This is an optimization exercise on Yosys and OpenROAD, whose aim is small area, a short achievable clock period and few clock cycles, not a production implementation. At most, simulation tests tie the RTL to the original design; equivalence was not proved. The series may have gaps, and a smaller design here may also do less where the tests do not look. Only the layout flow was run in runs 2 and 4; the RTL was not checked for function there.

$ cat config.mk
export PLATFORM = sky130hd
export DESIGN_NAME = mips_cpu_bus
export DESIGN_NICKNAME = mips_cpu_bus
export VERILOG_FILES = /design/flow/design.v
export SDC_FILE = /design/flow/constraint.sdc
export NUM_CORES = 8
export LEC_CHECK = 0
export CAP_MARGIN = 20
export CORE_MARGIN = 2
export CORE_UTILIZATION = 40
export SLEW_MARGIN = 20
$ cat design.v
module mips_cpu_bus(
    input logic clk,
    input logic reset,
    output logic active,
    output logic[31:0] register_v0,
    output logic[31:0] address,
    output logic write,
    output logic read,
    input logic waitrequest,
    output logic[31:0] writedata,
    output logic[3:0] byteenable,
    input logic[31:0] readdata
);
    reg[31:0] instr;
    logic [31:0] addresstemp;
    logic [1:0] addressend;
    logic [3:0] bytetranslate;
    wire [5:0]  instr_opcode    = instr[31:26];  
    wire [4:0]  R_instr_rd          = instr[15:11];
    wire [5:0]  R_instr_func        = instr[5:0];
    wire [4:0]  I_instr_rt          = instr[20:16];
    wire [15:0] I_instr_immediate   = instr[15:0];
    reg [31:0] exImmediate, zeroImmediate;
	reg [4:0] shiftamount;
    wire [25:0]  J_instr_addr        = instr[25:0];
    typedef enum logic[5:0] {
        OPCODE_ADDIU = 6'b001001,
        OPCODE_ANDI  = 6'b001100,
        OPCODE_ORI    = 6'b001101,
        OPCODE_XORI   = 6'b001110,
        OPCODE_REGIMM = 6'b000001,
        OPCODE_BEQ    = 6'b000100,
        OPCODE_BLEZ   = 6'b000110,
        OPCODE_BGTZ   = 6'b000111,
        OPCODE_BNE    = 6'b000101,
        OPCODE_SLTI   = 6'b001010,
        OPCODE_SLTIU = 6'b001011,
        OPCODE_LB     = 6'b100000,
        OPCODE_LBU    = 6'b100100,
        OPCODE_LHU    = 6'b100101,
        OPCODE_LH     = 6'b100001,
        OPCODE_LUI    = 6'b001111,
        OPCODE_LW     = 6'b100011,
        OPCODE_LWL    = 6'b100010,
        OPCODE_LWR    = 6'b100110,
        OPCODE_SB     = 6'b101000,
        OPCODE_SH     = 6'b101001,
        OPCODE_SW     = 6'b101011,
        OPCODE_J      = 6'b000010,
        OPCODE_JAL    = 6'b000011,
        OPCODE_R    = 6'b000000
    } opcode_t;
    typedef enum logic[5:0] {
        FUNC_JR = 6'b001000,
        FUNC_JALR = 6'b001001,
        FUNC_ADDU = 6'b100001,
        FUNC_SUBU = 6'b100011,
        FUNC_XOR  = 6'b100110,
        FUNC_AND  = 6'b100100,
        FUNC_OR   = 6'b100101,
        FUNC_DIV  = 6'b011010,
        FUNC_DIVU = 6'b011011,
        FUNC_MULT = 6'b011000,
        FUNC_MULTU= 6'b011001,
        FUNC_MFHI = 6'b010000,
        FUNC_MFLO = 6'b010010,
        FUNC_MTHI = 6'b010001,
        FUNC_MTLO = 6'b010011,
        FUNC_SLT  = 6'b101010,
        FUNC_SLTU = 6'b101011,
        FUNC_SLL  = 6'b000000,
        FUNC_SLLV = 6'b000100,
        FUNC_SRA  = 6'b000011,
        FUNC_SRAV = 6'b000111,
        FUNC_SRL  = 6'b000010,
        FUNC_SRLV = 6'b000110
    } func_t;
    typedef enum logic[2:0] {
        INSTR_FETCH = 3'b000,
        INSTR_DECODE = 3'b001,
        EXEC         = 3'b010,
        MEM          = 3'b011,
        WRITE_BACK   = 3'b100,
        HALTED       = 3'b111
    } state_t;
    typedef enum logic[3:0]{
        ALU_AND = 4'd0,
        ALU_OR =  4'd1,
        ALU_ADD = 4'd2,
        ALU_SUB = 4'd3,
        ALU_SLT = 4'd4,
        ALU_XOR = 4'd5,
        ALU_SLL = 4'd6,
        ALU_SRL = 4'd7,
        ALU_SRA = 4'd8,
        ALU_SLLV = 4'd9,
        ALU_SRLV = 4'd10,
        ALU_SRAV = 4'd11,
        ALU_LUI  = 4'd12,
        ALU_SLTU = 4'd13,
        ALU_A    = 4'd14
    }aluop_t;
    typedef enum logic[4:0]{
        BGEZ  = 5'b00001,
        BGEZAL =5'b10001,  
        BLTZ   =5'b00000,
        BLTZAL =5'b10000  
    }branchop_t;
    logic [2:0] state;
    logic [31:0] PC, PC_increment, PC_temp;
    assign PC_increment = PC+4;
    reg [31:0] HI, LO;
    logic moduleReset;
    assign moduleReset = (reset) ? 1'b1:1'b0;
    logic regWriteEn;
    logic [4:0]  regDest, regRdA,     regRdB;
    reg [31:0] regDestData, regRdDataA, regRdDataB;
    logic[31:0] regBLSB,regBLSH;
    assign regBLSB = {4{regRdDataB[7:0]}};
    assign regBLSH = {2{regRdDataB[15:0]}};
    wire [4:0] regRdATemp, regRdBTemp;
    assign regRdATemp = (state == INSTR_DECODE) ? readdata[25:21] : regRdA;
    assign regRdBTemp = (state == INSTR_DECODE) ? readdata[20:16] : regRdB;
    logic regWriteEnable;
    assign regWriteEnable = !(instr_opcode == OPCODE_R && (R_instr_func == FUNC_MTLO ||R_instr_func == FUNC_MTHI
                                                        ||R_instr_func == FUNC_JR ||R_instr_func == FUNC_MULT
                                                        ||R_instr_func == FUNC_MULTU ||R_instr_func == FUNC_DIV
                                                        ||R_instr_func == FUNC_DIVU )
                            ||(instr_opcode == OPCODE_REGIMM && (I_instr_rt == BGEZ || I_instr_rt == BLTZ)) || instr_opcode == OPCODE_J
                            || instr_opcode == OPCODE_BEQ || instr_opcode == OPCODE_BNE|| instr_opcode == OPCODE_BLEZ ||  instr_opcode == OPCODE_BGTZ
                            || instr_opcode == OPCODE_SB || instr_opcode == OPCODE_SH|| instr_opcode == OPCODE_SW
                            || ((instr_opcode == OPCODE_LH||instr_opcode == OPCODE_LHU) &&  ALUOut[0] != 0)
                            || (instr_opcode == OPCODE_LW && !(ALUOut[0] == 0 && ALUOut[1] == 0)));
    logic [3:0] ALUop;
    logic [31:0] ALUInA, ALUInB;
    reg [31:0] ALUOut;
    reg ALUZero;
    assign ALUInB = (instr_opcode == OPCODE_ORI ||  instr_opcode == OPCODE_XORI || instr_opcode == OPCODE_ANDI) ? zeroImmediate
                    :(instr_opcode == OPCODE_R || instr_opcode == OPCODE_J || instr_opcode == OPCODE_JAL || instr_opcode == OPCODE_BEQ || instr_opcode == OPCODE_BNE || instr_opcode == OPCODE_REGIMM)? regRdDataB
                    : exImmediate;
    assign ALUInA = regRdDataA;
    reg [63:0] MultOut;
    logic MultSign;
    assign MultSign = (instr_opcode == OPCODE_R && R_instr_func == FUNC_MULT) ? 1'b1:1'b0;
    logic [31:0] DivQuotient, DivRemainder;
    logic DivStart, DivDone, DivDbz, DivSign;
    assign DivStart = (state == EXEC && instr_opcode == OPCODE_R && (R_instr_func == FUNC_DIV || R_instr_func == FUNC_DIVU)) ? 1:0;
    assign DivSign = (instr_opcode == OPCODE_R && R_instr_func == FUNC_DIV) ? 1'b1 :1'b0;
    assign bytetranslate = (addresstemp[1:0] == 2'b00) ? 4'b0001 : (addresstemp[1:0] == 2'b01) ? 4'b0010 : (addresstemp[1:0] == 2'b10) ? 4'b0100 : (addresstemp[1:0] == 2'b11) ? 4'b1000 : 4'b0000 ;
    assign addresstemp = (state == INSTR_FETCH) ? PC : ALUOut;
    assign address = {addresstemp[31:2],2'd0};
    assign read =   (state==INSTR_FETCH || (state == MEM &&
                                        (((instr_opcode == OPCODE_LH||instr_opcode == OPCODE_LHU) &&  ALUOut[0] == 0)
                                        ||(instr_opcode == OPCODE_LW && ALUOut[0] == 0 && ALUOut[1] == 0)
                                        ||instr_opcode == OPCODE_LWL||instr_opcode == OPCODE_LWR
                                        ||instr_opcode == OPCODE_LB||instr_opcode == OPCODE_LBU))
                    ) ? 1'b1 : 1'b0;
    assign byteenable = (state==INSTR_FETCH || (state == MEM && (instr_opcode == OPCODE_LW ||instr_opcode == OPCODE_SW) && addresstemp[1:0] == 2'b00)) ? 4'b1111
                        : (state == MEM & instr_opcode == OPCODE_LWL & addresstemp[1:0] == 2'b00) ? 4'b0001
                        : (state == MEM & instr_opcode == OPCODE_LWL & addresstemp[1:0] == 2'b01) ? 4'b0011
                        : (state == MEM & instr_opcode == OPCODE_LWL & addresstemp[1:0] == 2'b10) ? 4'b0111
                        : (state == MEM & instr_opcode == OPCODE_LWL & addresstemp[1:0] == 2'b11) ? 4'b1111
                        : (state == MEM & instr_opcode == OPCODE_LWR & addresstemp[1:0] == 2'b00) ? 4'b1111
                        : (state == MEM & instr_opcode == OPCODE_LWR & addresstemp[1:0] == 2'b01) ? 4'b1110
                        : (state == MEM & instr_opcode == OPCODE_LWR & addresstemp[1:0] == 2'b10) ? 4'b1100
                        : (state == MEM & instr_opcode == OPCODE_LWR & addresstemp[1:0] == 2'b11) ? 4'b1000
                        : (state == MEM && (instr_opcode == OPCODE_LB || instr_opcode == OPCODE_LBU || instr_opcode == OPCODE_SB)) ? bytetranslate
                        : (state == MEM && (instr_opcode == OPCODE_LH || instr_opcode == OPCODE_LHU || instr_opcode == OPCODE_SH) & addresstemp[1:0] == 2'b00) ? 4'b0011 
                        : (state == MEM && (instr_opcode == OPCODE_LH || instr_opcode == OPCODE_LHU || instr_opcode == OPCODE_SH) & addresstemp[1:0] == 2'b10) ? 4'b1100
                        : 4'b0000;
    assign write =  (state == MEM &&    (instr_opcode == OPCODE_SW || instr_opcode == OPCODE_SB
                                        ||instr_opcode == OPCODE_SH)
                    ) ? 1'b1 :1'b0;
    assign writedata =  (instr_opcode == OPCODE_SW  && addresstemp[1:0] == 2'b00) ? regRdDataB 
                        :(instr_opcode == OPCODE_SH && addresstemp[1:0] == 2'b00) ? 32'h0000FFFF & regBLSH
                        :(instr_opcode == OPCODE_SH && addresstemp[1:0] == 2'b10) ? 32'hFFFF0000 & regBLSH
                        :(instr_opcode == OPCODE_SB && addresstemp[1:0] == 2'b00) ? 32'h000000FF & regBLSB
                        :(instr_opcode == OPCODE_SB && addresstemp[1:0] == 2'b01) ? 32'h0000FF00 & regBLSB
                        :(instr_opcode == OPCODE_SB && addresstemp[1:0] == 2'b10) ? 32'h00FF0000 & regBLSB
                        :(instr_opcode == OPCODE_SB && addresstemp[1:0] == 2'b11) ? 32'hFF000000 & regBLSB
                        :32'b0;
    reg [2:0] branch;
    always @(posedge clk) begin
        if (reset) begin
            state <= INSTR_FETCH;
            PC <= 32'hBFC00000;
            PC_temp <= 32'd0;
            active<=1;
            branch <=0;
            HI <= 0;
            LO <= 0;
            regDestData <=0;
            regWriteEn <= 0;
        end
        else begin
        if (state==INSTR_FETCH) begin
            if(address == 32'h00000000) begin
                active <= 0; state<=HALTED;
            end else if(waitrequest) begin
            end else begin state<=INSTR_DECODE; end
            regWriteEn<=0;
        end
        if (state==INSTR_DECODE) begin
            state <= EXEC;
            instr <= readdata;
            regRdA <= readdata[25:21];
            regRdB <= readdata[20:16];
            exImmediate <= {{16{readdata[15]}}, readdata[15:0]};
            zeroImmediate<={16'b0, readdata[15:0]};
            shiftamount <= readdata[10:6];
            ALUop <=  (readdata[31:26] == OPCODE_ANDI    || (readdata[31:26] == OPCODE_R && readdata[5:0] == FUNC_AND)) ? ALU_AND
                    : (readdata[31:26] == OPCODE_ORI   || (readdata[31:26] == OPCODE_R && readdata[5:0] == FUNC_OR)) ? ALU_OR
                    : (readdata[31:26] == OPCODE_XORI  || (readdata[31:26] == OPCODE_R && readdata[5:0] == FUNC_XOR)) ? ALU_XOR
                    : (readdata[31:26] == OPCODE_SLTI  || (readdata[31:26] == OPCODE_R && readdata[5:0] == FUNC_SLT)) ? ALU_SLT
                    : (readdata[31:26] == OPCODE_SLTIU || (readdata[31:26] == OPCODE_R && readdata[5:0] == FUNC_SLTU)) ? ALU_SLTU
                    : (readdata[31:26] == OPCODE_BLEZ  || readdata[31:26] == OPCODE_BGTZ || (readdata[31:26] == OPCODE_REGIMM && (readdata[20:16] == BGEZ || readdata[20:16] == BGEZAL || readdata[20:16] == BLTZ || readdata[20:16] == BLTZAL))) ? ALU_A
                    : (readdata[31:26] == OPCODE_BEQ   || (readdata[31:26] == OPCODE_R && readdata[5:0] == FUNC_SUBU) || readdata[31:26] == OPCODE_BNE ) ? ALU_SUB
                    : (readdata[31:26] == OPCODE_LUI) ? ALU_LUI
                    : (readdata[31:26] == OPCODE_R && readdata[5:0] == FUNC_SRAV) ? ALU_SRAV
                    : (readdata[31:26] == OPCODE_R && readdata[5:0] == FUNC_SRLV) ? ALU_SRLV
                    : (readdata[31:26] == OPCODE_R && readdata[5:0] == FUNC_SLLV) ? ALU_SLLV
                    : (readdata[31:26] == OPCODE_R && readdata[5:0] == FUNC_SRA) ? ALU_SRA
                    : (readdata[31:26] == OPCODE_R && readdata[5:0] == FUNC_SLL) ? ALU_SLL
                    : (readdata[31:26] == OPCODE_R && readdata[5:0] == FUNC_SRL) ? ALU_SRL
                    : (
                        readdata[31:26] == OPCODE_ADDIU || readdata[31:26] == OPCODE_LW  || readdata[31:26] == OPCODE_LB  || readdata[31:26] == OPCODE_LBU 
                        || readdata[31:26] == OPCODE_LH || readdata[31:26] == OPCODE_LHU || readdata[31:26] == OPCODE_LWL || readdata[31:26] == OPCODE_LWR
                        || readdata[31:26] == OPCODE_SW || readdata[31:26] == OPCODE_SH  || readdata[31:26] == OPCODE_SB  || 
                        (
                            readdata[31:26] == OPCODE_R && (readdata[5:0] == FUNC_ADDU || readdata[5:0] == FUNC_MTHI || readdata[5:0] == FUNC_MTLO)
                        )
                    ) ? ALU_ADD 
                    : 4'b1111;
        end
        if (state==EXEC) begin
            state <= MEM;
            if (instr_opcode == OPCODE_J)begin
                    branch <= 1;
                    PC_temp <= {PC_increment[31:28],J_instr_addr, 2'd0};
            end else if(instr_opcode == OPCODE_JAL) begin
                    branch <=1;
                    PC_temp <= {PC_increment[31:28],J_instr_addr, 2'd0};
            end else if(instr_opcode == OPCODE_R)begin
                    if(R_instr_func == FUNC_JR)begin
                            branch <= 1;
                            PC_temp<=regRdDataA;
                    end else if(R_instr_func ==  FUNC_JALR) begin
                            branch <=1;
                            PC_temp<=regRdDataA;
                    end else begin end
            end else begin end
        end
        if (state==MEM) begin
            if (waitrequest || (!DivDone && instr_opcode == OPCODE_R && (R_instr_func == FUNC_DIVU||R_instr_func == FUNC_DIV)) ) begin 
            end
            else begin state <= WRITE_BACK; end
            if(instr_opcode == OPCODE_BEQ && ALUZero) begin
                branch <= 1;
                PC_temp <= PC_increment + {{14{I_instr_immediate[15]}},I_instr_immediate, 2'd0};
            end else if(instr_opcode == OPCODE_BNE && !ALUZero) begin
                branch <= 1;
                PC_temp <= PC_increment + {{14{I_instr_immediate[15]}},I_instr_immediate, 2'd0};
            end else if(instr_opcode == OPCODE_BGTZ && ALUOut[31] == 0 && !ALUZero) begin
                branch <= 1;
                PC_temp <= PC_increment + {{14{I_instr_immediate[15]}},I_instr_immediate, 2'd0};
            end else if(instr_opcode == OPCODE_BLEZ && (ALUOut[31] == 1 || ALUZero)) begin
                branch <= 1;
                PC_temp <= PC_increment + {{14{I_instr_immediate[15]}},I_instr_immediate, 2'd0};
            end else if(instr_opcode == OPCODE_REGIMM) begin
                if((I_instr_rt == BGEZ || I_instr_rt == BGEZAL) && ALUOut[31] == 0)begin
                    branch <= 1;
                    PC_temp <= PC_increment + {{14{I_instr_immediate[15]}},I_instr_immediate, 2'd0};
                end else if((I_instr_rt == BLTZ || I_instr_rt == BLTZAL) && ALUOut[31] == 1)begin
                    branch <= 1;
                    PC_temp <= PC_increment + {{14{I_instr_immediate[15]}},I_instr_immediate, 2'd0};
                end
            end
        end
        if (state==WRITE_BACK) begin
            state <= INSTR_FETCH;
            regDest <= (instr_opcode == OPCODE_JAL ||(instr_opcode == OPCODE_REGIMM && (I_instr_rt == BLTZAL || I_instr_rt == BGEZAL) )) ? 5'd31
                        :(instr_opcode == OPCODE_R) ? R_instr_rd
                        :I_instr_rt;
             regDestData <=  (instr_opcode == OPCODE_LB & addresstemp[1:0] == 2'b00) ? {{24{readdata[7]}},readdata[7:0]} : (instr_opcode == OPCODE_LB & addresstemp[1:0] == 2'b01) ? {{24{readdata[15]}},readdata[15:8]} : (instr_opcode == OPCODE_LB & addresstemp[1:0] == 2'b10) ? {{24{readdata[23]}},readdata[23:16]} : (instr_opcode == OPCODE_LB & addresstemp[1:0] == 2'b11) ? {{24{readdata[31]}},readdata[31:24]}
                            :(instr_opcode == OPCODE_LBU & addresstemp[1:0] == 2'b00) ? {24'b0,readdata[7:0]} : (instr_opcode == OPCODE_LBU & addresstemp[1:0] == 2'b01) ? {24'b0,readdata[15:8]} : (instr_opcode == OPCODE_LBU & addresstemp[1:0] == 2'b10) ? {24'b0,readdata[23:16]} : (instr_opcode == OPCODE_LBU & addresstemp[1:0] == 2'b11) ? {24'b0,readdata[31:24]}
                            :(instr_opcode == OPCODE_LH & addresstemp[1:0] == 2'b00)  ? {{16{readdata[15]}},readdata[15:0]} : (instr_opcode == OPCODE_LH & addresstemp[1:0] == 2'b10) ? {{16{readdata[31]}},readdata[31:16]}
                            :(instr_opcode == OPCODE_LHU & addresstemp[1:0] == 2'b00)  ? {16'b0,readdata[15:0]} : (instr_opcode == OPCODE_LHU & addresstemp[1:0] == 2'b10) ? {16'b0,readdata[31:16]}
                            :(instr_opcode == OPCODE_LW)  ? readdata
                            :(instr_opcode == OPCODE_LWL & addresstemp[1:0] == 0) ? {readdata[7:0],regRdDataB[23:0]}
                            :(instr_opcode == OPCODE_LWL & addresstemp[1:0] == 1) ? {readdata[15:0],regRdDataB[15:0]}
                            :(instr_opcode == OPCODE_LWL & addresstemp[1:0] == 2) ? {readdata[23:0],regRdDataB[7:0]}
                            :(instr_opcode == OPCODE_LWL & addresstemp[1:0] == 3) ? readdata
                            :(instr_opcode == OPCODE_LWR & addresstemp[1:0] == 0) ? readdata
                            :(instr_opcode == OPCODE_LWR & addresstemp[1:0] == 1) ? {regRdDataB[31:24],readdata[31:8]}
                            :(instr_opcode == OPCODE_LWR & addresstemp[1:0] == 2) ? {regRdDataB[31:16],readdata[31:16]}
                            :(instr_opcode == OPCODE_LWR & addresstemp[1:0] == 3) ? {regRdDataB[31:8],readdata[31:24]}
                            :(instr_opcode == OPCODE_JAL||(instr_opcode == OPCODE_R && R_instr_func == FUNC_JALR ||(instr_opcode == OPCODE_REGIMM && (I_instr_rt == BLTZAL || I_instr_rt == BGEZAL)))) ? PC+8
                            :(instr_opcode == OPCODE_R && R_instr_func == FUNC_MFHI) ? HI
                            :(instr_opcode == OPCODE_R && R_instr_func == FUNC_MFLO) ? LO
                            :ALUOut;
            regWriteEn<= (regWriteEnable) ? 1'b1 : 1'b0;
            if(instr_opcode == OPCODE_R && (R_instr_func == FUNC_MULT || R_instr_func == FUNC_MULTU)) begin
                HI <= MultOut[63:32];
                LO <= MultOut[31:0];
            end else if(instr_opcode == OPCODE_R && R_instr_func == FUNC_MTHI)  begin
                HI <= ALUOut;
            end else if(instr_opcode == OPCODE_R && R_instr_func == FUNC_MTLO)  begin
                LO <= ALUOut;
            end else if(instr_opcode == OPCODE_R && (R_instr_func == FUNC_DIV || R_instr_func == FUNC_DIVU)) begin
                HI <= DivRemainder;
                LO <= DivQuotient;
            end
            if (branch == 1) begin
                branch <=2;
                PC <= PC_increment;
            end else if (branch == 2)begin
                branch <= 0;
                PC<= PC_temp;
            end else begin
                branch <= 0;
                PC <= PC_increment;
            end
        end
        end
    end
    mips_cpu_registers registerInst(
        .clk(clk), .write(regWriteEn), .reset(moduleReset),
        .wrAddr(regDest), .wrData(regDestData),
        .rdAddrA(regRdATemp), .rdDataA(regRdDataA),
        .rdAddrB(regRdBTemp), .rdDataB(regRdDataB),
        .register_v0(register_v0)
    );
    mips_cpu_ALU ALUInst(
        .op(ALUop), .a(ALUInA), .b(ALUInB),
        .result(ALUOut), .zero(ALUZero), .sa(shiftamount), .clk(clk), .reset(moduleReset)
    );
    mips_cpu_multiplier MultInst(
        .a(regRdDataA), .b(regRdDataB), .out(MultOut), .sign(MultSign), .clk(clk), .reset(moduleReset)
    );
    mips_cpu_divider DivInst(
        .clk(clk), .start(DivStart), .sign(DivSign),
        .Dividend(regRdDataA), .Divisor(regRdDataB), 
        .Quotient(DivQuotient), .Remainder(DivRemainder), 
        .done(DivDone), .dbz(DivDbz), .reset(moduleReset)
    );
endmodule
module mips_cpu_registers
    (
        input logic clk,
        input logic write,
        input logic reset,
        input logic [4:0] wrAddr,
        input logic [31:0] wrData,
        input logic [4:0] rdAddrA,
        output logic [31:0] rdDataA,
        input logic [4:0] rdAddrB,
        output logic [31:0] rdDataB,
        output logic [31:0] register_v0
    );
    reg [31:0] Register[0:31];  
    assign register_v0 = (write && wrAddr == 2) ? wrData: Register[2];   
    integer i;
    always@(posedge clk) begin
        if(reset) begin
            for( i = 0; i<32; i= i+1)begin
                Register[i] <= 0;  
            end
        end else if (write && wrAddr == 0) begin  
        end else if(write) begin
            Register[wrAddr] <= wrData;  
        end
        rdDataA <= (reset == 1) ? 0 : Register[rdAddrA];
        rdDataB <= (reset == 1) ? 0 : Register[rdAddrB];
    end
endmodule
module mips_cpu_ALU (
  input logic [3:0] op,
  input logic [31:0] a,
  input logic [31:0] b,
  input logic [4:0] sa,
  output logic [31:0] result,
  output logic zero,
  input logic clk,
  input logic reset
);
  logic [4:0] sav;
  logic [15:0] lower;
  assign zero = (result == 0);
  assign sav = (op==9 || op==10 || op==11) ? a[4:0] : 5'b0;
  assign lower = b[15:0];
  always_ff @(posedge clk) begin
    if(reset) begin
      result <= 0;
    end else begin
    case (op)
      0: begin result <= a & b; end  
      1: begin result <= a | b; end  
      2: begin result <= a + b; end  
      3: begin result <= a - b; end  
      4: begin result <= $signed(a) < $signed(b) ? 1 : 0; end  
      5: begin result <= a ^ b; end  
      6: begin result <= b << sa; end 
      7: begin result <= b >> sa; end  
      8: begin result <= $signed(b) >>> sa; end  
      9: begin result <= b << sav; end  
      10: begin result <= b >> sav; end  
      11: begin result <= $signed(b) >>> sav; end  
      12: begin result <= {lower,16'd0}; end
      13: begin result <= $unsigned(a) < $unsigned(b) ? 1'b1 : 1'b0; end 
      14: begin result <= a; end 
      default: begin end
    endcase
  end
  end
endmodule
module mips_cpu_multiplier
    (
    input logic [31:0] a, 
    input logic [31:0] b,
    input logic  clk, sign, reset,
    output logic [63:0] out
    );
	  always_ff @(posedge clk) begin
        if (reset) begin
            out <=0;
        end else begin
            if(sign)begin 
                out <= $signed(a)*$signed(b); 
            end
            else begin 
                out =$unsigned(a)*$unsigned(b); 
            end
        end
    end
endmodule
module mips_cpu_divider 
    (
    input  logic clk,
    input  logic start,           
    input  logic [31:0] Dividend,   
    input  logic [31:0] Divisor,   
    input  logic reset,
    input  logic sign,
    output     logic [31:0] Quotient,   
    output     logic [31:0] Remainder,   
    output     logic done,            
    output     logic dbz              
    );
    wire [31:0] Dividend_in,Divisor_in,Quotient_out, Remainder_out;
    assign Dividend_in = (sign) ? (Dividend[31]) ? -Dividend :Dividend :Dividend;
    assign Divisor_in = (sign) ? (Divisor[31]) ? -Divisor :Divisor :Divisor;
    assign Quotient = (sign) ? (Divisor[31]==Dividend[31]) ? Quotient_out : -Quotient_out : Quotient_out;
    assign Remainder = (sign) ? (Dividend[31]) ? -Remainder_out : Remainder_out : Remainder_out;
    mips_cpu_divideru inst(
        .clk(clk), .start(start), .Dividend(Dividend_in), .Divisor(Divisor_in), .reset(reset), .done(done), .dbz(dbz),
        .Quotient(Quotient_out), .Remainder(Remainder_out)
    );
endmodule
module mips_cpu_divideru
    (
    input  logic clk,
    input  logic start,           
    input  logic [31:0] Dividend,   
    input  logic [31:0] Divisor,   
    input  logic reset,
    output     logic [31:0] Quotient,   
    output     logic [31:0] Remainder,   
    output     logic done,            
    output     logic dbz              
    );
    logic [31:0] y1;             
    logic [31:0] q1, q1_next;    
    logic [31:0] ac, ac_next;    
    logic [5:0] i;    
    always@(*) begin
        if (ac >= y1) begin
            ac_next = ac - y1;
            {ac_next, q1_next} = {ac_next[30:0], q1, 1'b1};
        end else begin
            {ac_next, q1_next} = {ac, q1} << 1;
        end
    end
    always_ff @(posedge clk) begin
        if (reset) begin
            Quotient <= 0;
            Remainder <= 0;
            done <= 0;
            dbz <= 0;
        end else if (start) begin
            if (Divisor == 0) begin   
                dbz <= 1;
                done <= 1;
                Quotient <= 0;
                Remainder <= 0;
            end else if(Dividend == 0) begin
                done <= 1;
                Quotient <= 0;
                Remainder <= 0;
            end else if (Divisor > Dividend) begin
                done <= 1;
                Quotient <= 0;
                Remainder <= Dividend;
            end else begin   
                dbz <= 0;
                done <= 0;
                i <= 0;
                y1 <= Divisor;
                {ac, q1} <= {{31{1'b0}}, Dividend, 1'b0};
            end
        end else if (!done) begin
            if (i == 31) begin   
                done <= 1;
                Quotient <= q1_next;
                Remainder <= ac_next >> 1;   
            end else begin   
                i <= i + 6'd1;
                ac <= ac_next;
                q1 <= q1_next;
            end
        end
    end
endmodule
$ cat constraint.sdc
create_clock -name core_clock -period 12.5 [get_ports {clk}]
set_input_delay 2.5000 -clock core_clock [delete_from_list [all_inputs] [get_ports {clk}]]
set_output_delay 2.5000 -clock core_clock [all_outputs]
set_load 0.01 [all_outputs]
$ cat run.sh
#!/bin/bash
# synth_recipe.tcl (not shown) runs the flow's synth.tcl, then flattens the netlist and writes it again
# the make line also repeats each setting of config.mk as NAME=value (left out here)
make -C /OpenROAD-flow-scripts/flow DESIGN_CONFIG=/design/flow/config.mk WORK_HOME=/design/flow/orfs CLKGATE_MAP_FILE= SYNTH_SCRIPT=/design/flow/synth_recipe.tcl finish
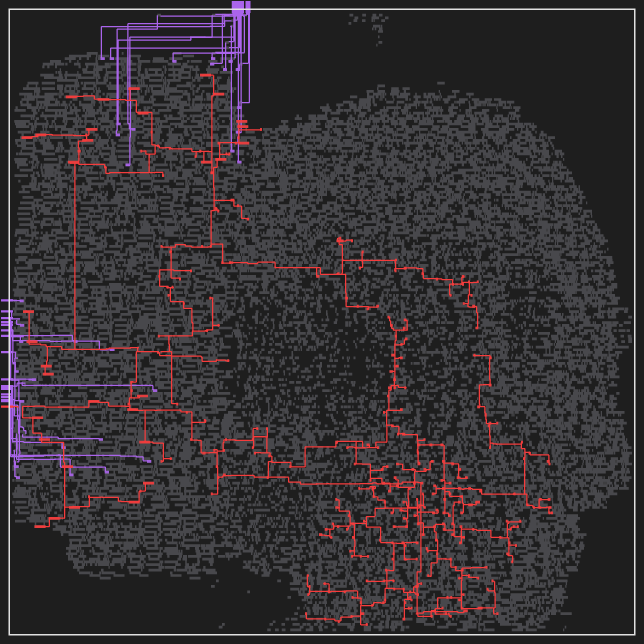
**Above:** run 1 (I/O nets highlighted).
Scale: 1 px per µm.
Purple stands for register_v0, bits 32, direction output, edge 16 west, 16 north, end cells 32, buffers 32, wire 3910 µm. Red stands for reset, bits 1, direction input, edge west, end cells 342, buffers 7, wire 6750 µm.

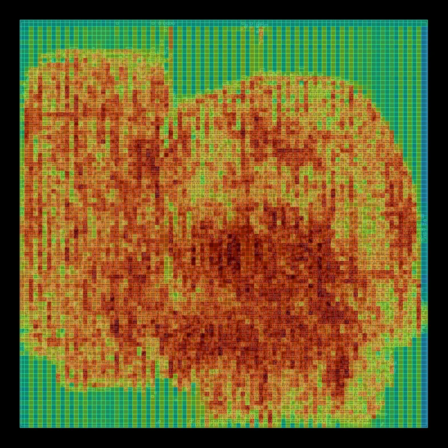
**Above:** run 1 (track usage over the die).
global routing usage on met2: 52.5%
routing usage on met3: 9.19%

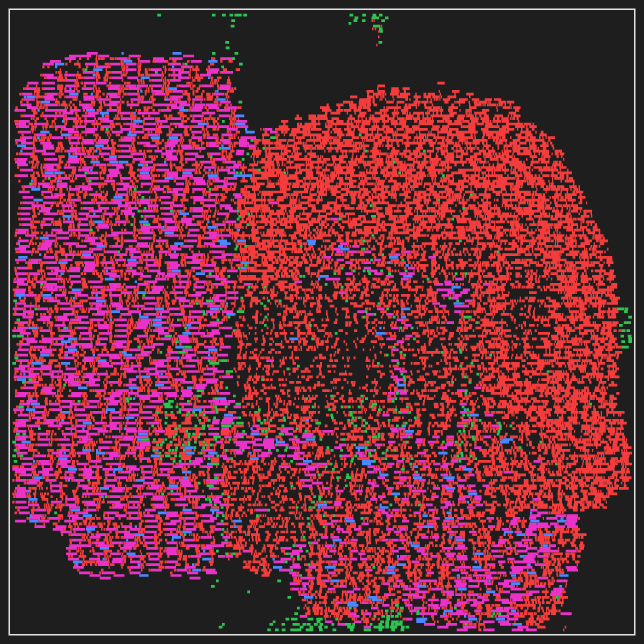
**Above:** run 1 (placement by cell class).
Scale: 1 px per µm.
Magenta stands for registers, cells 1570. Blue stands for clock drivers and dummy loads, cells 343. Red stands for remaining logic cells, cells 15137. Green stands for remaining buffers and delay cells, cells 629.

==> results_dict.tcl, run 1 <==
set metrics [dict create \
    worstPathMaxFanout 20 \
    cp_slowest_stage_delay_ns 1.02 \
    worstRegToRegCells 21 \
    crit_path_start_kind "flop" \
    post-route-min-period_ns 10.71 \
    core_area_um2 383000 \
    cts_buffers 189 \
    cts_tree "yes" \
    globalRouteTotalUtil_pct 35.0 \
    worst_clock_skew_ns 0.127 \
    synth-async-reset-ratio_pct 0 \
    yosysUniqueCellTypes 97 \
    postSynthRegisterBits 1570 \
    clock_sinks 1570 \
    design.die.area_um2 389000 \
    postCtsSetupBuffers 0 \
    first_pass_iters 11 \
    syn_area_um2 154000 \
    routabilityCongestion 1.13 \
    placement.io_buffers 135 \
    drt_wl_total_um 698000 \
    seq_area_frac_synth_pct 28.1 \
    insertion_delay_ns 0.97 \
    grt_pass1_wl_um 990000 \
    routed_wire_length_per_instance_um 30.7 \
    largestRegisters "registerInst.Register (1024), MultInst.out (64)" \
    timing.rr.end "MultInst.out[63]" \
    timing.critical_path.to_type "flop" \
    warnings_from_yosys 5 \
    grt_start_max_net_pins 128 \
    cap_viol_max_count 0 \
    clk_pin_slew_worst_paths_ns 0.07 \
    run_status "no timing/DRC/antenna violations" \
    route.antenna.remaining_nets 0 \
    setup-violations-final 0 \
    die_w_um 624 \
    unrepaired_setup_endpoints_after_global_routing "no" \
    htree_levels 4 \
    ios 138 \
    hold_violations 0 \
    critPathSlowestCell "fa_1" \
    tns_ns 0 \
    hpwl_um 485000 \
    worst-setup-path-type "reg -> reg" \
    crit_path_cell_trace "clkinv_1, nor2_1, fa_1, fa_1, fa_1, fa_1, inv_1, fa_1, inv_1, fa_1, fa_1, fa_1, ha_1, a21oi_1, o21ai_0, a31oi_1, nand4_1, and3_1, a31oi_1, xnor2_1, a2111oi_0" \
    cp_data_required_time_ns 13.26 \
    clock_tree.buffer_depth 4 \
    viasPerCell 6.16 \
    fillCellCount 37276 \
    drive_gt1_share_pct 6.47 \
    drc 0 \
    holdCritStartpoint "LO[23]" \
    max_slew_margin_pct 8.05 \
]
Testbench counts for the RTL of run 1, summed over its fixed seeds: cycles 399,225.
[run 1: layer usage]
layer	global-route usage (%)	wire (µm)	vias up
met1	43.5	255000	68773
met2	52.5	299000	9606
met5	0	263	-
met3	9.19	81000	2448
met4	25.7	63200	40
li1	-	-	59497
[run 1: layout make-up]
cell class,count,area [µm²],area share [%]
Clock inverter,85,732,0.437
Tap cell,5038,6300,3.77
Inverter,1767,6670,3.99
Clock buffer,258,5210,3.11
Antenna cell,52,130,0.0777
Sequential cell,1570,43300,25.9
Multi-Input combinational cell,13370,99800,59.6
Timing Repair Buffer,629,5280,3.15
[run 1: through the flow]
stage               cells  area, µm²  util [%]  worst slack (ns)
floorplan           18106     154000         -              3.87
global placement    22371     161000      42.2              2.38
detailed placement  22373     161000      42.2              2.10
CTS                 22716     167000      43.7              2.04
global route        22723     167000      43.7              1.49
finish              22769     167000      43.8              1.79
[run 1: Yosys cell counts, drive strengths merged, types with 92 or more instances]
cell type	number	share of area, %
nand2	3331	8.1
inv	1750	4.3
fa	1476	19
and2	1375	5.6
clkbuf	1263	3.1
edfxtp	1177	23
nand3	1173	3.8
nor2	1016	2.5
a21oi	742	2.4
ha	586	4.8
o21ai	472	1.5
dfxtp	393	5.1
a311oi	352	2.0
mux2i	232	1.5
a211oi	229	1.1
xnor2	221	1.3
nor3	209	0.69
and3	200	0.81
a31oi	164	0.68
xor2	138	0.79
a21o	137	0.67
buf	136	0.38
o22ai	115	0.47
mux2	94	0.69
o211ai	92	0.45
[run 1: cell families after synthesis]
| logic type | share of synthesized area [%] |
|---|---|
| AOI/OAI and AO/OA | 12.3 |
| xor gates and xnor gates | 2.04 |
| adders and majority gates | 24.0 |
| buffers and inverters | 7.78 |
| DFF | 28.1 |
| muxes | 2.23 |
| other | 0.00244 |
| and+or+nand+nor | 23.5 |
[run 1: worst max-delay path, delay by kind of cell, from the launching register on]
kind	cells	cell delay [ns]
adder cells (fa/ha/maj)	9	5.28
buffers and inverters	3	1.23
AO/OA/AOI/OAI	5	1.72
AND/OR/NAND/NOR	3	1.47
flip-flops	1	0.72
XOR/XNOR	1	0.11
[run 1: worst max path at each step]
stage / slack (ns) / cells after the start / start / end
finish: 1.79 / 21 / registerInst.rdDataA[31] / MultInst.out[63]
global route: 1.49 / 21 / registerInst.rdDataA[31] / MultInst.out[63]
CTS: 2.04 / 21 / registerInst.rdDataA[31] / MultInst.out[63]
detailed placement: 2.10 / 21 / registerInst.rdDataA[31] / MultInst.out[63]
global placement: 2.38 / 21 / registerInst.rdDataA[31] / MultInst.out[63]
floorplan: 3.87 / 26 / registerInst.rdDataA[31] / MultInst.out[56]
[run 1: layout by cell type (no fill, tap or decap), types with 71 or more instances in the layout]
master           instances
a311oi_1               352
o211ai_1                92
clkdlybuf4s50_1        134
fa_1                  1476
mux2i_1                209
nand4_1                 71
a21oi_1                736
inv_1                 1745
xor2_1                 138
ha_1                   586
edfxtp_1              1177
nand2_1               3327
dfxtp_1                331
mux2_2                  94
nor2b_1                 75
xnor2_1                219
a211oi_1               225
o22ai_1                110
o21ai_0                426
and3_1                 200
and2_1                1372
clkbuf_16              192
nor3_1                 197
a31oi_1                161
nor2_1                 979
buf_4                  475
nand3_1               1171
a21o_1                 137
**Run 1: metal 1**

Scale: 1 px per µm. Supply wires on this layer in gray. Cells faint in the background.
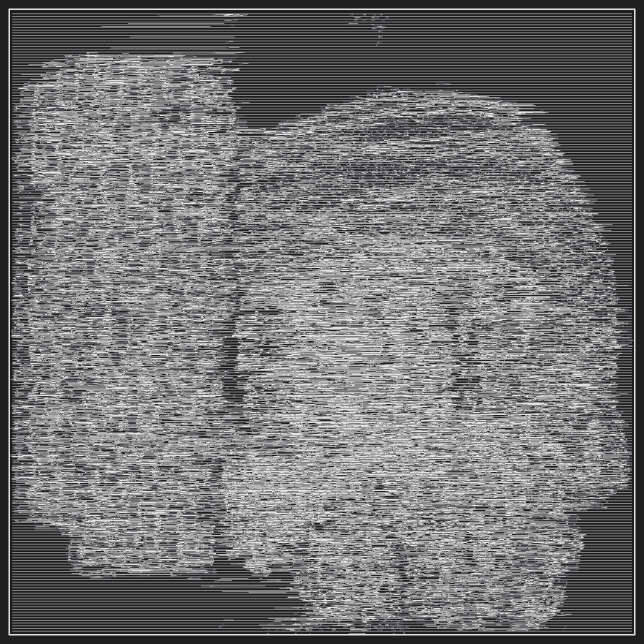

--- run 2 (changed files replaced; the others as in run 1) ---
==> design.v <==
module mips_cpu_bus(
    input logic clk,
    input logic reset,
    output logic active,
    output logic[31:0] register_v0,
    output logic[31:0] address,
    output logic write,
    output logic read,
    input logic waitrequest,
    output logic[31:0] writedata,
    output logic[3:0] byteenable,
    input logic[31:0] readdata
);
    logic [29:0] fpc;           
    logic        inflight;      
    logic        f0;            
    logic        dbuf;          
    logic [31:0] ird;
    logic        ev;
    logic [31:0] ea, eb;
    logic [25:0] ei;            
    logic [29:0] epc4;          
    logic [4:0]  edst;          
    logic [3:0]  ealu;
    logic        eload, estore;
    logic [2:0]  emt;           
    logic        ebr, ejmp, ejr, elink;
    logic [2:0]  ebt;           
    logic        emthi, emtlo, emul, ediv, emsign, emf, emfhi;
    logic        wv;
    logic [4:0]  wdst;
    logic [31:0] wd;
    logic        wload;
    logic [2:0]  wmt;
    logic [1:0]  woff;
    logic        dv;
    logic [31:0] di;
    assign dv = dbuf | inflight;
    assign di = dbuf ? ird : readdata;
    wire [5:0] d_op = di[31:26];
    wire [4:0] d_rs = di[25:21];
    wire [4:0] d_rt = di[20:16];
    wire [4:0] d_rd = di[15:11];
    wire [5:0] d_fn = di[5:0];
    wire d_r      = d_op == 6'b000000;
    wire d_regimm = d_op == 6'b000001;
    wire d_j      = d_op == 6'b000010;
    wire d_jal    = d_op == 6'b000011;
    wire d_br4    = d_op[5:2] == 4'b0001;            
    wire d_immalu = d_op[5:3] == 3'b001;              
    wire d_load   = d_op[5:3] == 3'b100;
    wire d_store  = d_op[5:3] == 3'b101;
    wire d_jr     = d_r & (d_fn == 6'b001000);
    wire d_jalr   = d_r & (d_fn == 6'b001001);
    wire d_mfhi   = d_r & (d_fn == 6'b010000);
    wire d_mflo   = d_r & (d_fn == 6'b010010);
    wire d_mthi   = d_r & (d_fn == 6'b010001);
    wire d_mtlo   = d_r & (d_fn == 6'b010011);
    wire d_mul    = d_r & (d_fn[5:1] == 5'b01100);
    wire d_div    = d_r & (d_fn[5:1] == 5'b01101);
    wire d_ralu   = d_r & (d_fn[5] | (d_fn[5:3] == 3'b000));
    wire d_rlink  = d_regimm & d_rt[4];
    localparam ALU_ADD = 4'd0, ALU_SUB = 4'd1, ALU_AND = 4'd2, ALU_OR = 4'd3,
               ALU_XOR = 4'd4, ALU_SLT = 4'd5, ALU_SLTU = 4'd6,
               ALU_SLL = 4'd8, ALU_SRL = 4'd10, ALU_SRA = 4'd11,
               ALU_SLLV = 4'd12, ALU_SRLV = 4'd14, ALU_SRAV = 4'd15;
    logic [3:0] d_alu;
    always_comb begin
        d_alu = ALU_ADD;
        if (d_r) begin
            case (d_fn)
                6'b100011: d_alu = ALU_SUB;
                6'b100100: d_alu = ALU_AND;
                6'b100101: d_alu = ALU_OR;
                6'b100110: d_alu = ALU_XOR;
                6'b101010: d_alu = ALU_SLT;
                6'b101011: d_alu = ALU_SLTU;
                6'b000000: d_alu = ALU_SLL;
                6'b000010: d_alu = ALU_SRL;
                6'b000011: d_alu = ALU_SRA;
                6'b000100: d_alu = ALU_SLLV;
                6'b000110: d_alu = ALU_SRLV;
                6'b000111: d_alu = ALU_SRAV;
                default:   d_alu = ALU_ADD;
            endcase
        end else begin
            case (d_op[2:0])
                3'b010: d_alu = ALU_SLT;
                3'b011: d_alu = ALU_SLTU;
                3'b100: d_alu = ALU_AND;
                3'b101: d_alu = ALU_OR;
                3'b110: d_alu = ALU_XOR;
                default: d_alu = ALU_ADD;    
            endcase
        end
    end
    logic [4:0] d_dst;
    always_comb begin
        if (d_jal | d_rlink)                 d_dst = 5'd31;
        else if (d_ralu | d_mfhi | d_mflo | d_jalr) d_dst = d_rd;
        else if (d_immalu | d_load)          d_dst = d_rt;
        else                                 d_dst = 5'd0;
    end
    logic [31:0] d_imm;
    always_comb begin
        if (d_op[2:0] == 3'b111)      d_imm = {di[15:0], 16'd0};               
        else if (d_op[2])             d_imm = {16'd0, di[15:0]};               
        else                          d_imm = {{16{di[15]}}, di[15:0]};        
    end
    logic        rf_we;
    logic [4:0]  rf_wa;
    logic [31:0] rf_wd;
    logic [31:0] rf_a, rf_b;
    mips_cpu_registers regs(
        .clk(clk), .reset(reset),
        .we(rf_we), .wa(rf_wa), .wd(rf_wd),
        .ra(d_rs), .rda(rf_a),
        .rb(d_rt), .rdb(rf_b),
        .v0(register_v0)
    );
    logic [31:0] alu_y;
    logic [4:0]  alu_sa;
    assign alu_sa = ealu[2] ? ea[4:0] : ei[10:6];
    mips_cpu_ALU alu(.op(ealu), .a(ea), .b(eb), .sa(alu_sa), .y(alu_y));
    logic        md_busy;
    logic [31:0] md_hi, md_lo;
    logic        md_nhi, md_nlo, md_chi;
    logic        md_start;
    wire [31:0] agu = ea + {{16{ei[15]}}, ei[15:0]};
    wire [29:0] link = epc4 + 30'd1;
    logic [31:0] eres;
    always_comb begin
        if (elink)      eres = {link, 2'b00};
        else if (eload) eres = eb;
        else            eres = alu_y;
    end
    wire a_zero = (ea == 32'd0);
    wire a_neg  = ea[31];
    logic br_cond;
    always_comb begin
        case (ebt)
            3'b100:  br_cond = (ea == eb);           
            3'b101:  br_cond = (ea != eb);           
            3'b110:  br_cond = a_neg | a_zero;       
            3'b111:  br_cond = !a_neg & !a_zero;     
            3'b000:  br_cond = a_neg;                
            default: br_cond = !a_neg;               
        endcase
    end
    wire e_taken = ev & (ejmp | ejr | (ebr & br_cond));
    wire [29:0] bta = epc4 + {{14{ei[15]}}, ei[15:0]};
    wire [29:0] target = ejr ? ea[31:2] : ejmp ? {epc4[29:26], ei[25:0]} : bta;
    wire e_bus   = ev & (eload | estore);
    wire e_mdop  = emthi | emtlo | emul | ediv;
    wire e_md_stall = ev & (e_mdop | emf) & md_busy;
    wire e_br_wait  = e_taken & !dv;            
    logic halted;
    wire fetch_req = !halted && !e_bus && !(dv && f0) &&
                     (!dv || !ev || !(e_md_stall || e_br_wait));
    wire [29:0] faddr = (e_taken & dv) ? target : fpc;
    wire accepted = !waitrequest;
    wire e_done = ev & !e_md_stall & !e_br_wait &
                  !((e_bus | (e_taken & dv)) & waitrequest);
    wire e_free = !ev | e_done;
    wire d_uses_rs = !(d_j | d_jal);
    wire d_uses_rt = d_r | d_store | (d_op[5:1] == 5'b00010) | (d_op[5:3] == 3'b100 & d_op[1:0] == 2'b10);
    wire d_hazard = ev & eload & (edst != 5'd0) &
                    (((edst == d_rs) & d_uses_rs) | ((edst == d_rt) & d_uses_rt));
    wire d_adv = dv & !f0 & e_free & !d_hazard;
    assign md_start = e_done & (emul | ediv);
    wire [1:0] boff = agu[1:0];
    logic [3:0] be_mem;
    always_comb begin
        case (emt[1:0])
            2'b00: be_mem = 4'b0001 << boff;                                    
            2'b01: be_mem = boff[0] ? 4'b0000 : (boff[1] ? 4'b1100 : 4'b0011);  
            2'b11: be_mem = (boff == 2'b00) ? 4'b1111 : 4'b0000;                
            default: be_mem = eload ? ((emt[2] ? (4'b1111 << boff)               
                                               : (4'b1111 >> (2'd3 - boff))))    
                                    : 4'b0000;
        endcase
    end
    assign address    = e_bus ? {agu[31:2], 2'b00} : {faddr, 2'b00};
    assign read       = (ev & eload) | (!e_bus & fetch_req);
    assign write      = ev & estore;
    assign byteenable = e_bus ? be_mem : 4'b1111;
    assign writedata  = (emt[1:0] == 2'b00) ? {4{eb[7:0]}} :
                        (emt[1:0] == 2'b01) ? {2{eb[15:0]}} : eb;
    logic [31:0] ld;
    always_comb begin
        case (wmt)
            3'b000: case (woff)                                    
                2'd0: ld = {{24{readdata[7]}},  readdata[7:0]};
                2'd1: ld = {{24{readdata[15]}}, readdata[15:8]};
                2'd2: ld = {{24{readdata[23]}}, readdata[23:16]};
                default: ld = {{24{readdata[31]}}, readdata[31:24]};
            endcase
            3'b100: case (woff)                                    
                2'd0: ld = {24'd0, readdata[7:0]};
                2'd1: ld = {24'd0, readdata[15:8]};
                2'd2: ld = {24'd0, readdata[23:16]};
                default: ld = {24'd0, readdata[31:24]};
            endcase
            3'b001: ld = woff[1] ? {{16{readdata[31]}}, readdata[31:16]}
                                 : {{16{readdata[15]}}, readdata[15:0]};    
            3'b101: ld = woff[1] ? {16'd0, readdata[31:16]}
                                 : {16'd0, readdata[15:0]};                 
            3'b010: case (woff)                                    
                2'd0: ld = {readdata[7:0],  wd[23:0]};
                2'd1: ld = {readdata[15:0], wd[15:0]};
                2'd2: ld = {readdata[23:0], wd[7:0]};
                default: ld = readdata;
            endcase
            3'b110: case (woff)                                    
                2'd0: ld = readdata;
                2'd1: ld = {wd[31:24], readdata[31:8]};
                2'd2: ld = {wd[31:16], readdata[31:16]};
                default: ld = {wd[31:8], readdata[31:24]};
            endcase
            default: ld = readdata;                                
        endcase
    end
    wire w_misal = wload & ((wmt[1:0] == 2'b11 & woff != 2'b00) |
                            (wmt[1:0] == 2'b01 & woff[0]));
    wire [31:0] wval = wload ? ld : wd;
    assign rf_we = wv & (wdst != 5'd0) & !w_misal;
    assign rf_wa = wdst;
    assign rf_wd = wval;
    wire e_fwd = e_done & !eload & (edst != 5'd0);
    wire [31:0] d_a = (e_fwd && edst == d_rs) ? eres :
                      (rf_we && wdst == d_rs) ? wval : rf_a;
    wire [31:0] d_b0 = (e_fwd && edst == d_rt) ? eres :
                       (rf_we && wdst == d_rt) ? wval : rf_b;
    wire d_mf    = d_mfhi | d_mflo;
    wire d_mfneg = d_fn[1] ? md_nlo : md_nhi;
    wire d_mfc   = d_fn[1] | md_chi;
    wire e_mfneg = emfhi ? md_nhi : md_nlo;
    wire e_mfc   = !emfhi | md_chi;
    wire [31:0] d_b = d_immalu ? d_imm : d_mf ? (d_fn[1] ? md_lo : md_hi) : d_b0;
    always_ff @(posedge clk) begin
        if (reset) begin
            fpc      <= 30'h2FF00000;      
            inflight <= 1'b0;
            f0       <= 1'b0;
            dbuf     <= 1'b0;
            ev       <= 1'b0;
            wv       <= 1'b0;
            halted   <= 1'b0;
            active   <= 1'b1;
        end else begin
            inflight <= fetch_req & accepted;
            if (fetch_req & accepted) begin
                fpc <= faddr + 30'd1;
                f0  <= (faddr == 30'd0);
            end
            if (inflight & !d_adv) begin
                ird  <= readdata;
                dbuf <= 1'b1;
            end else if (d_adv) begin
                dbuf <= 1'b0;
            end
            if (e_free) ev <= d_adv;
            wv <= e_done & (edst != 5'd0);
            if (dv & f0 & !ev & !wv) begin
                halted <= 1'b1;
                active <= 1'b0;
            end
        end
        if (d_adv & e_free) begin
            ea    <= d_a | {32{d_mf & d_mfneg & !d_mfc}};
            eb    <= d_b;
            ei    <= di[25:0];
            epc4  <= fpc;
            edst  <= d_dst;
            ealu  <= (d_mf & d_mfneg) ? ALU_SUB : d_alu;
            eload <= d_load;
            estore<= d_store;
            emt   <= d_op[2:0];
            ebr   <= d_br4 | d_regimm;
            ebt   <= d_regimm ? {2'b00, d_rt[0]} : d_op[2:0];
            ejmp  <= d_j | d_jal;
            ejr   <= d_jr | d_jalr;
            elink <= d_jal | d_jalr | d_rlink;
            emthi <= d_mthi;
            emf   <= d_mf;
            emfhi <= d_mfhi;
            emtlo <= d_mtlo;
            emul  <= d_mul;
            ediv  <= d_div;
            emsign<= !d_fn[0];
        end
        if (ev & emf & !e_done) begin
            ea   <= {32{e_mfneg & !e_mfc}};
            eb   <= emfhi ? md_hi : md_lo;
            ealu <= e_mfneg ? ALU_SUB : ALU_ADD;
        end
        if (e_done) begin
            wdst  <= edst;
            wd    <= eres;
            wload <= eload;
            wmt   <= emt;
            woff  <= agu[1:0];
        end
    end
    mips_cpu_multiplier md(
        .clk(clk), .reset(reset),
        .start(md_start), .is_div(ediv), .sign(emsign),
        .a(ea), .b(eb),
        .wr_hi(e_done & emthi), .wr_lo(e_done & emtlo),
        .busy(md_busy), .hi_n(md_hi), .lo_n(md_lo),
        .nhi_n(md_nhi), .nlo_n(md_nlo), .chi_n(md_chi)
    );
endmodule
module mips_cpu_registers(
    input  logic        clk,
    input  logic        reset,
    input  logic        we,
    input  logic [4:0]  wa,
    input  logic [31:0] wd,
    input  logic [4:0]  ra,
    output logic [31:0] rda,
    input  logic [4:0]  rb,
    output logic [31:0] rdb,
    output logic [31:0] v0
);
    logic [31:0] r [1:31];
    wire  [31:0] wdm = reset ? 32'd0 : wd;
    genvar i;
    generate
        for (i = 1; i < 32; i = i + 1) begin : g_reg
            always_ff @(posedge clk)
                if (reset | (we & (wa == i))) r[i] <= wdm;
        end
    endgenerate
    always_comb begin
        rda = 32'd0;
        rdb = 32'd0;
        for (int k = 1; k < 32; k++) begin
            if (ra == k) rda = r[k];
            if (rb == k) rdb = r[k];
        end
    end
    assign v0 = r[2];
endmodule
module mips_cpu_ALU(
    input  logic [3:0]  op,
    input  logic [31:0] a,
    input  logic [31:0] b,
    input  logic [4:0]  sa,
    output logic [31:0] y
);
    wire sub = (op == 4'd1) | (op == 4'd5) | (op == 4'd6);
    wire [32:0] s = {1'b0, a} + {1'b0, b ^ {32{sub}}} + {32'd0, sub};
    wire slt  = (a[31] ^ b[31]) ? a[31] : s[31];
    wire sltu = ~s[32];
    wire left  = op[3] & ~op[1];           
    wire arith = op[3] & op[1] & op[0];    
    logic [31:0] x, r, sh;
    always_comb begin
        for (int k = 0; k < 32; k++) x[k] = left ? b[31-k] : b[k];
        r = $signed({arith & b[31], x}) >>> sa;
        for (int k = 0; k < 32; k++) sh[k] = left ? r[31-k] : r[k];
    end
    always_comb begin
        case (op)
            4'd0, 4'd1: y = s[31:0];
            4'd2:       y = a & b;
            4'd3:       y = a | b;
            4'd4:       y = a ^ b;
            4'd5:       y = {31'd0, slt};
            4'd6:       y = {31'd0, sltu};
            default:    y = sh;
        endcase
    end
endmodule
module mips_cpu_multiplier(
    input  logic        clk,
    input  logic        reset,
    input  logic        start,
    input  logic        is_div,
    input  logic        sign,
    input  logic [31:0] a,
    input  logic [31:0] b,
    input  logic        wr_hi,
    input  logic        wr_lo,
    output logic        busy,
    output logic [31:0] hi_n,       
    output logic [31:0] lo_n,
    output logic        nhi_n,
    output logic        nlo_n,
    output logic        chi_n       
);
    logic [31:0] hi, lo;
    logic        neg_hi, neg_lo, c_hi;
    localparam S_IDLE = 3'd0, S_ABSB = 3'd1, S_MUL = 3'd2, S_DCHK = 3'd3,
               S_NORM = 3'd4, S_DIV = 3'd5;
    logic [2:0]  st;
    logic        hix;               
    logic [32:0] c;
    logic        cin;
    logic [5:0]  cnt;
    logic [31:0] m;
    assign busy = (st != S_IDLE);
    logic [32:0] ax, ay;
    logic        aci;
    logic [33:0] asum;
    always_comb begin
        ax = {1'b0, hi}; ay = {1'b1, ~m}; aci = 1'b1;
        case (st)
            S_IDLE: begin ax = 33'd0; ay = {1'b1, ~a}; aci = 1'b1; end
            S_ABSB: begin ax = 33'd0; ay = {1'b1, ~m}; aci = 1'b1; end
            S_MUL:  begin ax = {hix, hi}; ay = c;       aci = cin;  end
            S_NORM: begin ax = {1'b0, hi}; ay = ~{1'b0, m[30:0], 1'b0}; aci = 1'b1; end
            default: ;    
        endcase
    end
    assign asum = {1'b0, ax} + {1'b0, ay} + {33'd0, aci};
    wire ge = asum[33] | (st == S_MUL);    
    logic [36:0] p0, p1, p2, p3, sv, cv, s1, c1, s2, c2, s3, c3, s4, c4;
    logic [4:0]  low;
    always_comb begin
        sv = {4'd0, hix, hi};
        cv = {4'd0, c};
        p0 = lo[0] ? {5'd0, m}        : 37'd0;
        p1 = lo[1] ? {4'd0, m, 1'b0}  : 37'd0;
        p2 = lo[2] ? {3'd0, m, 2'b0}  : 37'd0;
        p3 = lo[3] ? {2'd0, m, 3'b0}  : 37'd0;
        s1 = sv ^ cv ^ p0;
        c1 = {((sv & cv) | (sv & p0) | (cv & p0)), cin};    
        s2 = p1 ^ p2 ^ p3;
        c2 = ((p1 & p2) | (p1 & p3) | (p2 & p3)) << 1;
        s3 = s1 ^ c1[36:0] ^ s2;
        c3 = ((s1 & c1[36:0]) | (s1 & s2) | (c1[36:0] & s2)) << 1;
        s4 = s3 ^ c3 ^ c2;
        c4 = ((s3 & c3) | (s3 & c2) | (c3 & c2)) << 1;
        low = {1'b0, s4[3:0]} + {1'b0, c4[3:0]};
    end
    function automatic [4:0] clz32(input [31:0] x);
        clz32 = 5'd0;
        for (int k = 0; k < 32; k++) if (x[k]) clz32 = 5'd31 - k[4:0];
    endfunction
    wire [4:0] nsh = clz32(m) - clz32(hi);
    wire [31:0] r1 = ge ? asum[31:0] : hi;
    wire [32:0] sum2 = {1'b0, r1} + {1'b0, ~{1'b0, m[31:1]}} + 33'd1;
    wire ge2 = sum2[32];
    wire na = sign & a[31];
    wire nb = sign & b[31];
    wire [31:0] am = a ^ {32{na}};
    wire [31:0] bm = b ^ {32{nb}};
    logic [2:0]  st_n;
    logic        hix_n, cin_n;
    logic [32:0] c_n;
    logic [5:0]  cnt_n;
    logic [31:0] m_n;
    always_comb begin
        st_n = st; hix_n = hix; cin_n = cin; c_n = c; cnt_n = cnt; m_n = m;
        hi_n = hi; lo_n = lo; nhi_n = neg_hi; nlo_n = neg_lo; chi_n = c_hi;
        case (st)
            S_IDLE: begin
                if (wr_hi) begin hi_n = a; nhi_n = 1'b0; chi_n = 1'b1; end
                if (wr_lo) begin lo_n = a; nlo_n = 1'b0; end
                if (start) begin
                    cnt_n = 6'd0;
                    if (is_div) begin
                        hi_n  = na ? asum[31:0] : a;
                        m_n   = b;
                        lo_n  = 32'd0;
                        nlo_n = na ^ nb;
                        nhi_n = na;
                        chi_n = 1'b1;
                        st_n  = nb ? S_ABSB : S_DCHK;
                    end else begin
                        m_n   = am;
                        lo_n  = bm;
                        hi_n  = na ? bm : 32'd0;
                        hix_n = 1'b0;
                        c_n   = nb ? {1'b0, am} : 33'd0;
                        cin_n = na & nb;
                        nlo_n = na ^ nb;
                        nhi_n = na ^ nb;
                        st_n  = S_MUL;
                    end
                end
            end
            S_ABSB: begin
                m_n  = asum[31:0];
                st_n = S_DCHK;
            end
            S_MUL: begin
                if (cnt[3]) begin
                    hi_n  = asum[31:0];
                    chi_n = (lo == 32'd0);
                    st_n  = S_IDLE;
                end else begin
                    {hix_n, hi_n} = s4[36:4];
                    c_n   = c4[36:4];
                    cin_n = low[4];
                    lo_n  = {low[3:0], lo[31:4]};
                    cnt_n = cnt + 6'd1;
                end
            end
            S_DCHK: begin
                if (m == 32'd0) begin
                    hi_n = 32'd0;
                    st_n = S_IDLE;
                end else if (!ge) begin
                    st_n = S_IDLE;
                end else begin
                    st_n = S_NORM;
                end
            end
            S_NORM: begin
                m_n   = m << nsh;
                cnt_n = {1'b0, nsh};
                st_n  = S_DIV;
            end
            S_DIV: begin
                if (cnt == 6'd0) begin
                    if (ge) hi_n = asum[31:0];
                    lo_n = {lo[30:0], ge};
                    st_n = S_IDLE;
                end else begin
                    hi_n = ge2 ? sum2[31:0] : r1;
                    lo_n = {lo[29:0], ge, ge2};
                    m_n  = {2'b0, m[31:2]};
                    cnt_n = cnt - 6'd2;
                    if (cnt == 6'd1) st_n = S_IDLE;
                end
            end
            default: st_n = S_IDLE;
        endcase
    end
    always_ff @(posedge clk) begin
        if (reset) begin
            st     <= S_IDLE;
            hi     <= 32'd0;
            lo     <= 32'd0;
            neg_hi <= 1'b0;
            neg_lo <= 1'b0;
            c_hi   <= 1'b1;
        end else begin
            st     <= st_n;
            hi     <= hi_n;
            lo     <= lo_n;
            neg_hi <= nhi_n;
            neg_lo <= nlo_n;
            c_hi   <= chi_n;
        end
        hix <= hix_n;
        cin <= cin_n;
        c   <= c_n;
        cnt <= cnt_n;
        m   <= m_n;
    end
endmodule
==> config.mk <==
export PLATFORM = sky130hd
export DESIGN_NAME = mips_cpu_bus
export DESIGN_NICKNAME = mips_cpu_bus
export VERILOG_FILES = /design/flow/design.v
export SDC_FILE = /design/flow/constraint.sdc
export NUM_CORES = 8
export LEC_CHECK = 0
export CAP_MARGIN = 20
export CORE_MARGIN = 2
export CORE_UTILIZATION = 40
export SETUP_SLACK_MARGIN = 5
export SLEW_MARGIN = 20
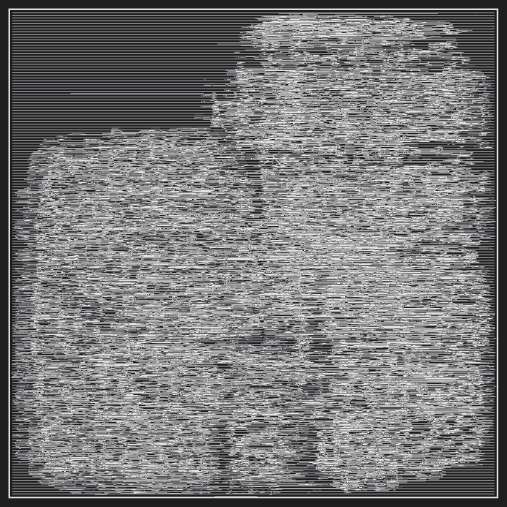
**Above:** run 2 (metal 1).
Scale: 1 px per µm. Supply wires on this layer in gray. Cells faint in the background.
The wires run mostly horizontal. 9411 nets have wire on it. The layer carries 178 mm of wire.

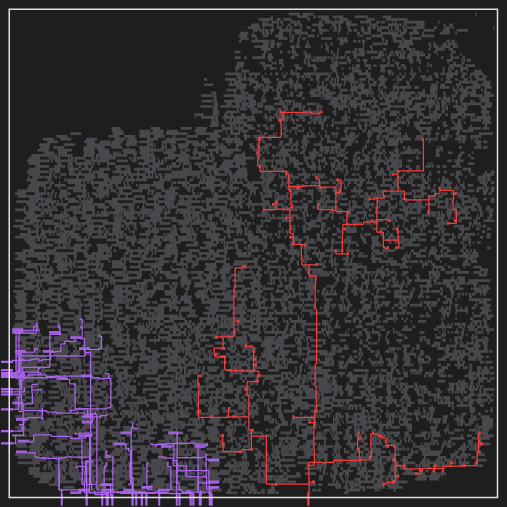
**Above:** run 2 (I/O nets highlighted).
Scale: 1 px per µm.
Purple stands for register_v0, bits 32, direction output, edge 20 south, 12 west, end cells 32, buffers 32, wire 3270 µm. Red stands for reset, bits 1, direction input, edge south, end cells 106, buffers 3, wire 2220 µm.

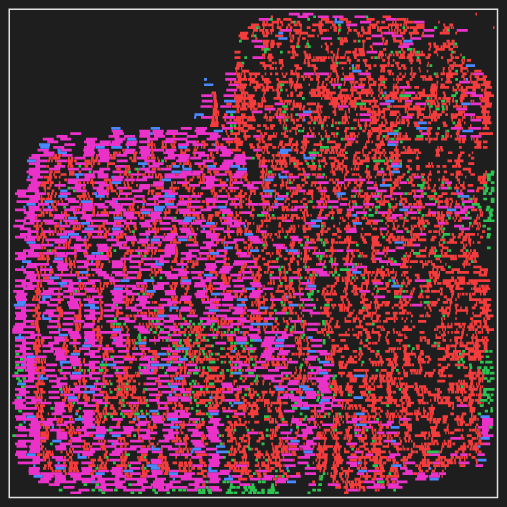
**Above:** run 2 (placement by cell class).
Scale: 1 px per µm.
Blue stands for clock drivers and dummy loads, cells 296. Red stands for remaining logic cells, cells 7349. Green stands for remaining buffers and delay cells, cells 681. Magenta stands for registers, cells 1393.

==> run 2 against run 1 <==
Still clean on timing, DRC and antenna; count of clock-buffer cells in the layout decreased by 73; die area decreased by 39%; synthesized area decreased by 39%; first-iteration DRC count decreased by 13%; via count decreased by 34%; critical path depth decreased by 4; critical path type is now in -> reg.
==> results_dict.tcl, run 2 <==
set metrics [dict create \
    seq_area_frac_synth_pct 43.7 \
    synth_top_area_cell "edfxtp_1" \
    cap_viol_max_count 0 \
    detailedPlace.worstSlack_ns 3.19 \
    die_w_um 487 \
    grt_pass1_wl_um 693000 \
    drc 0 \
    synth_top_family_by_area "compound AO/OA/AOI/OAI gates" \
    placement.io_buffers 135 \
    timing.critical_path.to_type "flop" \
    netlist_top_cells_area "edfxtp_1 (41%), a21oi_1 (3.6%), o21ai_0 (3.5%)" \
    layout.cells.most_common "edfxtp_1" \
    hold_violations 0 \
    setup_ws_ns 4.75 \
    post-route-min-period_ns 7.75 \
    run_status "no timing/DRC/antenna violations" \
    timing.rr.end "eb[11]" \
    postSynthRegisterBits 1393 \
    insertion_delay_ns 0.87 \
    hpwl_um 353000 \
    post_synth_xor_area_fraction_pct 2.55 \
    grt_start_max_net_pins 69 \
    syn_area_um2 93200 \
    synthAdderAreaFrac_pct 6.03 \
    synth-async-reset-ratio_pct 0 \
    simple_gate_share_of_the_synthesized_area_pct 13.7 \
    yosysUniqueCellTypes 119 \
    route.antenna.remaining_nets 0 \
    synth-compound-area-share_pct 24.3 \
    setup-violations-final 0 \
    worst-setup-path-type "in -> reg" \
    drt_wl_total_um 505000 \
    unrepaired_setup_endpoints_after_global_routing "yes" \
    clock_sinks 1393 \
    cp_data_required_time_ns 13.03 \
    max_slew_margin_pct 6.41 \
    worst-path-buf-inv 5 \
    final_cell_count_no_fill 12787 \
    warnings_from_yosys 5 \
    cp_slowest_stage_delay_ns 0.99 \
]
-- run 2: changes by cell type after synthesis, sizes merged, moves of 286 or more --
cell,change
nand2,-2541
inv,-1528
fa,-1344
and2,-1166
nand3,-945
clkbuf,-696
ha,-348
a311oi,-324
a22oi,+294
dfxtp,-286
-- run 2: how the worst max path moves through the flow --
stage	from	end	cells after the start
2_1_floorplan	md.st[2]	eb[29]	29
3_3_place_gp	md.st[1]	eb[11]	29
3_5_place_dp	md.st[1]	eb[1]	25
4_1_cts	ea[2]	address[31]	16
5_1_grt	ei[0]	address[22]	13
6_report	readdata[20]	eb[18]	17
-- run 2: per-layer routing --
metal  global-route usage [%]  up-vias  part of all wire (%)
li1                         -    37062                     -
met1                     50.8    45439                    35
met2                     59.9     8315                    42
met3                     13.0     2057                    13
met4                     31.1       30                   9.7
met5                        0        -                 0.055
-- run 2: area by class of cell --
class	instances	area, µm²	area share (%)
Multi-Input combinational cell	7122	50200	46.9
Sequential cell	1393	40800	38.1
Timing Repair Buffer	681	5740	5.36
Clock buffer	185	4150	3.87
Tap cell	3043	3810	3.56
Clock inverter	111	1420	1.33
Inverter	227	898	0.839
Antenna cell	25	62.6	0.0584
-- run 2: cell families (layout without fill, tap and decap cells) --
family / count (synthesis) / after routing
other: 1 / 27
and+or+nand+nor: 2707 / 2707
AOI/OAI and AO/OA: 3359 / 3359
buffers and inverters: 968 / 1204
adders and majority gates: 370 / 370
muxes: 413 / 413
DFF: 1393 / 1393
xor gates and xnor gates: 271 / 271
-- run 2: repair_timing --
item / in CTS / in global routing
setup endpoints to repair: 95 / 81
setup buffers: 50 / 34
pin swaps: 20 / 34
gates resized for setup: 177 / 118
cloned: 3 / 1
--- run 3 (changed files replaced; the others as in run 2) ---
==> design.v <==
module mips_cpu_bus(
    input logic clk,
    input logic reset,
    output logic active,
    output logic[31:0] register_v0,
    output logic[31:0] address,
    output logic write,
    output logic read,
    input logic waitrequest,
    output logic[31:0] writedata,
    output logic[3:0] byteenable,
    input logic[31:0] readdata
);
    logic [29:0] fpc;           
    logic        inflight;      
    logic        f0;            
    logic        dbuf;          
    logic [31:0] ird;
    logic        ev;
    logic [31:0] ea, eb;
    logic [25:0] ei;            
    logic [29:0] epc4;          
    logic [4:0]  edst;          
    logic [3:0]  ealu;
    logic        eload, estore;
    logic [2:0]  emt;           
    logic        ebr, ejmp, ejr, elink;
    logic [2:0]  ebt;           
    logic        emfhi, emflo, emthi, emtlo, emul, ediv, emsign;
    logic        wv;
    logic [4:0]  wdst;
    logic [31:0] wd;
    logic        wload;
    logic [2:0]  wmt;
    logic [1:0]  woff;
    logic        dv;
    logic [31:0] di;
    assign dv = dbuf | inflight;
    assign di = dbuf ? ird : readdata;
    wire [5:0] d_op = di[31:26];
    wire [4:0] d_rs = di[25:21];
    wire [4:0] d_rt = di[20:16];
    wire [4:0] d_rd = di[15:11];
    wire [5:0] d_fn = di[5:0];
    wire d_r      = d_op == 6'b000000;
    wire d_regimm = d_op == 6'b000001;
    wire d_j      = d_op == 6'b000010;
    wire d_jal    = d_op == 6'b000011;
    wire d_br4    = d_op[5:2] == 4'b0001;            
    wire d_immalu = d_op[5:3] == 3'b001;              
    wire d_load   = d_op[5:3] == 3'b100;
    wire d_store  = d_op[5:3] == 3'b101;
    wire d_jr     = d_r & (d_fn == 6'b001000);
    wire d_jalr   = d_r & (d_fn == 6'b001001);
    wire d_mfhi   = d_r & (d_fn == 6'b010000);
    wire d_mflo   = d_r & (d_fn == 6'b010010);
    wire d_mthi   = d_r & (d_fn == 6'b010001);
    wire d_mtlo   = d_r & (d_fn == 6'b010011);
    wire d_mul    = d_r & (d_fn[5:1] == 5'b01100);
    wire d_div    = d_r & (d_fn[5:1] == 5'b01101);
    wire d_ralu   = d_r & (d_fn[5] | (d_fn[5:3] == 3'b000));
    wire d_rlink  = d_regimm & d_rt[4];
    localparam ALU_ADD = 4'd0, ALU_SUB = 4'd1, ALU_AND = 4'd2, ALU_OR = 4'd3,
               ALU_XOR = 4'd4, ALU_SLT = 4'd5, ALU_SLTU = 4'd6,
               ALU_SLL = 4'd8, ALU_SRL = 4'd10, ALU_SRA = 4'd11,
               ALU_SLLV = 4'd12, ALU_SRLV = 4'd14, ALU_SRAV = 4'd15;
    logic [3:0] d_alu;
    always_comb begin
        d_alu = ALU_ADD;
        if (d_r) begin
            case (d_fn)
                6'b100011: d_alu = ALU_SUB;
                6'b100100: d_alu = ALU_AND;
                6'b100101: d_alu = ALU_OR;
                6'b100110: d_alu = ALU_XOR;
                6'b101010: d_alu = ALU_SLT;
                6'b101011: d_alu = ALU_SLTU;
                6'b000000: d_alu = ALU_SLL;
                6'b000010: d_alu = ALU_SRL;
                6'b000011: d_alu = ALU_SRA;
                6'b000100: d_alu = ALU_SLLV;
                6'b000110: d_alu = ALU_SRLV;
                6'b000111: d_alu = ALU_SRAV;
                default:   d_alu = ALU_ADD;
            endcase
        end else begin
            case (d_op[2:0])
                3'b010: d_alu = ALU_SLT;
                3'b011: d_alu = ALU_SLTU;
                3'b100: d_alu = ALU_AND;
                3'b101: d_alu = ALU_OR;
                3'b110: d_alu = ALU_XOR;
                default: d_alu = ALU_ADD;    
            endcase
        end
    end
    logic [4:0] d_dst;
    always_comb begin
        if (d_jal | d_rlink)                 d_dst = 5'd31;
        else if (d_ralu | d_mfhi | d_mflo | d_jalr) d_dst = d_rd;
        else if (d_immalu | d_load)          d_dst = d_rt;
        else                                 d_dst = 5'd0;
    end
    logic [31:0] d_imm;
    always_comb begin
        if (d_op[2:0] == 3'b111)      d_imm = {di[15:0], 16'd0};               
        else if (d_op[2])             d_imm = {16'd0, di[15:0]};               
        else                          d_imm = {{16{di[15]}}, di[15:0]};        
    end
    logic        rf_we;
    logic [4:0]  rf_wa;
    logic [31:0] rf_wd;
    logic [31:0] rf_a, rf_b;
    mips_cpu_registers regs(
        .clk(clk), .reset(reset),
        .we(rf_we), .wa(rf_wa), .wd(rf_wd),
        .ra(d_rs), .rda(rf_a),
        .rb(d_rt), .rdb(rf_b),
        .v0(register_v0)
    );
    logic [31:0] alu_y;
    logic [4:0]  alu_sa;
    assign alu_sa = ealu[2] ? ea[4:0] : ei[10:6];
    mips_cpu_ALU alu(.op(ealu), .a(ea), .b(eb), .sa(alu_sa), .y(alu_y));
    logic        md_busy;
    logic [31:0] md_hi, md_lo;
    logic        md_start;
    wire [31:0] agu = ea + {{16{ei[15]}}, ei[15:0]};
    wire [29:0] link = epc4 + 30'd1;
    logic [31:0] eres;
    always_comb begin
        if (elink)      eres = {link, 2'b00};
        else if (emfhi) eres = md_hi;
        else if (emflo) eres = md_lo;
        else if (eload) eres = eb;
        else            eres = alu_y;
    end
    wire a_zero = (ea == 32'd0);
    wire a_neg  = ea[31];
    logic br_cond;
    always_comb begin
        case (ebt)
            3'b100:  br_cond = (ea == eb);           
            3'b101:  br_cond = (ea != eb);           
            3'b110:  br_cond = a_neg | a_zero;       
            3'b111:  br_cond = !a_neg & !a_zero;     
            3'b000:  br_cond = a_neg;                
            default: br_cond = !a_neg;               
        endcase
    end
    wire e_taken = ev & (ejmp | ejr | (ebr & br_cond));
    wire [29:0] bta = epc4 + {{14{ei[15]}}, ei[15:0]};
    wire [29:0] target = ejr ? ea[31:2] : ejmp ? {epc4[29:26], ei[25:0]} : bta;
    wire e_bus   = ev & (eload | estore);
    wire e_mdop  = emfhi | emflo | emthi | emtlo | emul | ediv;
    wire e_md_stall = ev & e_mdop & md_busy;
    wire e_br_wait  = e_taken & !dv;            
    logic halted;
    wire fetch_req = !halted && !e_bus && !(dv && f0) &&
                     (!dv || !ev || !(e_md_stall || e_br_wait));
    wire [29:0] faddr = (e_taken & dv) ? target : fpc;
    wire accepted = !waitrequest;
    wire e_done = ev & !e_md_stall & !e_br_wait &
                  !((e_bus | (e_taken & dv)) & waitrequest);
    wire e_free = !ev | e_done;
    wire d_hazard = ev & eload & (edst != 5'd0) & ((edst == d_rs) | (edst == d_rt));
    wire d_adv = dv & !f0 & e_free & !d_hazard;
    assign md_start = e_done & (emul | ediv);
    wire [1:0] boff = agu[1:0];
    logic [3:0] be_mem;
    always_comb begin
        case (emt[1:0])
            2'b00: be_mem = 4'b0001 << boff;                                    
            2'b01: be_mem = boff[0] ? 4'b0000 : (boff[1] ? 4'b1100 : 4'b0011);  
            2'b11: be_mem = (boff == 2'b00) ? 4'b1111 : 4'b0000;                
            default: be_mem = eload ? ((emt[2] ? (4'b1111 << boff)               
                                               : (4'b1111 >> (2'd3 - boff))))    
                                    : 4'b0000;
        endcase
    end
    assign address    = e_bus ? {agu[31:2], 2'b00} : {faddr, 2'b00};
    assign read       = (ev & eload) | (!e_bus & fetch_req);
    assign write      = ev & estore;
    assign byteenable = e_bus ? be_mem : 4'b1111;
    assign writedata  = (emt[1:0] == 2'b00) ? {4{eb[7:0]}} :
                        (emt[1:0] == 2'b01) ? {2{eb[15:0]}} : eb;
    logic [31:0] ld;
    always_comb begin
        case (wmt)
            3'b000: case (woff)                                    
                2'd0: ld = {{24{readdata[7]}},  readdata[7:0]};
                2'd1: ld = {{24{readdata[15]}}, readdata[15:8]};
                2'd2: ld = {{24{readdata[23]}}, readdata[23:16]};
                default: ld = {{24{readdata[31]}}, readdata[31:24]};
            endcase
            3'b100: case (woff)                                    
                2'd0: ld = {24'd0, readdata[7:0]};
                2'd1: ld = {24'd0, readdata[15:8]};
                2'd2: ld = {24'd0, readdata[23:16]};
                default: ld = {24'd0, readdata[31:24]};
            endcase
            3'b001: ld = woff[1] ? {{16{readdata[31]}}, readdata[31:16]}
                                 : {{16{readdata[15]}}, readdata[15:0]};    
            3'b101: ld = woff[1] ? {16'd0, readdata[31:16]}
                                 : {16'd0, readdata[15:0]};                 
            3'b010: case (woff)                                    
                2'd0: ld = {readdata[7:0],  wd[23:0]};
                2'd1: ld = {readdata[15:0], wd[15:0]};
                2'd2: ld = {readdata[23:0], wd[7:0]};
                default: ld = readdata;
            endcase
            3'b110: case (woff)                                    
                2'd0: ld = readdata;
                2'd1: ld = {wd[31:24], readdata[31:8]};
                2'd2: ld = {wd[31:16], readdata[31:16]};
                default: ld = {wd[31:8], readdata[31:24]};
            endcase
            default: ld = readdata;                                
        endcase
    end
    wire w_misal = wload & ((wmt[1:0] == 2'b11 & woff != 2'b00) |
                            (wmt[1:0] == 2'b01 & woff[0]));
    wire [31:0] wval = wload ? ld : wd;
    assign rf_we = wv & (wdst != 5'd0) & !w_misal;
    assign rf_wa = wdst;
    assign rf_wd = wval;
    wire e_fwd = e_done & !eload & (edst != 5'd0);
    wire [31:0] d_a = (e_fwd && edst == d_rs) ? eres :
                      (rf_we && wdst == d_rs) ? wval : rf_a;
    wire [31:0] d_b0 = (e_fwd && edst == d_rt) ? eres :
                       (rf_we && wdst == d_rt) ? wval : rf_b;
    wire [31:0] d_b = d_immalu ? d_imm : d_b0;
    always_ff @(posedge clk) begin
        if (reset) begin
            fpc      <= 30'h2FF00000;      
            inflight <= 1'b0;
            f0       <= 1'b0;
            dbuf     <= 1'b0;
            ev       <= 1'b0;
            wv       <= 1'b0;
            halted   <= 1'b0;
            active   <= 1'b1;
        end else begin
            inflight <= fetch_req & accepted;
            if (fetch_req & accepted) begin
                fpc <= faddr + 30'd1;
                f0  <= (faddr == 30'd0);
            end
            if (inflight & !d_adv) begin
                ird  <= readdata;
                dbuf <= 1'b1;
            end else if (d_adv) begin
                dbuf <= 1'b0;
            end
            if (e_free) ev <= d_adv;
            wv <= e_done & (edst != 5'd0);
            if (dv & f0 & !ev & !wv) begin
                halted <= 1'b1;
                active <= 1'b0;
            end
        end
        if (d_adv & e_free) begin
            ea    <= d_a;
            eb    <= d_b;
            ei    <= di[25:0];
            epc4  <= fpc;
            edst  <= d_dst;
            ealu  <= d_alu;
            eload <= d_load;
            estore<= d_store;
            emt   <= d_op[2:0];
            ebr   <= d_br4 | d_regimm;
            ebt   <= d_regimm ? {2'b00, d_rt[0]} : d_op[2:0];
            ejmp  <= d_j | d_jal;
            ejr   <= d_jr | d_jalr;
            elink <= d_jal | d_jalr | d_rlink;
            emfhi <= d_mfhi;
            emflo <= d_mflo;
            emthi <= d_mthi;
            emtlo <= d_mtlo;
            emul  <= d_mul;
            ediv  <= d_div;
            emsign<= !d_fn[0];
        end
        if (e_done) begin
            wdst  <= edst;
            wd    <= eres;
            wload <= eload;
            wmt   <= emt;
            woff  <= agu[1:0];
        end
    end
    mips_cpu_multiplier md(
        .clk(clk), .reset(reset),
        .start(md_start), .is_div(ediv), .sign(emsign),
        .a(ea), .b(eb),
        .wr_hi(e_done & emthi), .wr_lo(e_done & emtlo),
        .busy(md_busy), .hi(md_hi), .lo(md_lo)
    );
endmodule
module mips_cpu_registers(
    input  logic        clk,
    input  logic        reset,
    input  logic        we,
    input  logic [4:0]  wa,
    input  logic [31:0] wd,
    input  logic [4:0]  ra,
    output logic [31:0] rda,
    input  logic [4:0]  rb,
    output logic [31:0] rdb,
    output logic [31:0] v0
);
    logic [31:0] r [1:31];
    wire  [31:0] wdm = reset ? 32'd0 : wd;
    genvar i;
    generate
        for (i = 1; i < 32; i = i + 1) begin : g_reg
            always_ff @(posedge clk)
                if (reset | (we & (wa == i))) r[i] <= wdm;
        end
    endgenerate
    always_comb begin
        rda = 32'd0;
        rdb = 32'd0;
        for (int k = 1; k < 32; k++) begin
            if (ra == k) rda = r[k];
            if (rb == k) rdb = r[k];
        end
    end
    assign v0 = r[2];
endmodule
module mips_cpu_ALU(
    input  logic [3:0]  op,
    input  logic [31:0] a,
    input  logic [31:0] b,
    input  logic [4:0]  sa,
    output logic [31:0] y
);
    wire sub = (op == 4'd1) | (op == 4'd5) | (op == 4'd6);
    wire [32:0] s = {1'b0, a} + {1'b0, b ^ {32{sub}}} + {32'd0, sub};
    wire slt  = (a[31] ^ b[31]) ? a[31] : s[31];
    wire sltu = ~s[32];
    wire left  = op[3] & ~op[1];           
    wire arith = op[3] & op[1] & op[0];    
    logic [31:0] x, r, sh;
    always_comb begin
        for (int k = 0; k < 32; k++) x[k] = left ? b[31-k] : b[k];
        r = $signed({arith & b[31], x}) >>> sa;
        for (int k = 0; k < 32; k++) sh[k] = left ? r[31-k] : r[k];
    end
    always_comb begin
        case (op)
            4'd0, 4'd1: y = s[31:0];
            4'd2:       y = a & b;
            4'd3:       y = a | b;
            4'd4:       y = a ^ b;
            4'd5:       y = {31'd0, slt};
            4'd6:       y = {31'd0, sltu};
            default:    y = sh;
        endcase
    end
endmodule
module mips_cpu_multiplier(
    input  logic        clk,
    input  logic        reset,
    input  logic        start,
    input  logic        is_div,
    input  logic        sign,
    input  logic [31:0] a,
    input  logic [31:0] b,
    input  logic        wr_hi,
    input  logic        wr_lo,
    output logic        busy,
    output logic [31:0] hi,
    output logic [31:0] lo
);
    localparam S_IDLE = 3'd0, S_ABS1 = 3'd1, S_ABS2 = 3'd2, S_MUL = 3'd3,
               S_NORM = 3'd4, S_DIV = 3'd5, S_NEGH = 3'd6, S_NEGL = 3'd7;
    logic [2:0]  st;
    logic        div, negq, negr, nega, negb;
    logic [31:0] m, c;
    logic        cin;
    logic [5:0]  cnt;
    assign busy = (st != S_IDLE);
    logic [31:0] ax, ay;
    logic        aci;
    logic [32:0] asum;
    always_comb begin
        ax = 32'd0; ay = ~m; aci = 1'b1;
        case (st)
            S_ABS1: begin ax = 32'd0; ay = div ? ~hi : ~lo; aci = 1'b1; end
            S_ABS2: begin ax = 32'd0; ay = ~m;              aci = 1'b1; end
            S_MUL:  begin ax = hi;    ay = c;               aci = cin;  end
            S_NORM: begin ax = hi;    ay = ~{m[30:0], 1'b0}; aci = 1'b1; end
            S_DIV:  begin ax = hi;    ay = ~m;              aci = 1'b1; end
            S_NEGH: begin ax = 32'd0; ay = ~hi; aci = div ? 1'b1 : (lo == 32'd0); end
            S_NEGL: begin ax = 32'd0; ay = ~lo;             aci = 1'b1; end
            default: ;
        endcase
    end
    assign asum = {1'b0, ax} + {1'b0, ay} + {32'd0, aci};
    logic [35:0] p0, p1, p2, p3, s1, c1, s2, c2, s3, c3, s4, c4;
    logic [4:0]  low;
    always_comb begin
        p0 = lo[0] ? {4'd0, m}        : 36'd0;
        p1 = lo[1] ? {3'd0, m, 1'b0}  : 36'd0;
        p2 = lo[2] ? {2'd0, m, 2'b0}  : 36'd0;
        p3 = lo[3] ? {1'd0, m, 3'b0}  : 36'd0;
        s1 = {4'd0, hi} ^ {4'd0, c} ^ p0;
        c1 = (({4'd0, hi} & {4'd0, c}) | ({4'd0, hi} & p0) | ({4'd0, c} & p0)) << 1;
        s2 = p1 ^ p2 ^ p3;
        c2 = ((p1 & p2) | (p1 & p3) | (p2 & p3)) << 1;
        s3 = s1 ^ c1 ^ s2;
        c3 = ((s1 & c1) | (s1 & s2) | (c1 & s2)) << 1;
        s4 = s3 ^ c3 ^ c2;
        c4 = ((s3 & c3) | (s3 & c2) | (c3 & c2)) << 1;
        low = {1'b0, s4[3:0]} + {1'b0, c4[3:0]} + {4'd0, cin};
    end
    always_ff @(posedge clk) begin
        if (reset) begin
            st <= S_IDLE;
            hi <= 32'd0;
            lo <= 32'd0;
        end else begin
            case (st)
                S_IDLE: begin
                    if (wr_hi) hi <= a;
                    if (wr_lo) lo <= a;
                    if (start) begin
                        div  <= is_div;
                        nega <= sign & a[31];
                        negb <= sign & b[31];
                        negq <= sign & (a[31] ^ b[31]);
                        negr <= sign & a[31];
                        m    <= b;
                        c    <= 32'd0;
                        cin  <= 1'b0;
                        cnt  <= 6'd0;
                        if (is_div) begin hi <= a;     lo <= 32'd0; end
                        else        begin hi <= 32'd0; lo <= a;     end
                        st <= (sign & a[31]) ? S_ABS1 :
                              (sign & b[31]) ? S_ABS2 :
                              is_div ? S_NORM : S_MUL;
                    end
                end
                S_ABS1: begin
                    if (div) hi <= asum[31:0]; else lo <= asum[31:0];
                    st <= negb ? S_ABS2 : (div ? S_NORM : S_MUL);
                end
                S_ABS2: begin
                    m  <= asum[31:0];
                    st <= div ? S_NORM : S_MUL;
                end
                S_MUL: begin
                    if (cnt[3]) begin
                        hi <= asum[31:0];
                        st <= negq ? S_NEGH : S_IDLE;
                    end else begin
                        hi  <= s4[35:4];
                        c   <= c4[35:4];
                        cin <= low[4];
                        lo  <= {low[3:0], lo[31:4]};
                        cnt <= cnt + 6'd1;
                    end
                end
                S_NORM: begin
                    if (m == 32'd0) begin
                        hi <= 32'd0;
                        lo <= 32'd0;
                        st <= S_IDLE;
                    end else if (!m[31] && asum[32]) begin
                        m   <= {m[30:0], 1'b0};
                        cnt <= cnt + 6'd1;
                    end else begin
                        st <= S_DIV;
                    end
                end
                S_DIV: begin
                    if (asum[32]) hi <= asum[31:0];
                    lo  <= {lo[30:0], asum[32]};
                    m   <= {1'b0, m[31:1]};
                    cnt <= cnt - 6'd1;
                    if (cnt == 6'd0)
                        st <= negq ? S_NEGL : (negr ? S_NEGH : S_IDLE);
                end
                S_NEGL: begin
                    lo <= asum[31:0];
                    st <= (div & negr) ? S_NEGH : S_IDLE;
                end
                S_NEGH: begin
                    hi <= asum[31:0];
                    st <= div ? S_IDLE : S_NEGL;
                end
                default: st <= S_IDLE;
            endcase
        end
    end
endmodule
==> config.mk <==
export PLATFORM = sky130hd
export DESIGN_NAME = mips_cpu_bus
export DESIGN_NICKNAME = mips_cpu_bus
export VERILOG_FILES = /design/flow/design.v
export SDC_FILE = /design/flow/constraint.sdc
export NUM_CORES = 8
export LEC_CHECK = 0
export CAP_MARGIN = 20
export CORE_MARGIN = 2
export CORE_UTILIZATION = 40
export SLEW_MARGIN = 20
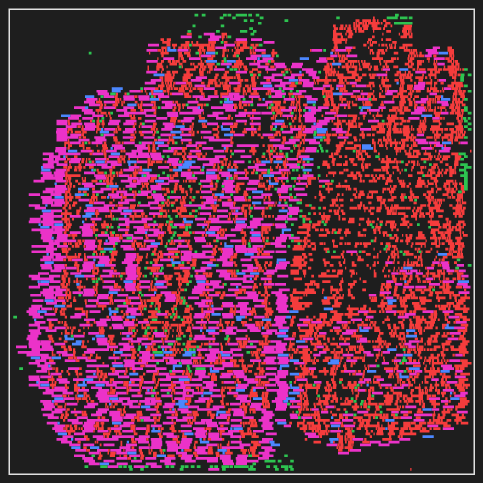
**Above:** run 3 (placement by cell class).
Scale: 1 px per µm.
Red stands for remaining logic cells, cells 6094. Blue stands for clock drivers and dummy loads, cells 297. Green stands for remaining buffers and delay cells, cells 477. Magenta stands for registers, cells 1394.

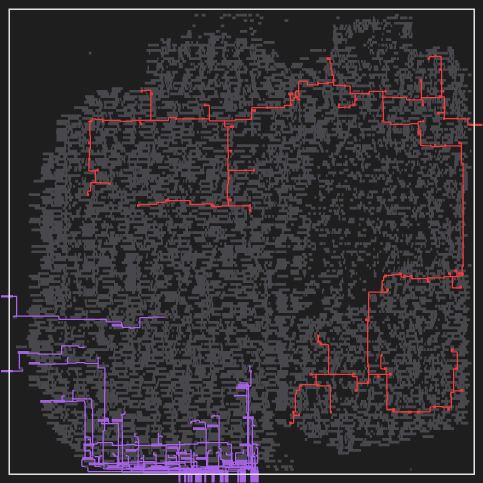
**Above:** run 3 (I/O nets highlighted).
Scale: 1 px per µm.
Purple stands for register_v0, bits 32, direction output, edge 30 south, 2 west, end cells 32, buffers 32, wire 3460 µm. Red stands for reset, bits 1, direction input, edge east, end cells 92, buffers 3, wire 2150 µm.

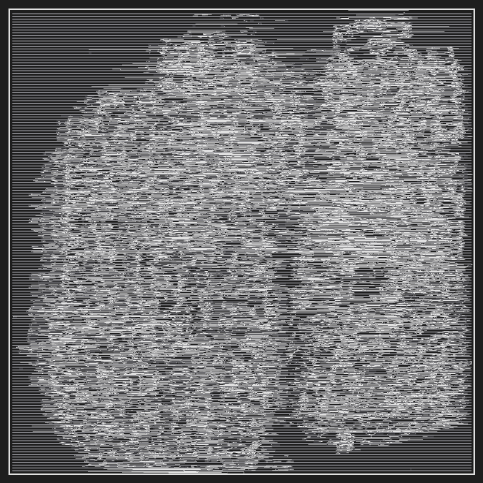
**Above:** run 3 (metal 1).
Scale: 1 px per µm. Supply wires on this layer in gray. Cells faint in the background.
The layer holds 36% of the routed length. The longest straight run is 138 µm. The wires run mostly horizontal. 7964 nets have wire on it.

==> run 3 against run 2 <==
Critical path type is now reg -> out; sequential share of layout area increased by 4.6 points; synthesized cell count shrank 15%; via count shrank 16%; highest routed layer unchanged; critical path depth is 4 lower; critical endpoint is now address[30]; register-to-register slack better by 0.14 ns.
==> results_dict.tcl, run 3 <==
set metrics [dict create \
    run_status "no timing/DRC/antenna violations" \
    synth-async-reset-ratio_pct 0 \
    postCtsSetupBuffers 0 \
    seq_area_frac_synth_pct 48.3 \
    cp_common_cell "a31oi_1" \
    drt_wl_total_um 409000 \
    clock_sinks 1394 \
    post-route-min-period_ns 8.93 \
    cap_viol_max_count 0 \
    postLayoutCoreUtil_pct 45.6 \
    cp_data_required_time_ns 10.00 \
    unrepaired_setup_endpoints_after_global_routing "no" \
    ctsResizeCount 0 \
    placement.io_buffers 135 \
    synth.most_common_cell "edfxtp_1" \
    layout.cells.most_common "edfxtp_1" \
    hpwl_um 281000 \
    die_w_um 463 \
    detailedPlace.worstSlack_ns 3.96 \
    cp_slowest_stage_delay_ns 0.94 \
    max_slew_margin_pct 6.03 \
    setup-violations-final 0 \
    timing_max_transition_violations_final 0 \
    worst-setup-path-type "reg -> out" \
    insertion_delay_ns 0.87 \
    syn_area_um2 84400 \
    timing.critical_path.to_type "primary output" \
    multi_input_area_um2 41200 \
    netlist_top_cells_area "edfxtp_1 (46%), a21oi_1 (3.4%), nand2_1 (3.1%)" \
    warnings_from_yosys 5 \
    floorplan.initialDensity_pct 40.2 \
    yosysUniqueCellTypes 122 \
    drc 0 \
    grt_pass1_wl_um 567000 \
    grt_start_max_net_pins 94 \
    postSynthRegisterBits 1394 \
    setup_ws_ns 3.57 \
    worstMarginPinSlew_ns 1.40 \
    route.antenna.remaining_nets 0 \
    registers.top_by_ff_count "regs.r" \
    core_area_um2 210000 \
    hold_violations 0 \
    globalRouteTotalUtil_pct 36.7 \
    area.sequential_um2 40800 \
    synth_top_area_cell "edfxtp_1" \
]
Testbench counts for the RTL of run 3, summed over its fixed seeds: cycles 118,745.
==> run 3: area by class of cell <==
| cell class | instances | share of cell area [%] |
|---|---|---|
| tap | 2805 | 3.67 |
| clock inverter | 96 | 1.14 |
| sequential | 1394 | 42.7 |
| clock buffer | 201 | 4.40 |
| timing repair buffer | 477 | 4.15 |
| antenna | 19 | 0.0497 |
| multi-input combinational | 5889 | 43.1 |
| inverter | 205 | 0.814 |
==> run 3: through the flow <==
step                hold WS (ns)  std cells
detailed placement         0.413      10770
global placement           0.413      10762
floorplan                  0.408       8097
finish                     0.437      11086
CTS                        0.431      11067
global route               0.441      11075
==> run 3: worst paths after layout <==
kind / from / endpoint / slack, ns / cells after the start
min reg2reg: fpc[23] / epc4[23] / 0.44 / 0
max reg2reg: md.st[1] / md.m[9] / 5.31 / 19
min: fpc[23] / epc4[23] / 0.44 / 0
max: eb[6] / address[30] / 3.57 / 13
==> run 3: routing by layer <==
layer / GRT usage (%) / routed length (µm) / up-vias
met1: 45.7 / 147000 / 38484
met5: 0.423 / 121 / -
met3: 9.24 / 48600 / 1369
met2: 54.8 / 177000 / 6114
met4: 27.5 / 36800 / 18
li1: - / - / 31850
==> run 3: logic make-up after synthesis <==
kind of cell	count (synthesis)	synth area share, %
AO/OA/AOI/OAI	2841	23.1
XOR/XNOR	186	1.93
adder cells (fa/ha/maj)	330	6.04
buffers and inverters	814	3.86
flip-flops	1394	48.3
multiplexers	283	4.11
other	1	0.00444
AND/OR/NAND/NOR	2247	12.6
==> run 3: critical path, delay by kind of cell, from the launching register on <==
family	cells	cell delay, ns
buffers and inverters	3	1.13
adder cells (fa/ha/maj)	1	0.36
AO/OA/AOI/OAI	5	1.93
AND/OR/NAND/NOR	4	1.84
flip-flops	1	0.32
==> run 4: too many edits to list; what changed since run 3 <==
design.v: 498 -> 583 lines; modules unchanged: 2
  mips_cpu_bus: edited, 300 -> 371 lines
  mips_cpu_multiplier: edited, 136 -> 150 lines
==> module mips_cpu_multiplier as of run 4 <==
module mips_cpu_multiplier(
    input  logic        clk,
    input  logic        reset,
    input  logic        start,
    input  logic        is_div,
    input  logic        sign,
    input  logic [31:0] a,
    input  logic [31:0] b,
    input  logic        wr_hi,
    input  logic        wr_lo,
    output logic        busy,
    output logic [31:0] hi,
    output logic [31:0] lo
);
    localparam S_IDLE = 4'd0, S_ABS1 = 4'd1, S_ABS2 = 4'd2, S_MUL = 4'd3,
               S_NORM = 4'd4, S_DIV = 4'd5, S_NEGH = 4'd6, S_NEGL = 4'd7,
               S_NRM4 = 4'd8;
    logic [3:0]  st;
    logic        div, negq, negr, nega, negb;
    logic [31:0] m, c;
    logic        cin;
    logic [5:0]  cnt;
    assign busy = (st != S_IDLE);
    logic [31:0] ax, ay;
    logic        aci;
    logic [32:0] asum;
    always_comb begin
        ax = 32'd0; ay = ~m; aci = 1'b1;
        case (st)
            S_ABS1: begin ax = 32'd0; ay = div ? ~hi : ~lo; aci = 1'b1; end
            S_ABS2: begin ax = 32'd0; ay = ~m;              aci = 1'b1; end
            S_MUL:  begin ax = hi;    ay = c;               aci = cin;  end
            S_NORM: begin ax = hi;    ay = ~{m[30:0], 1'b0}; aci = 1'b1; end
            S_NRM4: begin ax = hi;    ay = ~{m[27:0], 4'b0}; aci = 1'b1; end
            S_DIV:  begin ax = hi;    ay = ~m;              aci = 1'b1; end
            S_NEGH: begin ax = 32'd0; ay = ~hi; aci = div ? 1'b1 : (lo == 32'd0); end
            S_NEGL: begin ax = 32'd0; ay = ~lo;             aci = 1'b1; end
            default: ;
        endcase
    end
    assign asum = {1'b0, ax} + {1'b0, ay} + {32'd0, aci};
    logic [35:0] p0, p1, p2, p3, s1, c1, s2, c2, s3, c3, s4, c4;
    logic [4:0]  low;
    always_comb begin
        p0 = lo[0] ? {4'd0, m}        : 36'd0;
        p1 = lo[1] ? {3'd0, m, 1'b0}  : 36'd0;
        p2 = lo[2] ? {2'd0, m, 2'b0}  : 36'd0;
        p3 = lo[3] ? {1'd0, m, 3'b0}  : 36'd0;
        s1 = {4'd0, hi} ^ {4'd0, c} ^ p0;
        c1 = (({4'd0, hi} & {4'd0, c}) | ({4'd0, hi} & p0) | ({4'd0, c} & p0)) << 1;
        s2 = p1 ^ p2 ^ p3;
        c2 = ((p1 & p2) | (p1 & p3) | (p2 & p3)) << 1;
        s3 = s1 ^ c1 ^ s2;
        c3 = ((s1 & c1) | (s1 & s2) | (c1 & s2)) << 1;
        s4 = s3 ^ c3 ^ c2;
        c4 = ((s3 & c3) | (s3 & c2) | (c3 & c2)) << 1;
        low = {1'b0, s4[3:0]} + {1'b0, c4[3:0]} + {4'd0, cin};
    end
    always_ff @(posedge clk) begin
        if (reset) begin
            st <= S_IDLE;
            hi <= 32'd0;
            lo <= 32'd0;
        end else begin
            case (st)
                S_IDLE: begin
                    if (wr_hi) hi <= a;
                    if (wr_lo) lo <= a;
                    if (start) begin
                        div  <= is_div;
                        nega <= sign & a[31];
                        negb <= sign & b[31];
                        negq <= sign & (a[31] ^ b[31]);
                        negr <= sign & a[31];
                        m    <= b;
                        c    <= 32'd0;
                        cin  <= 1'b0;
                        cnt  <= 6'd0;
                        if (is_div) begin hi <= a;     lo <= 32'd0; end
                        else        begin hi <= 32'd0; lo <= a;     end
                        st <= (sign & a[31]) ? S_ABS1 :
                              (sign & b[31]) ? S_ABS2 :
                              is_div ? S_NRM4 : S_MUL;
                    end
                end
                S_ABS1: begin
                    if (div) hi <= asum[31:0]; else lo <= asum[31:0];
                    st <= negb ? S_ABS2 : (div ? S_NRM4 : S_MUL);
                end
                S_ABS2: begin
                    m  <= asum[31:0];
                    st <= div ? S_NRM4 : S_MUL;
                end
                S_MUL: begin
                    if (cnt[3]) begin
                        hi <= asum[31:0];
                        st <= negq ? S_NEGH : S_IDLE;
                    end else begin
                        hi  <= s4[35:4];
                        c   <= c4[35:4];
                        cin <= low[4];
                        lo  <= {low[3:0], lo[31:4]};
                        cnt <= cnt + 6'd1;
                    end
                end
                S_NRM4: begin
                    if (m == 32'd0) begin
                        hi <= 32'd0;
                        lo <= 32'd0;
                        st <= S_IDLE;
                    end else if (m[31:28] == 4'd0 && asum[32]) begin
                        m   <= {m[27:0], 4'b0};
                        cnt <= cnt + 6'd4;
                    end else begin
                        st <= S_NORM;
                    end
                end
                S_NORM: begin
                    if (m == 32'd0) begin
                        hi <= 32'd0;
                        lo <= 32'd0;
                        st <= S_IDLE;
                    end else if (!m[31] && asum[32]) begin
                        m   <= {m[30:0], 1'b0};
                        cnt <= cnt + 6'd1;
                    end else begin
                        st <= S_DIV;
                    end
                end
                S_DIV: begin
                    if (asum[32]) hi <= asum[31:0];
                    lo  <= {lo[30:0], asum[32]};
                    m   <= {1'b0, m[31:1]};
                    cnt <= cnt - 6'd1;
                    if (cnt == 6'd0)
                        st <= negq ? S_NEGL : (negr ? S_NEGH : S_IDLE);
                end
                S_NEGL: begin
                    lo <= asum[31:0];
                    st <= (div & negr) ? S_NEGH : S_IDLE;
                end
                S_NEGH: begin
                    hi <= asum[31:0];
                    st <= div ? S_IDLE : S_NEGL;
                end
                default: st <= S_IDLE;
            endcase
        end
    end
endmodule
--- a/config.mk
+++ b/config.mk
@@ -9,3 +9,4 @@
 export CORE_MARGIN = 2
 export CORE_UTILIZATION = 40
+export SETUP_SLACK_MARGIN = 5
 export SLEW_MARGIN = 20
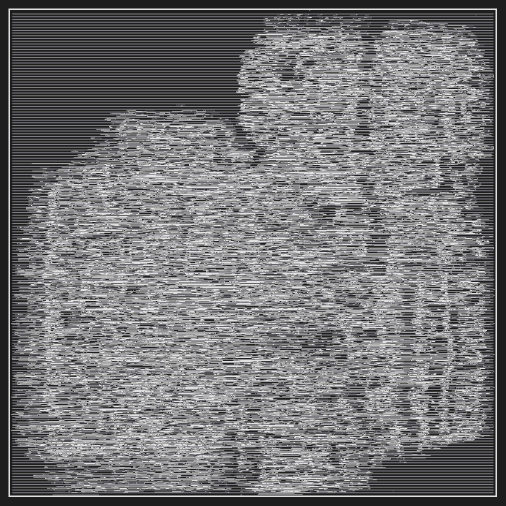
**Above:** run 4 (metal 1).
Scale: 1 px per µm. Supply wires on this layer in gray. Cells faint in the background.
8766 nets have wire on it. The layer carries 165 mm of wire. The layer holds 35% of the routed length.

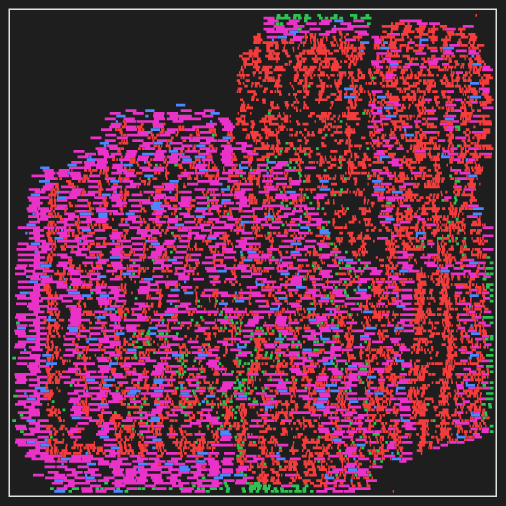
**Above:** run 4 (placement by cell class).
Scale: 1 px per µm.
Red stands for remaining logic cells, cells 6641. Magenta stands for registers, cells 1572. Green stands for remaining buffers and delay cells, cells 516. Blue stands for clock drivers and dummy loads, cells 327.

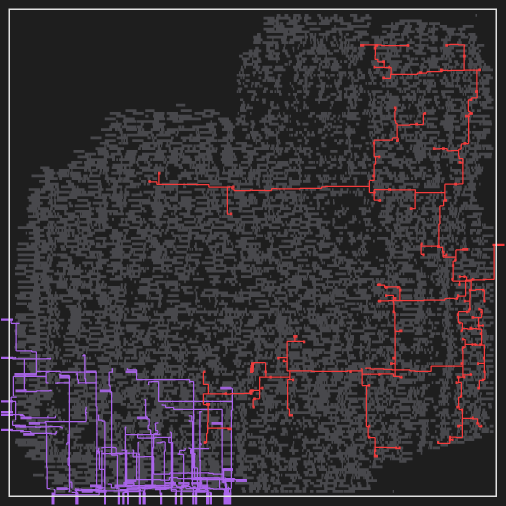
**Above:** run 4 (I/O nets highlighted).
Scale: 1 px per µm.
Red stands for reset, bits 1, direction input, edge east, end cells 138, buffers 2, wire 2740 µm. Purple stands for register_v0, bits 32, direction output, edge 26 south, 6 west, end cells 32, buffers 32, wire 3970 µm.

==> run 4 against run 3 <==
Flip-flop and latch count grew 178; first-iteration DRC count increased by 19%; still clean on timing, DRC and antenna; register-to-register slack better by 0.18 ns; cell count up 9.2%; global-route usage up 1.9 points; via count up 12%; critical endpoint is now eb[7]; largest cell class is now flip-flops and latches; die area is 9.8% higher.
==> results_dict.tcl, run 4 <==
set metrics [dict create \
    worstRegToRegCells 21 \
    core_area_um2 230000 \
    cp_slowest_stage_delay_ns 0.67 \
    min_delay_path_depth 0 \
    worst-path-buf-inv 3 \
    clock_sinks 1572 \
    seq_area_frac_synth_pct 49.0 \
    drt_wl_total_um 473000 \
    synth.most_common_cell "edfxtp_1" \
    run_status "no timing/DRC/antenna violations" \
    cp_common_cell "o21ai_0" \
    multi_input_area_um2 44500 \
    hold_end "wmt[0]" \
    area.sequential_um2 45500 \
    layout.cells.most_common "edfxtp_1" \
    timing_max_transition_violations_final 0 \
    timing.critical_path.to_type "flop" \
    post-route-min-period_ns 7.71 \
    floorplan.initialDensity_pct 40.3 \
    setup-violations-final 0 \
    worstSetupStartpoint "readdata[20]" \
    worstMarginPinSlew_ns 1.38 \
    die_w_um 486 \
    registers.top_by_ff_count "regs.r" \
    cp_data_required_time_ns 13.17 \
    synth_top_area_cell "edfxtp_1" \
    grt_pass1_wl_um 647000 \
    globalRouteTotalUtil_pct 38.6 \
    postCtsSetupBuffers 0 \
    syn_area_um2 92700 \
    postSynthRegisterBits 1572 \
    reg2reg_setup_slack_ns 5.49 \
    timing.rr.end "md.m[13]" \
    final_cell_count_no_fill 12106 \
    synth-async-reset-ratio_pct 0 \
    hpwl_um 322000 \
    grt_start_max_net_pins 160 \
    cpLargestDelayFamily "simple AND/OR/NAND/NOR gates" \
    worst-setup-path-type "in -> reg" \
    holdCritStartpoint "mmt[0]" \
    route.antenna.remaining_nets 0 \
]
run 4: logic make-up after synthesis:
group,share of synthesized area (%)
AOI/OAI and AO/OA,22.5
xor gates and xnor gates,2.41
adders and majority gates,5.55
buffers and inverters,3.90
DFF,49.0
muxes,3.68
other,0.00404
and+or+nand+nor,12.9
run 4: final cells by class:
type,count,share of cell area [%]
diodes,24,0.0572
clock buffers,217,4.43
clock inverters,110,1.32
inverters,217,0.779
multi-input cells,6424,42.4
flip-flops and latches,1572,43.3
well taps,3026,3.61
repair buffers,516,4.05
run 4: through the flow:
stage	utilization, %	worst slack (ns)	cell area, µm²
2_1_floorplan	-	5.01	92800
3_3_place_gp	42.9	4.35	98700
3_5_place_dp	42.9	4.44	98800
4_1_cts	45.5	5.27	105000
5_1_grt	45.5	5.04	105000
6_report	45.6	4.79	105000
run 4: per-layer routing:
metal / up-vias / GRT usage [%] / part of all wire [%]
li1: 34792 / - / -
met1: 42519 / 46.9 / 35
met2: 7678 / 56.6 / 42
met3: 1893 / 12.9 / 14
met4: 22 / 29.0 / 9.5
met5: - / 0.408 / 0.037
run 4: worst max path at each step:
stage | to | slack [ns] | cells past startpoint
CTS | ea[7] | 5.27 | 14
global placement | ea[11] | 4.35 | 14
global route | eb[7] | 5.04 | 14
floorplan | iq1[0] | 5.01 | 12
detailed placement | ea[7] | 4.44 | 14
finish | eb[7] | 4.79 | 14

==> screenshots <==
Track usage over the die.
panel A
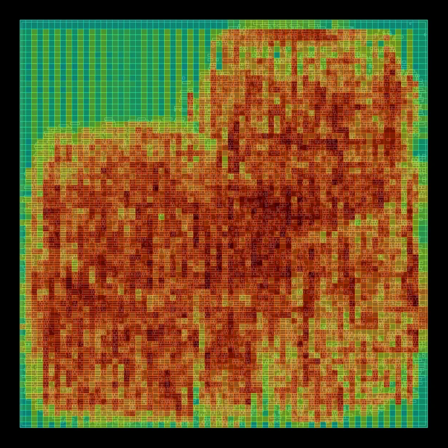
panel B
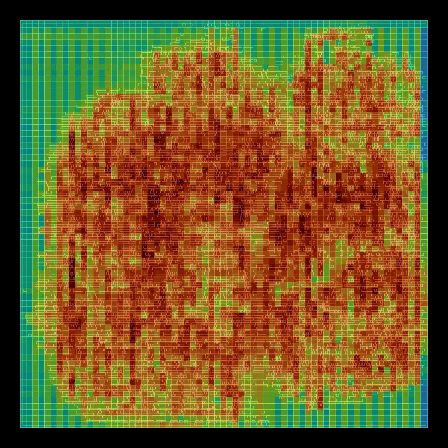
Run 2 is panel A.
Run 3 is panel B.

-- re-timing with driven ports --
In the flow no input, the clock included, has a driving cell. The finished layouts below were timed again as built, in two steps. Step 1, drivers: a clkbuf_16 drives clk and a buf_2 each remaining input, both assumed. Step 2 moves the port delays by t, midway between the first and last clock arrival at a register: inputs arrive t later, outputs are due t later. That takes back most of the time a late clock gives input paths. a / b / c = no drivers / after step 1 / after step 2; a / b = the first two.
| run | shift t [ns] | slack for setup (ns) | cell pins on the clock port's net |
|---|---|---|---|
| run 1 | 0.988 | 1.786 / 1.786 / 1.786 | 1 |
| run 2 | 0.925 | 4.747 / 4.817 / 3.891 | 1 |
| run 3 | 0.921 | 3.569 / 3.478 / 3.593 | 1 |
| run 4 | 0.949 | 4.794 / 4.854 / 3.906 | 1 |
After both steps every run listed still meets setup and hold. The setup slack of run 4, which loses most, moves by +0.060 ns with the drivers and by -0.888 ns with both steps.
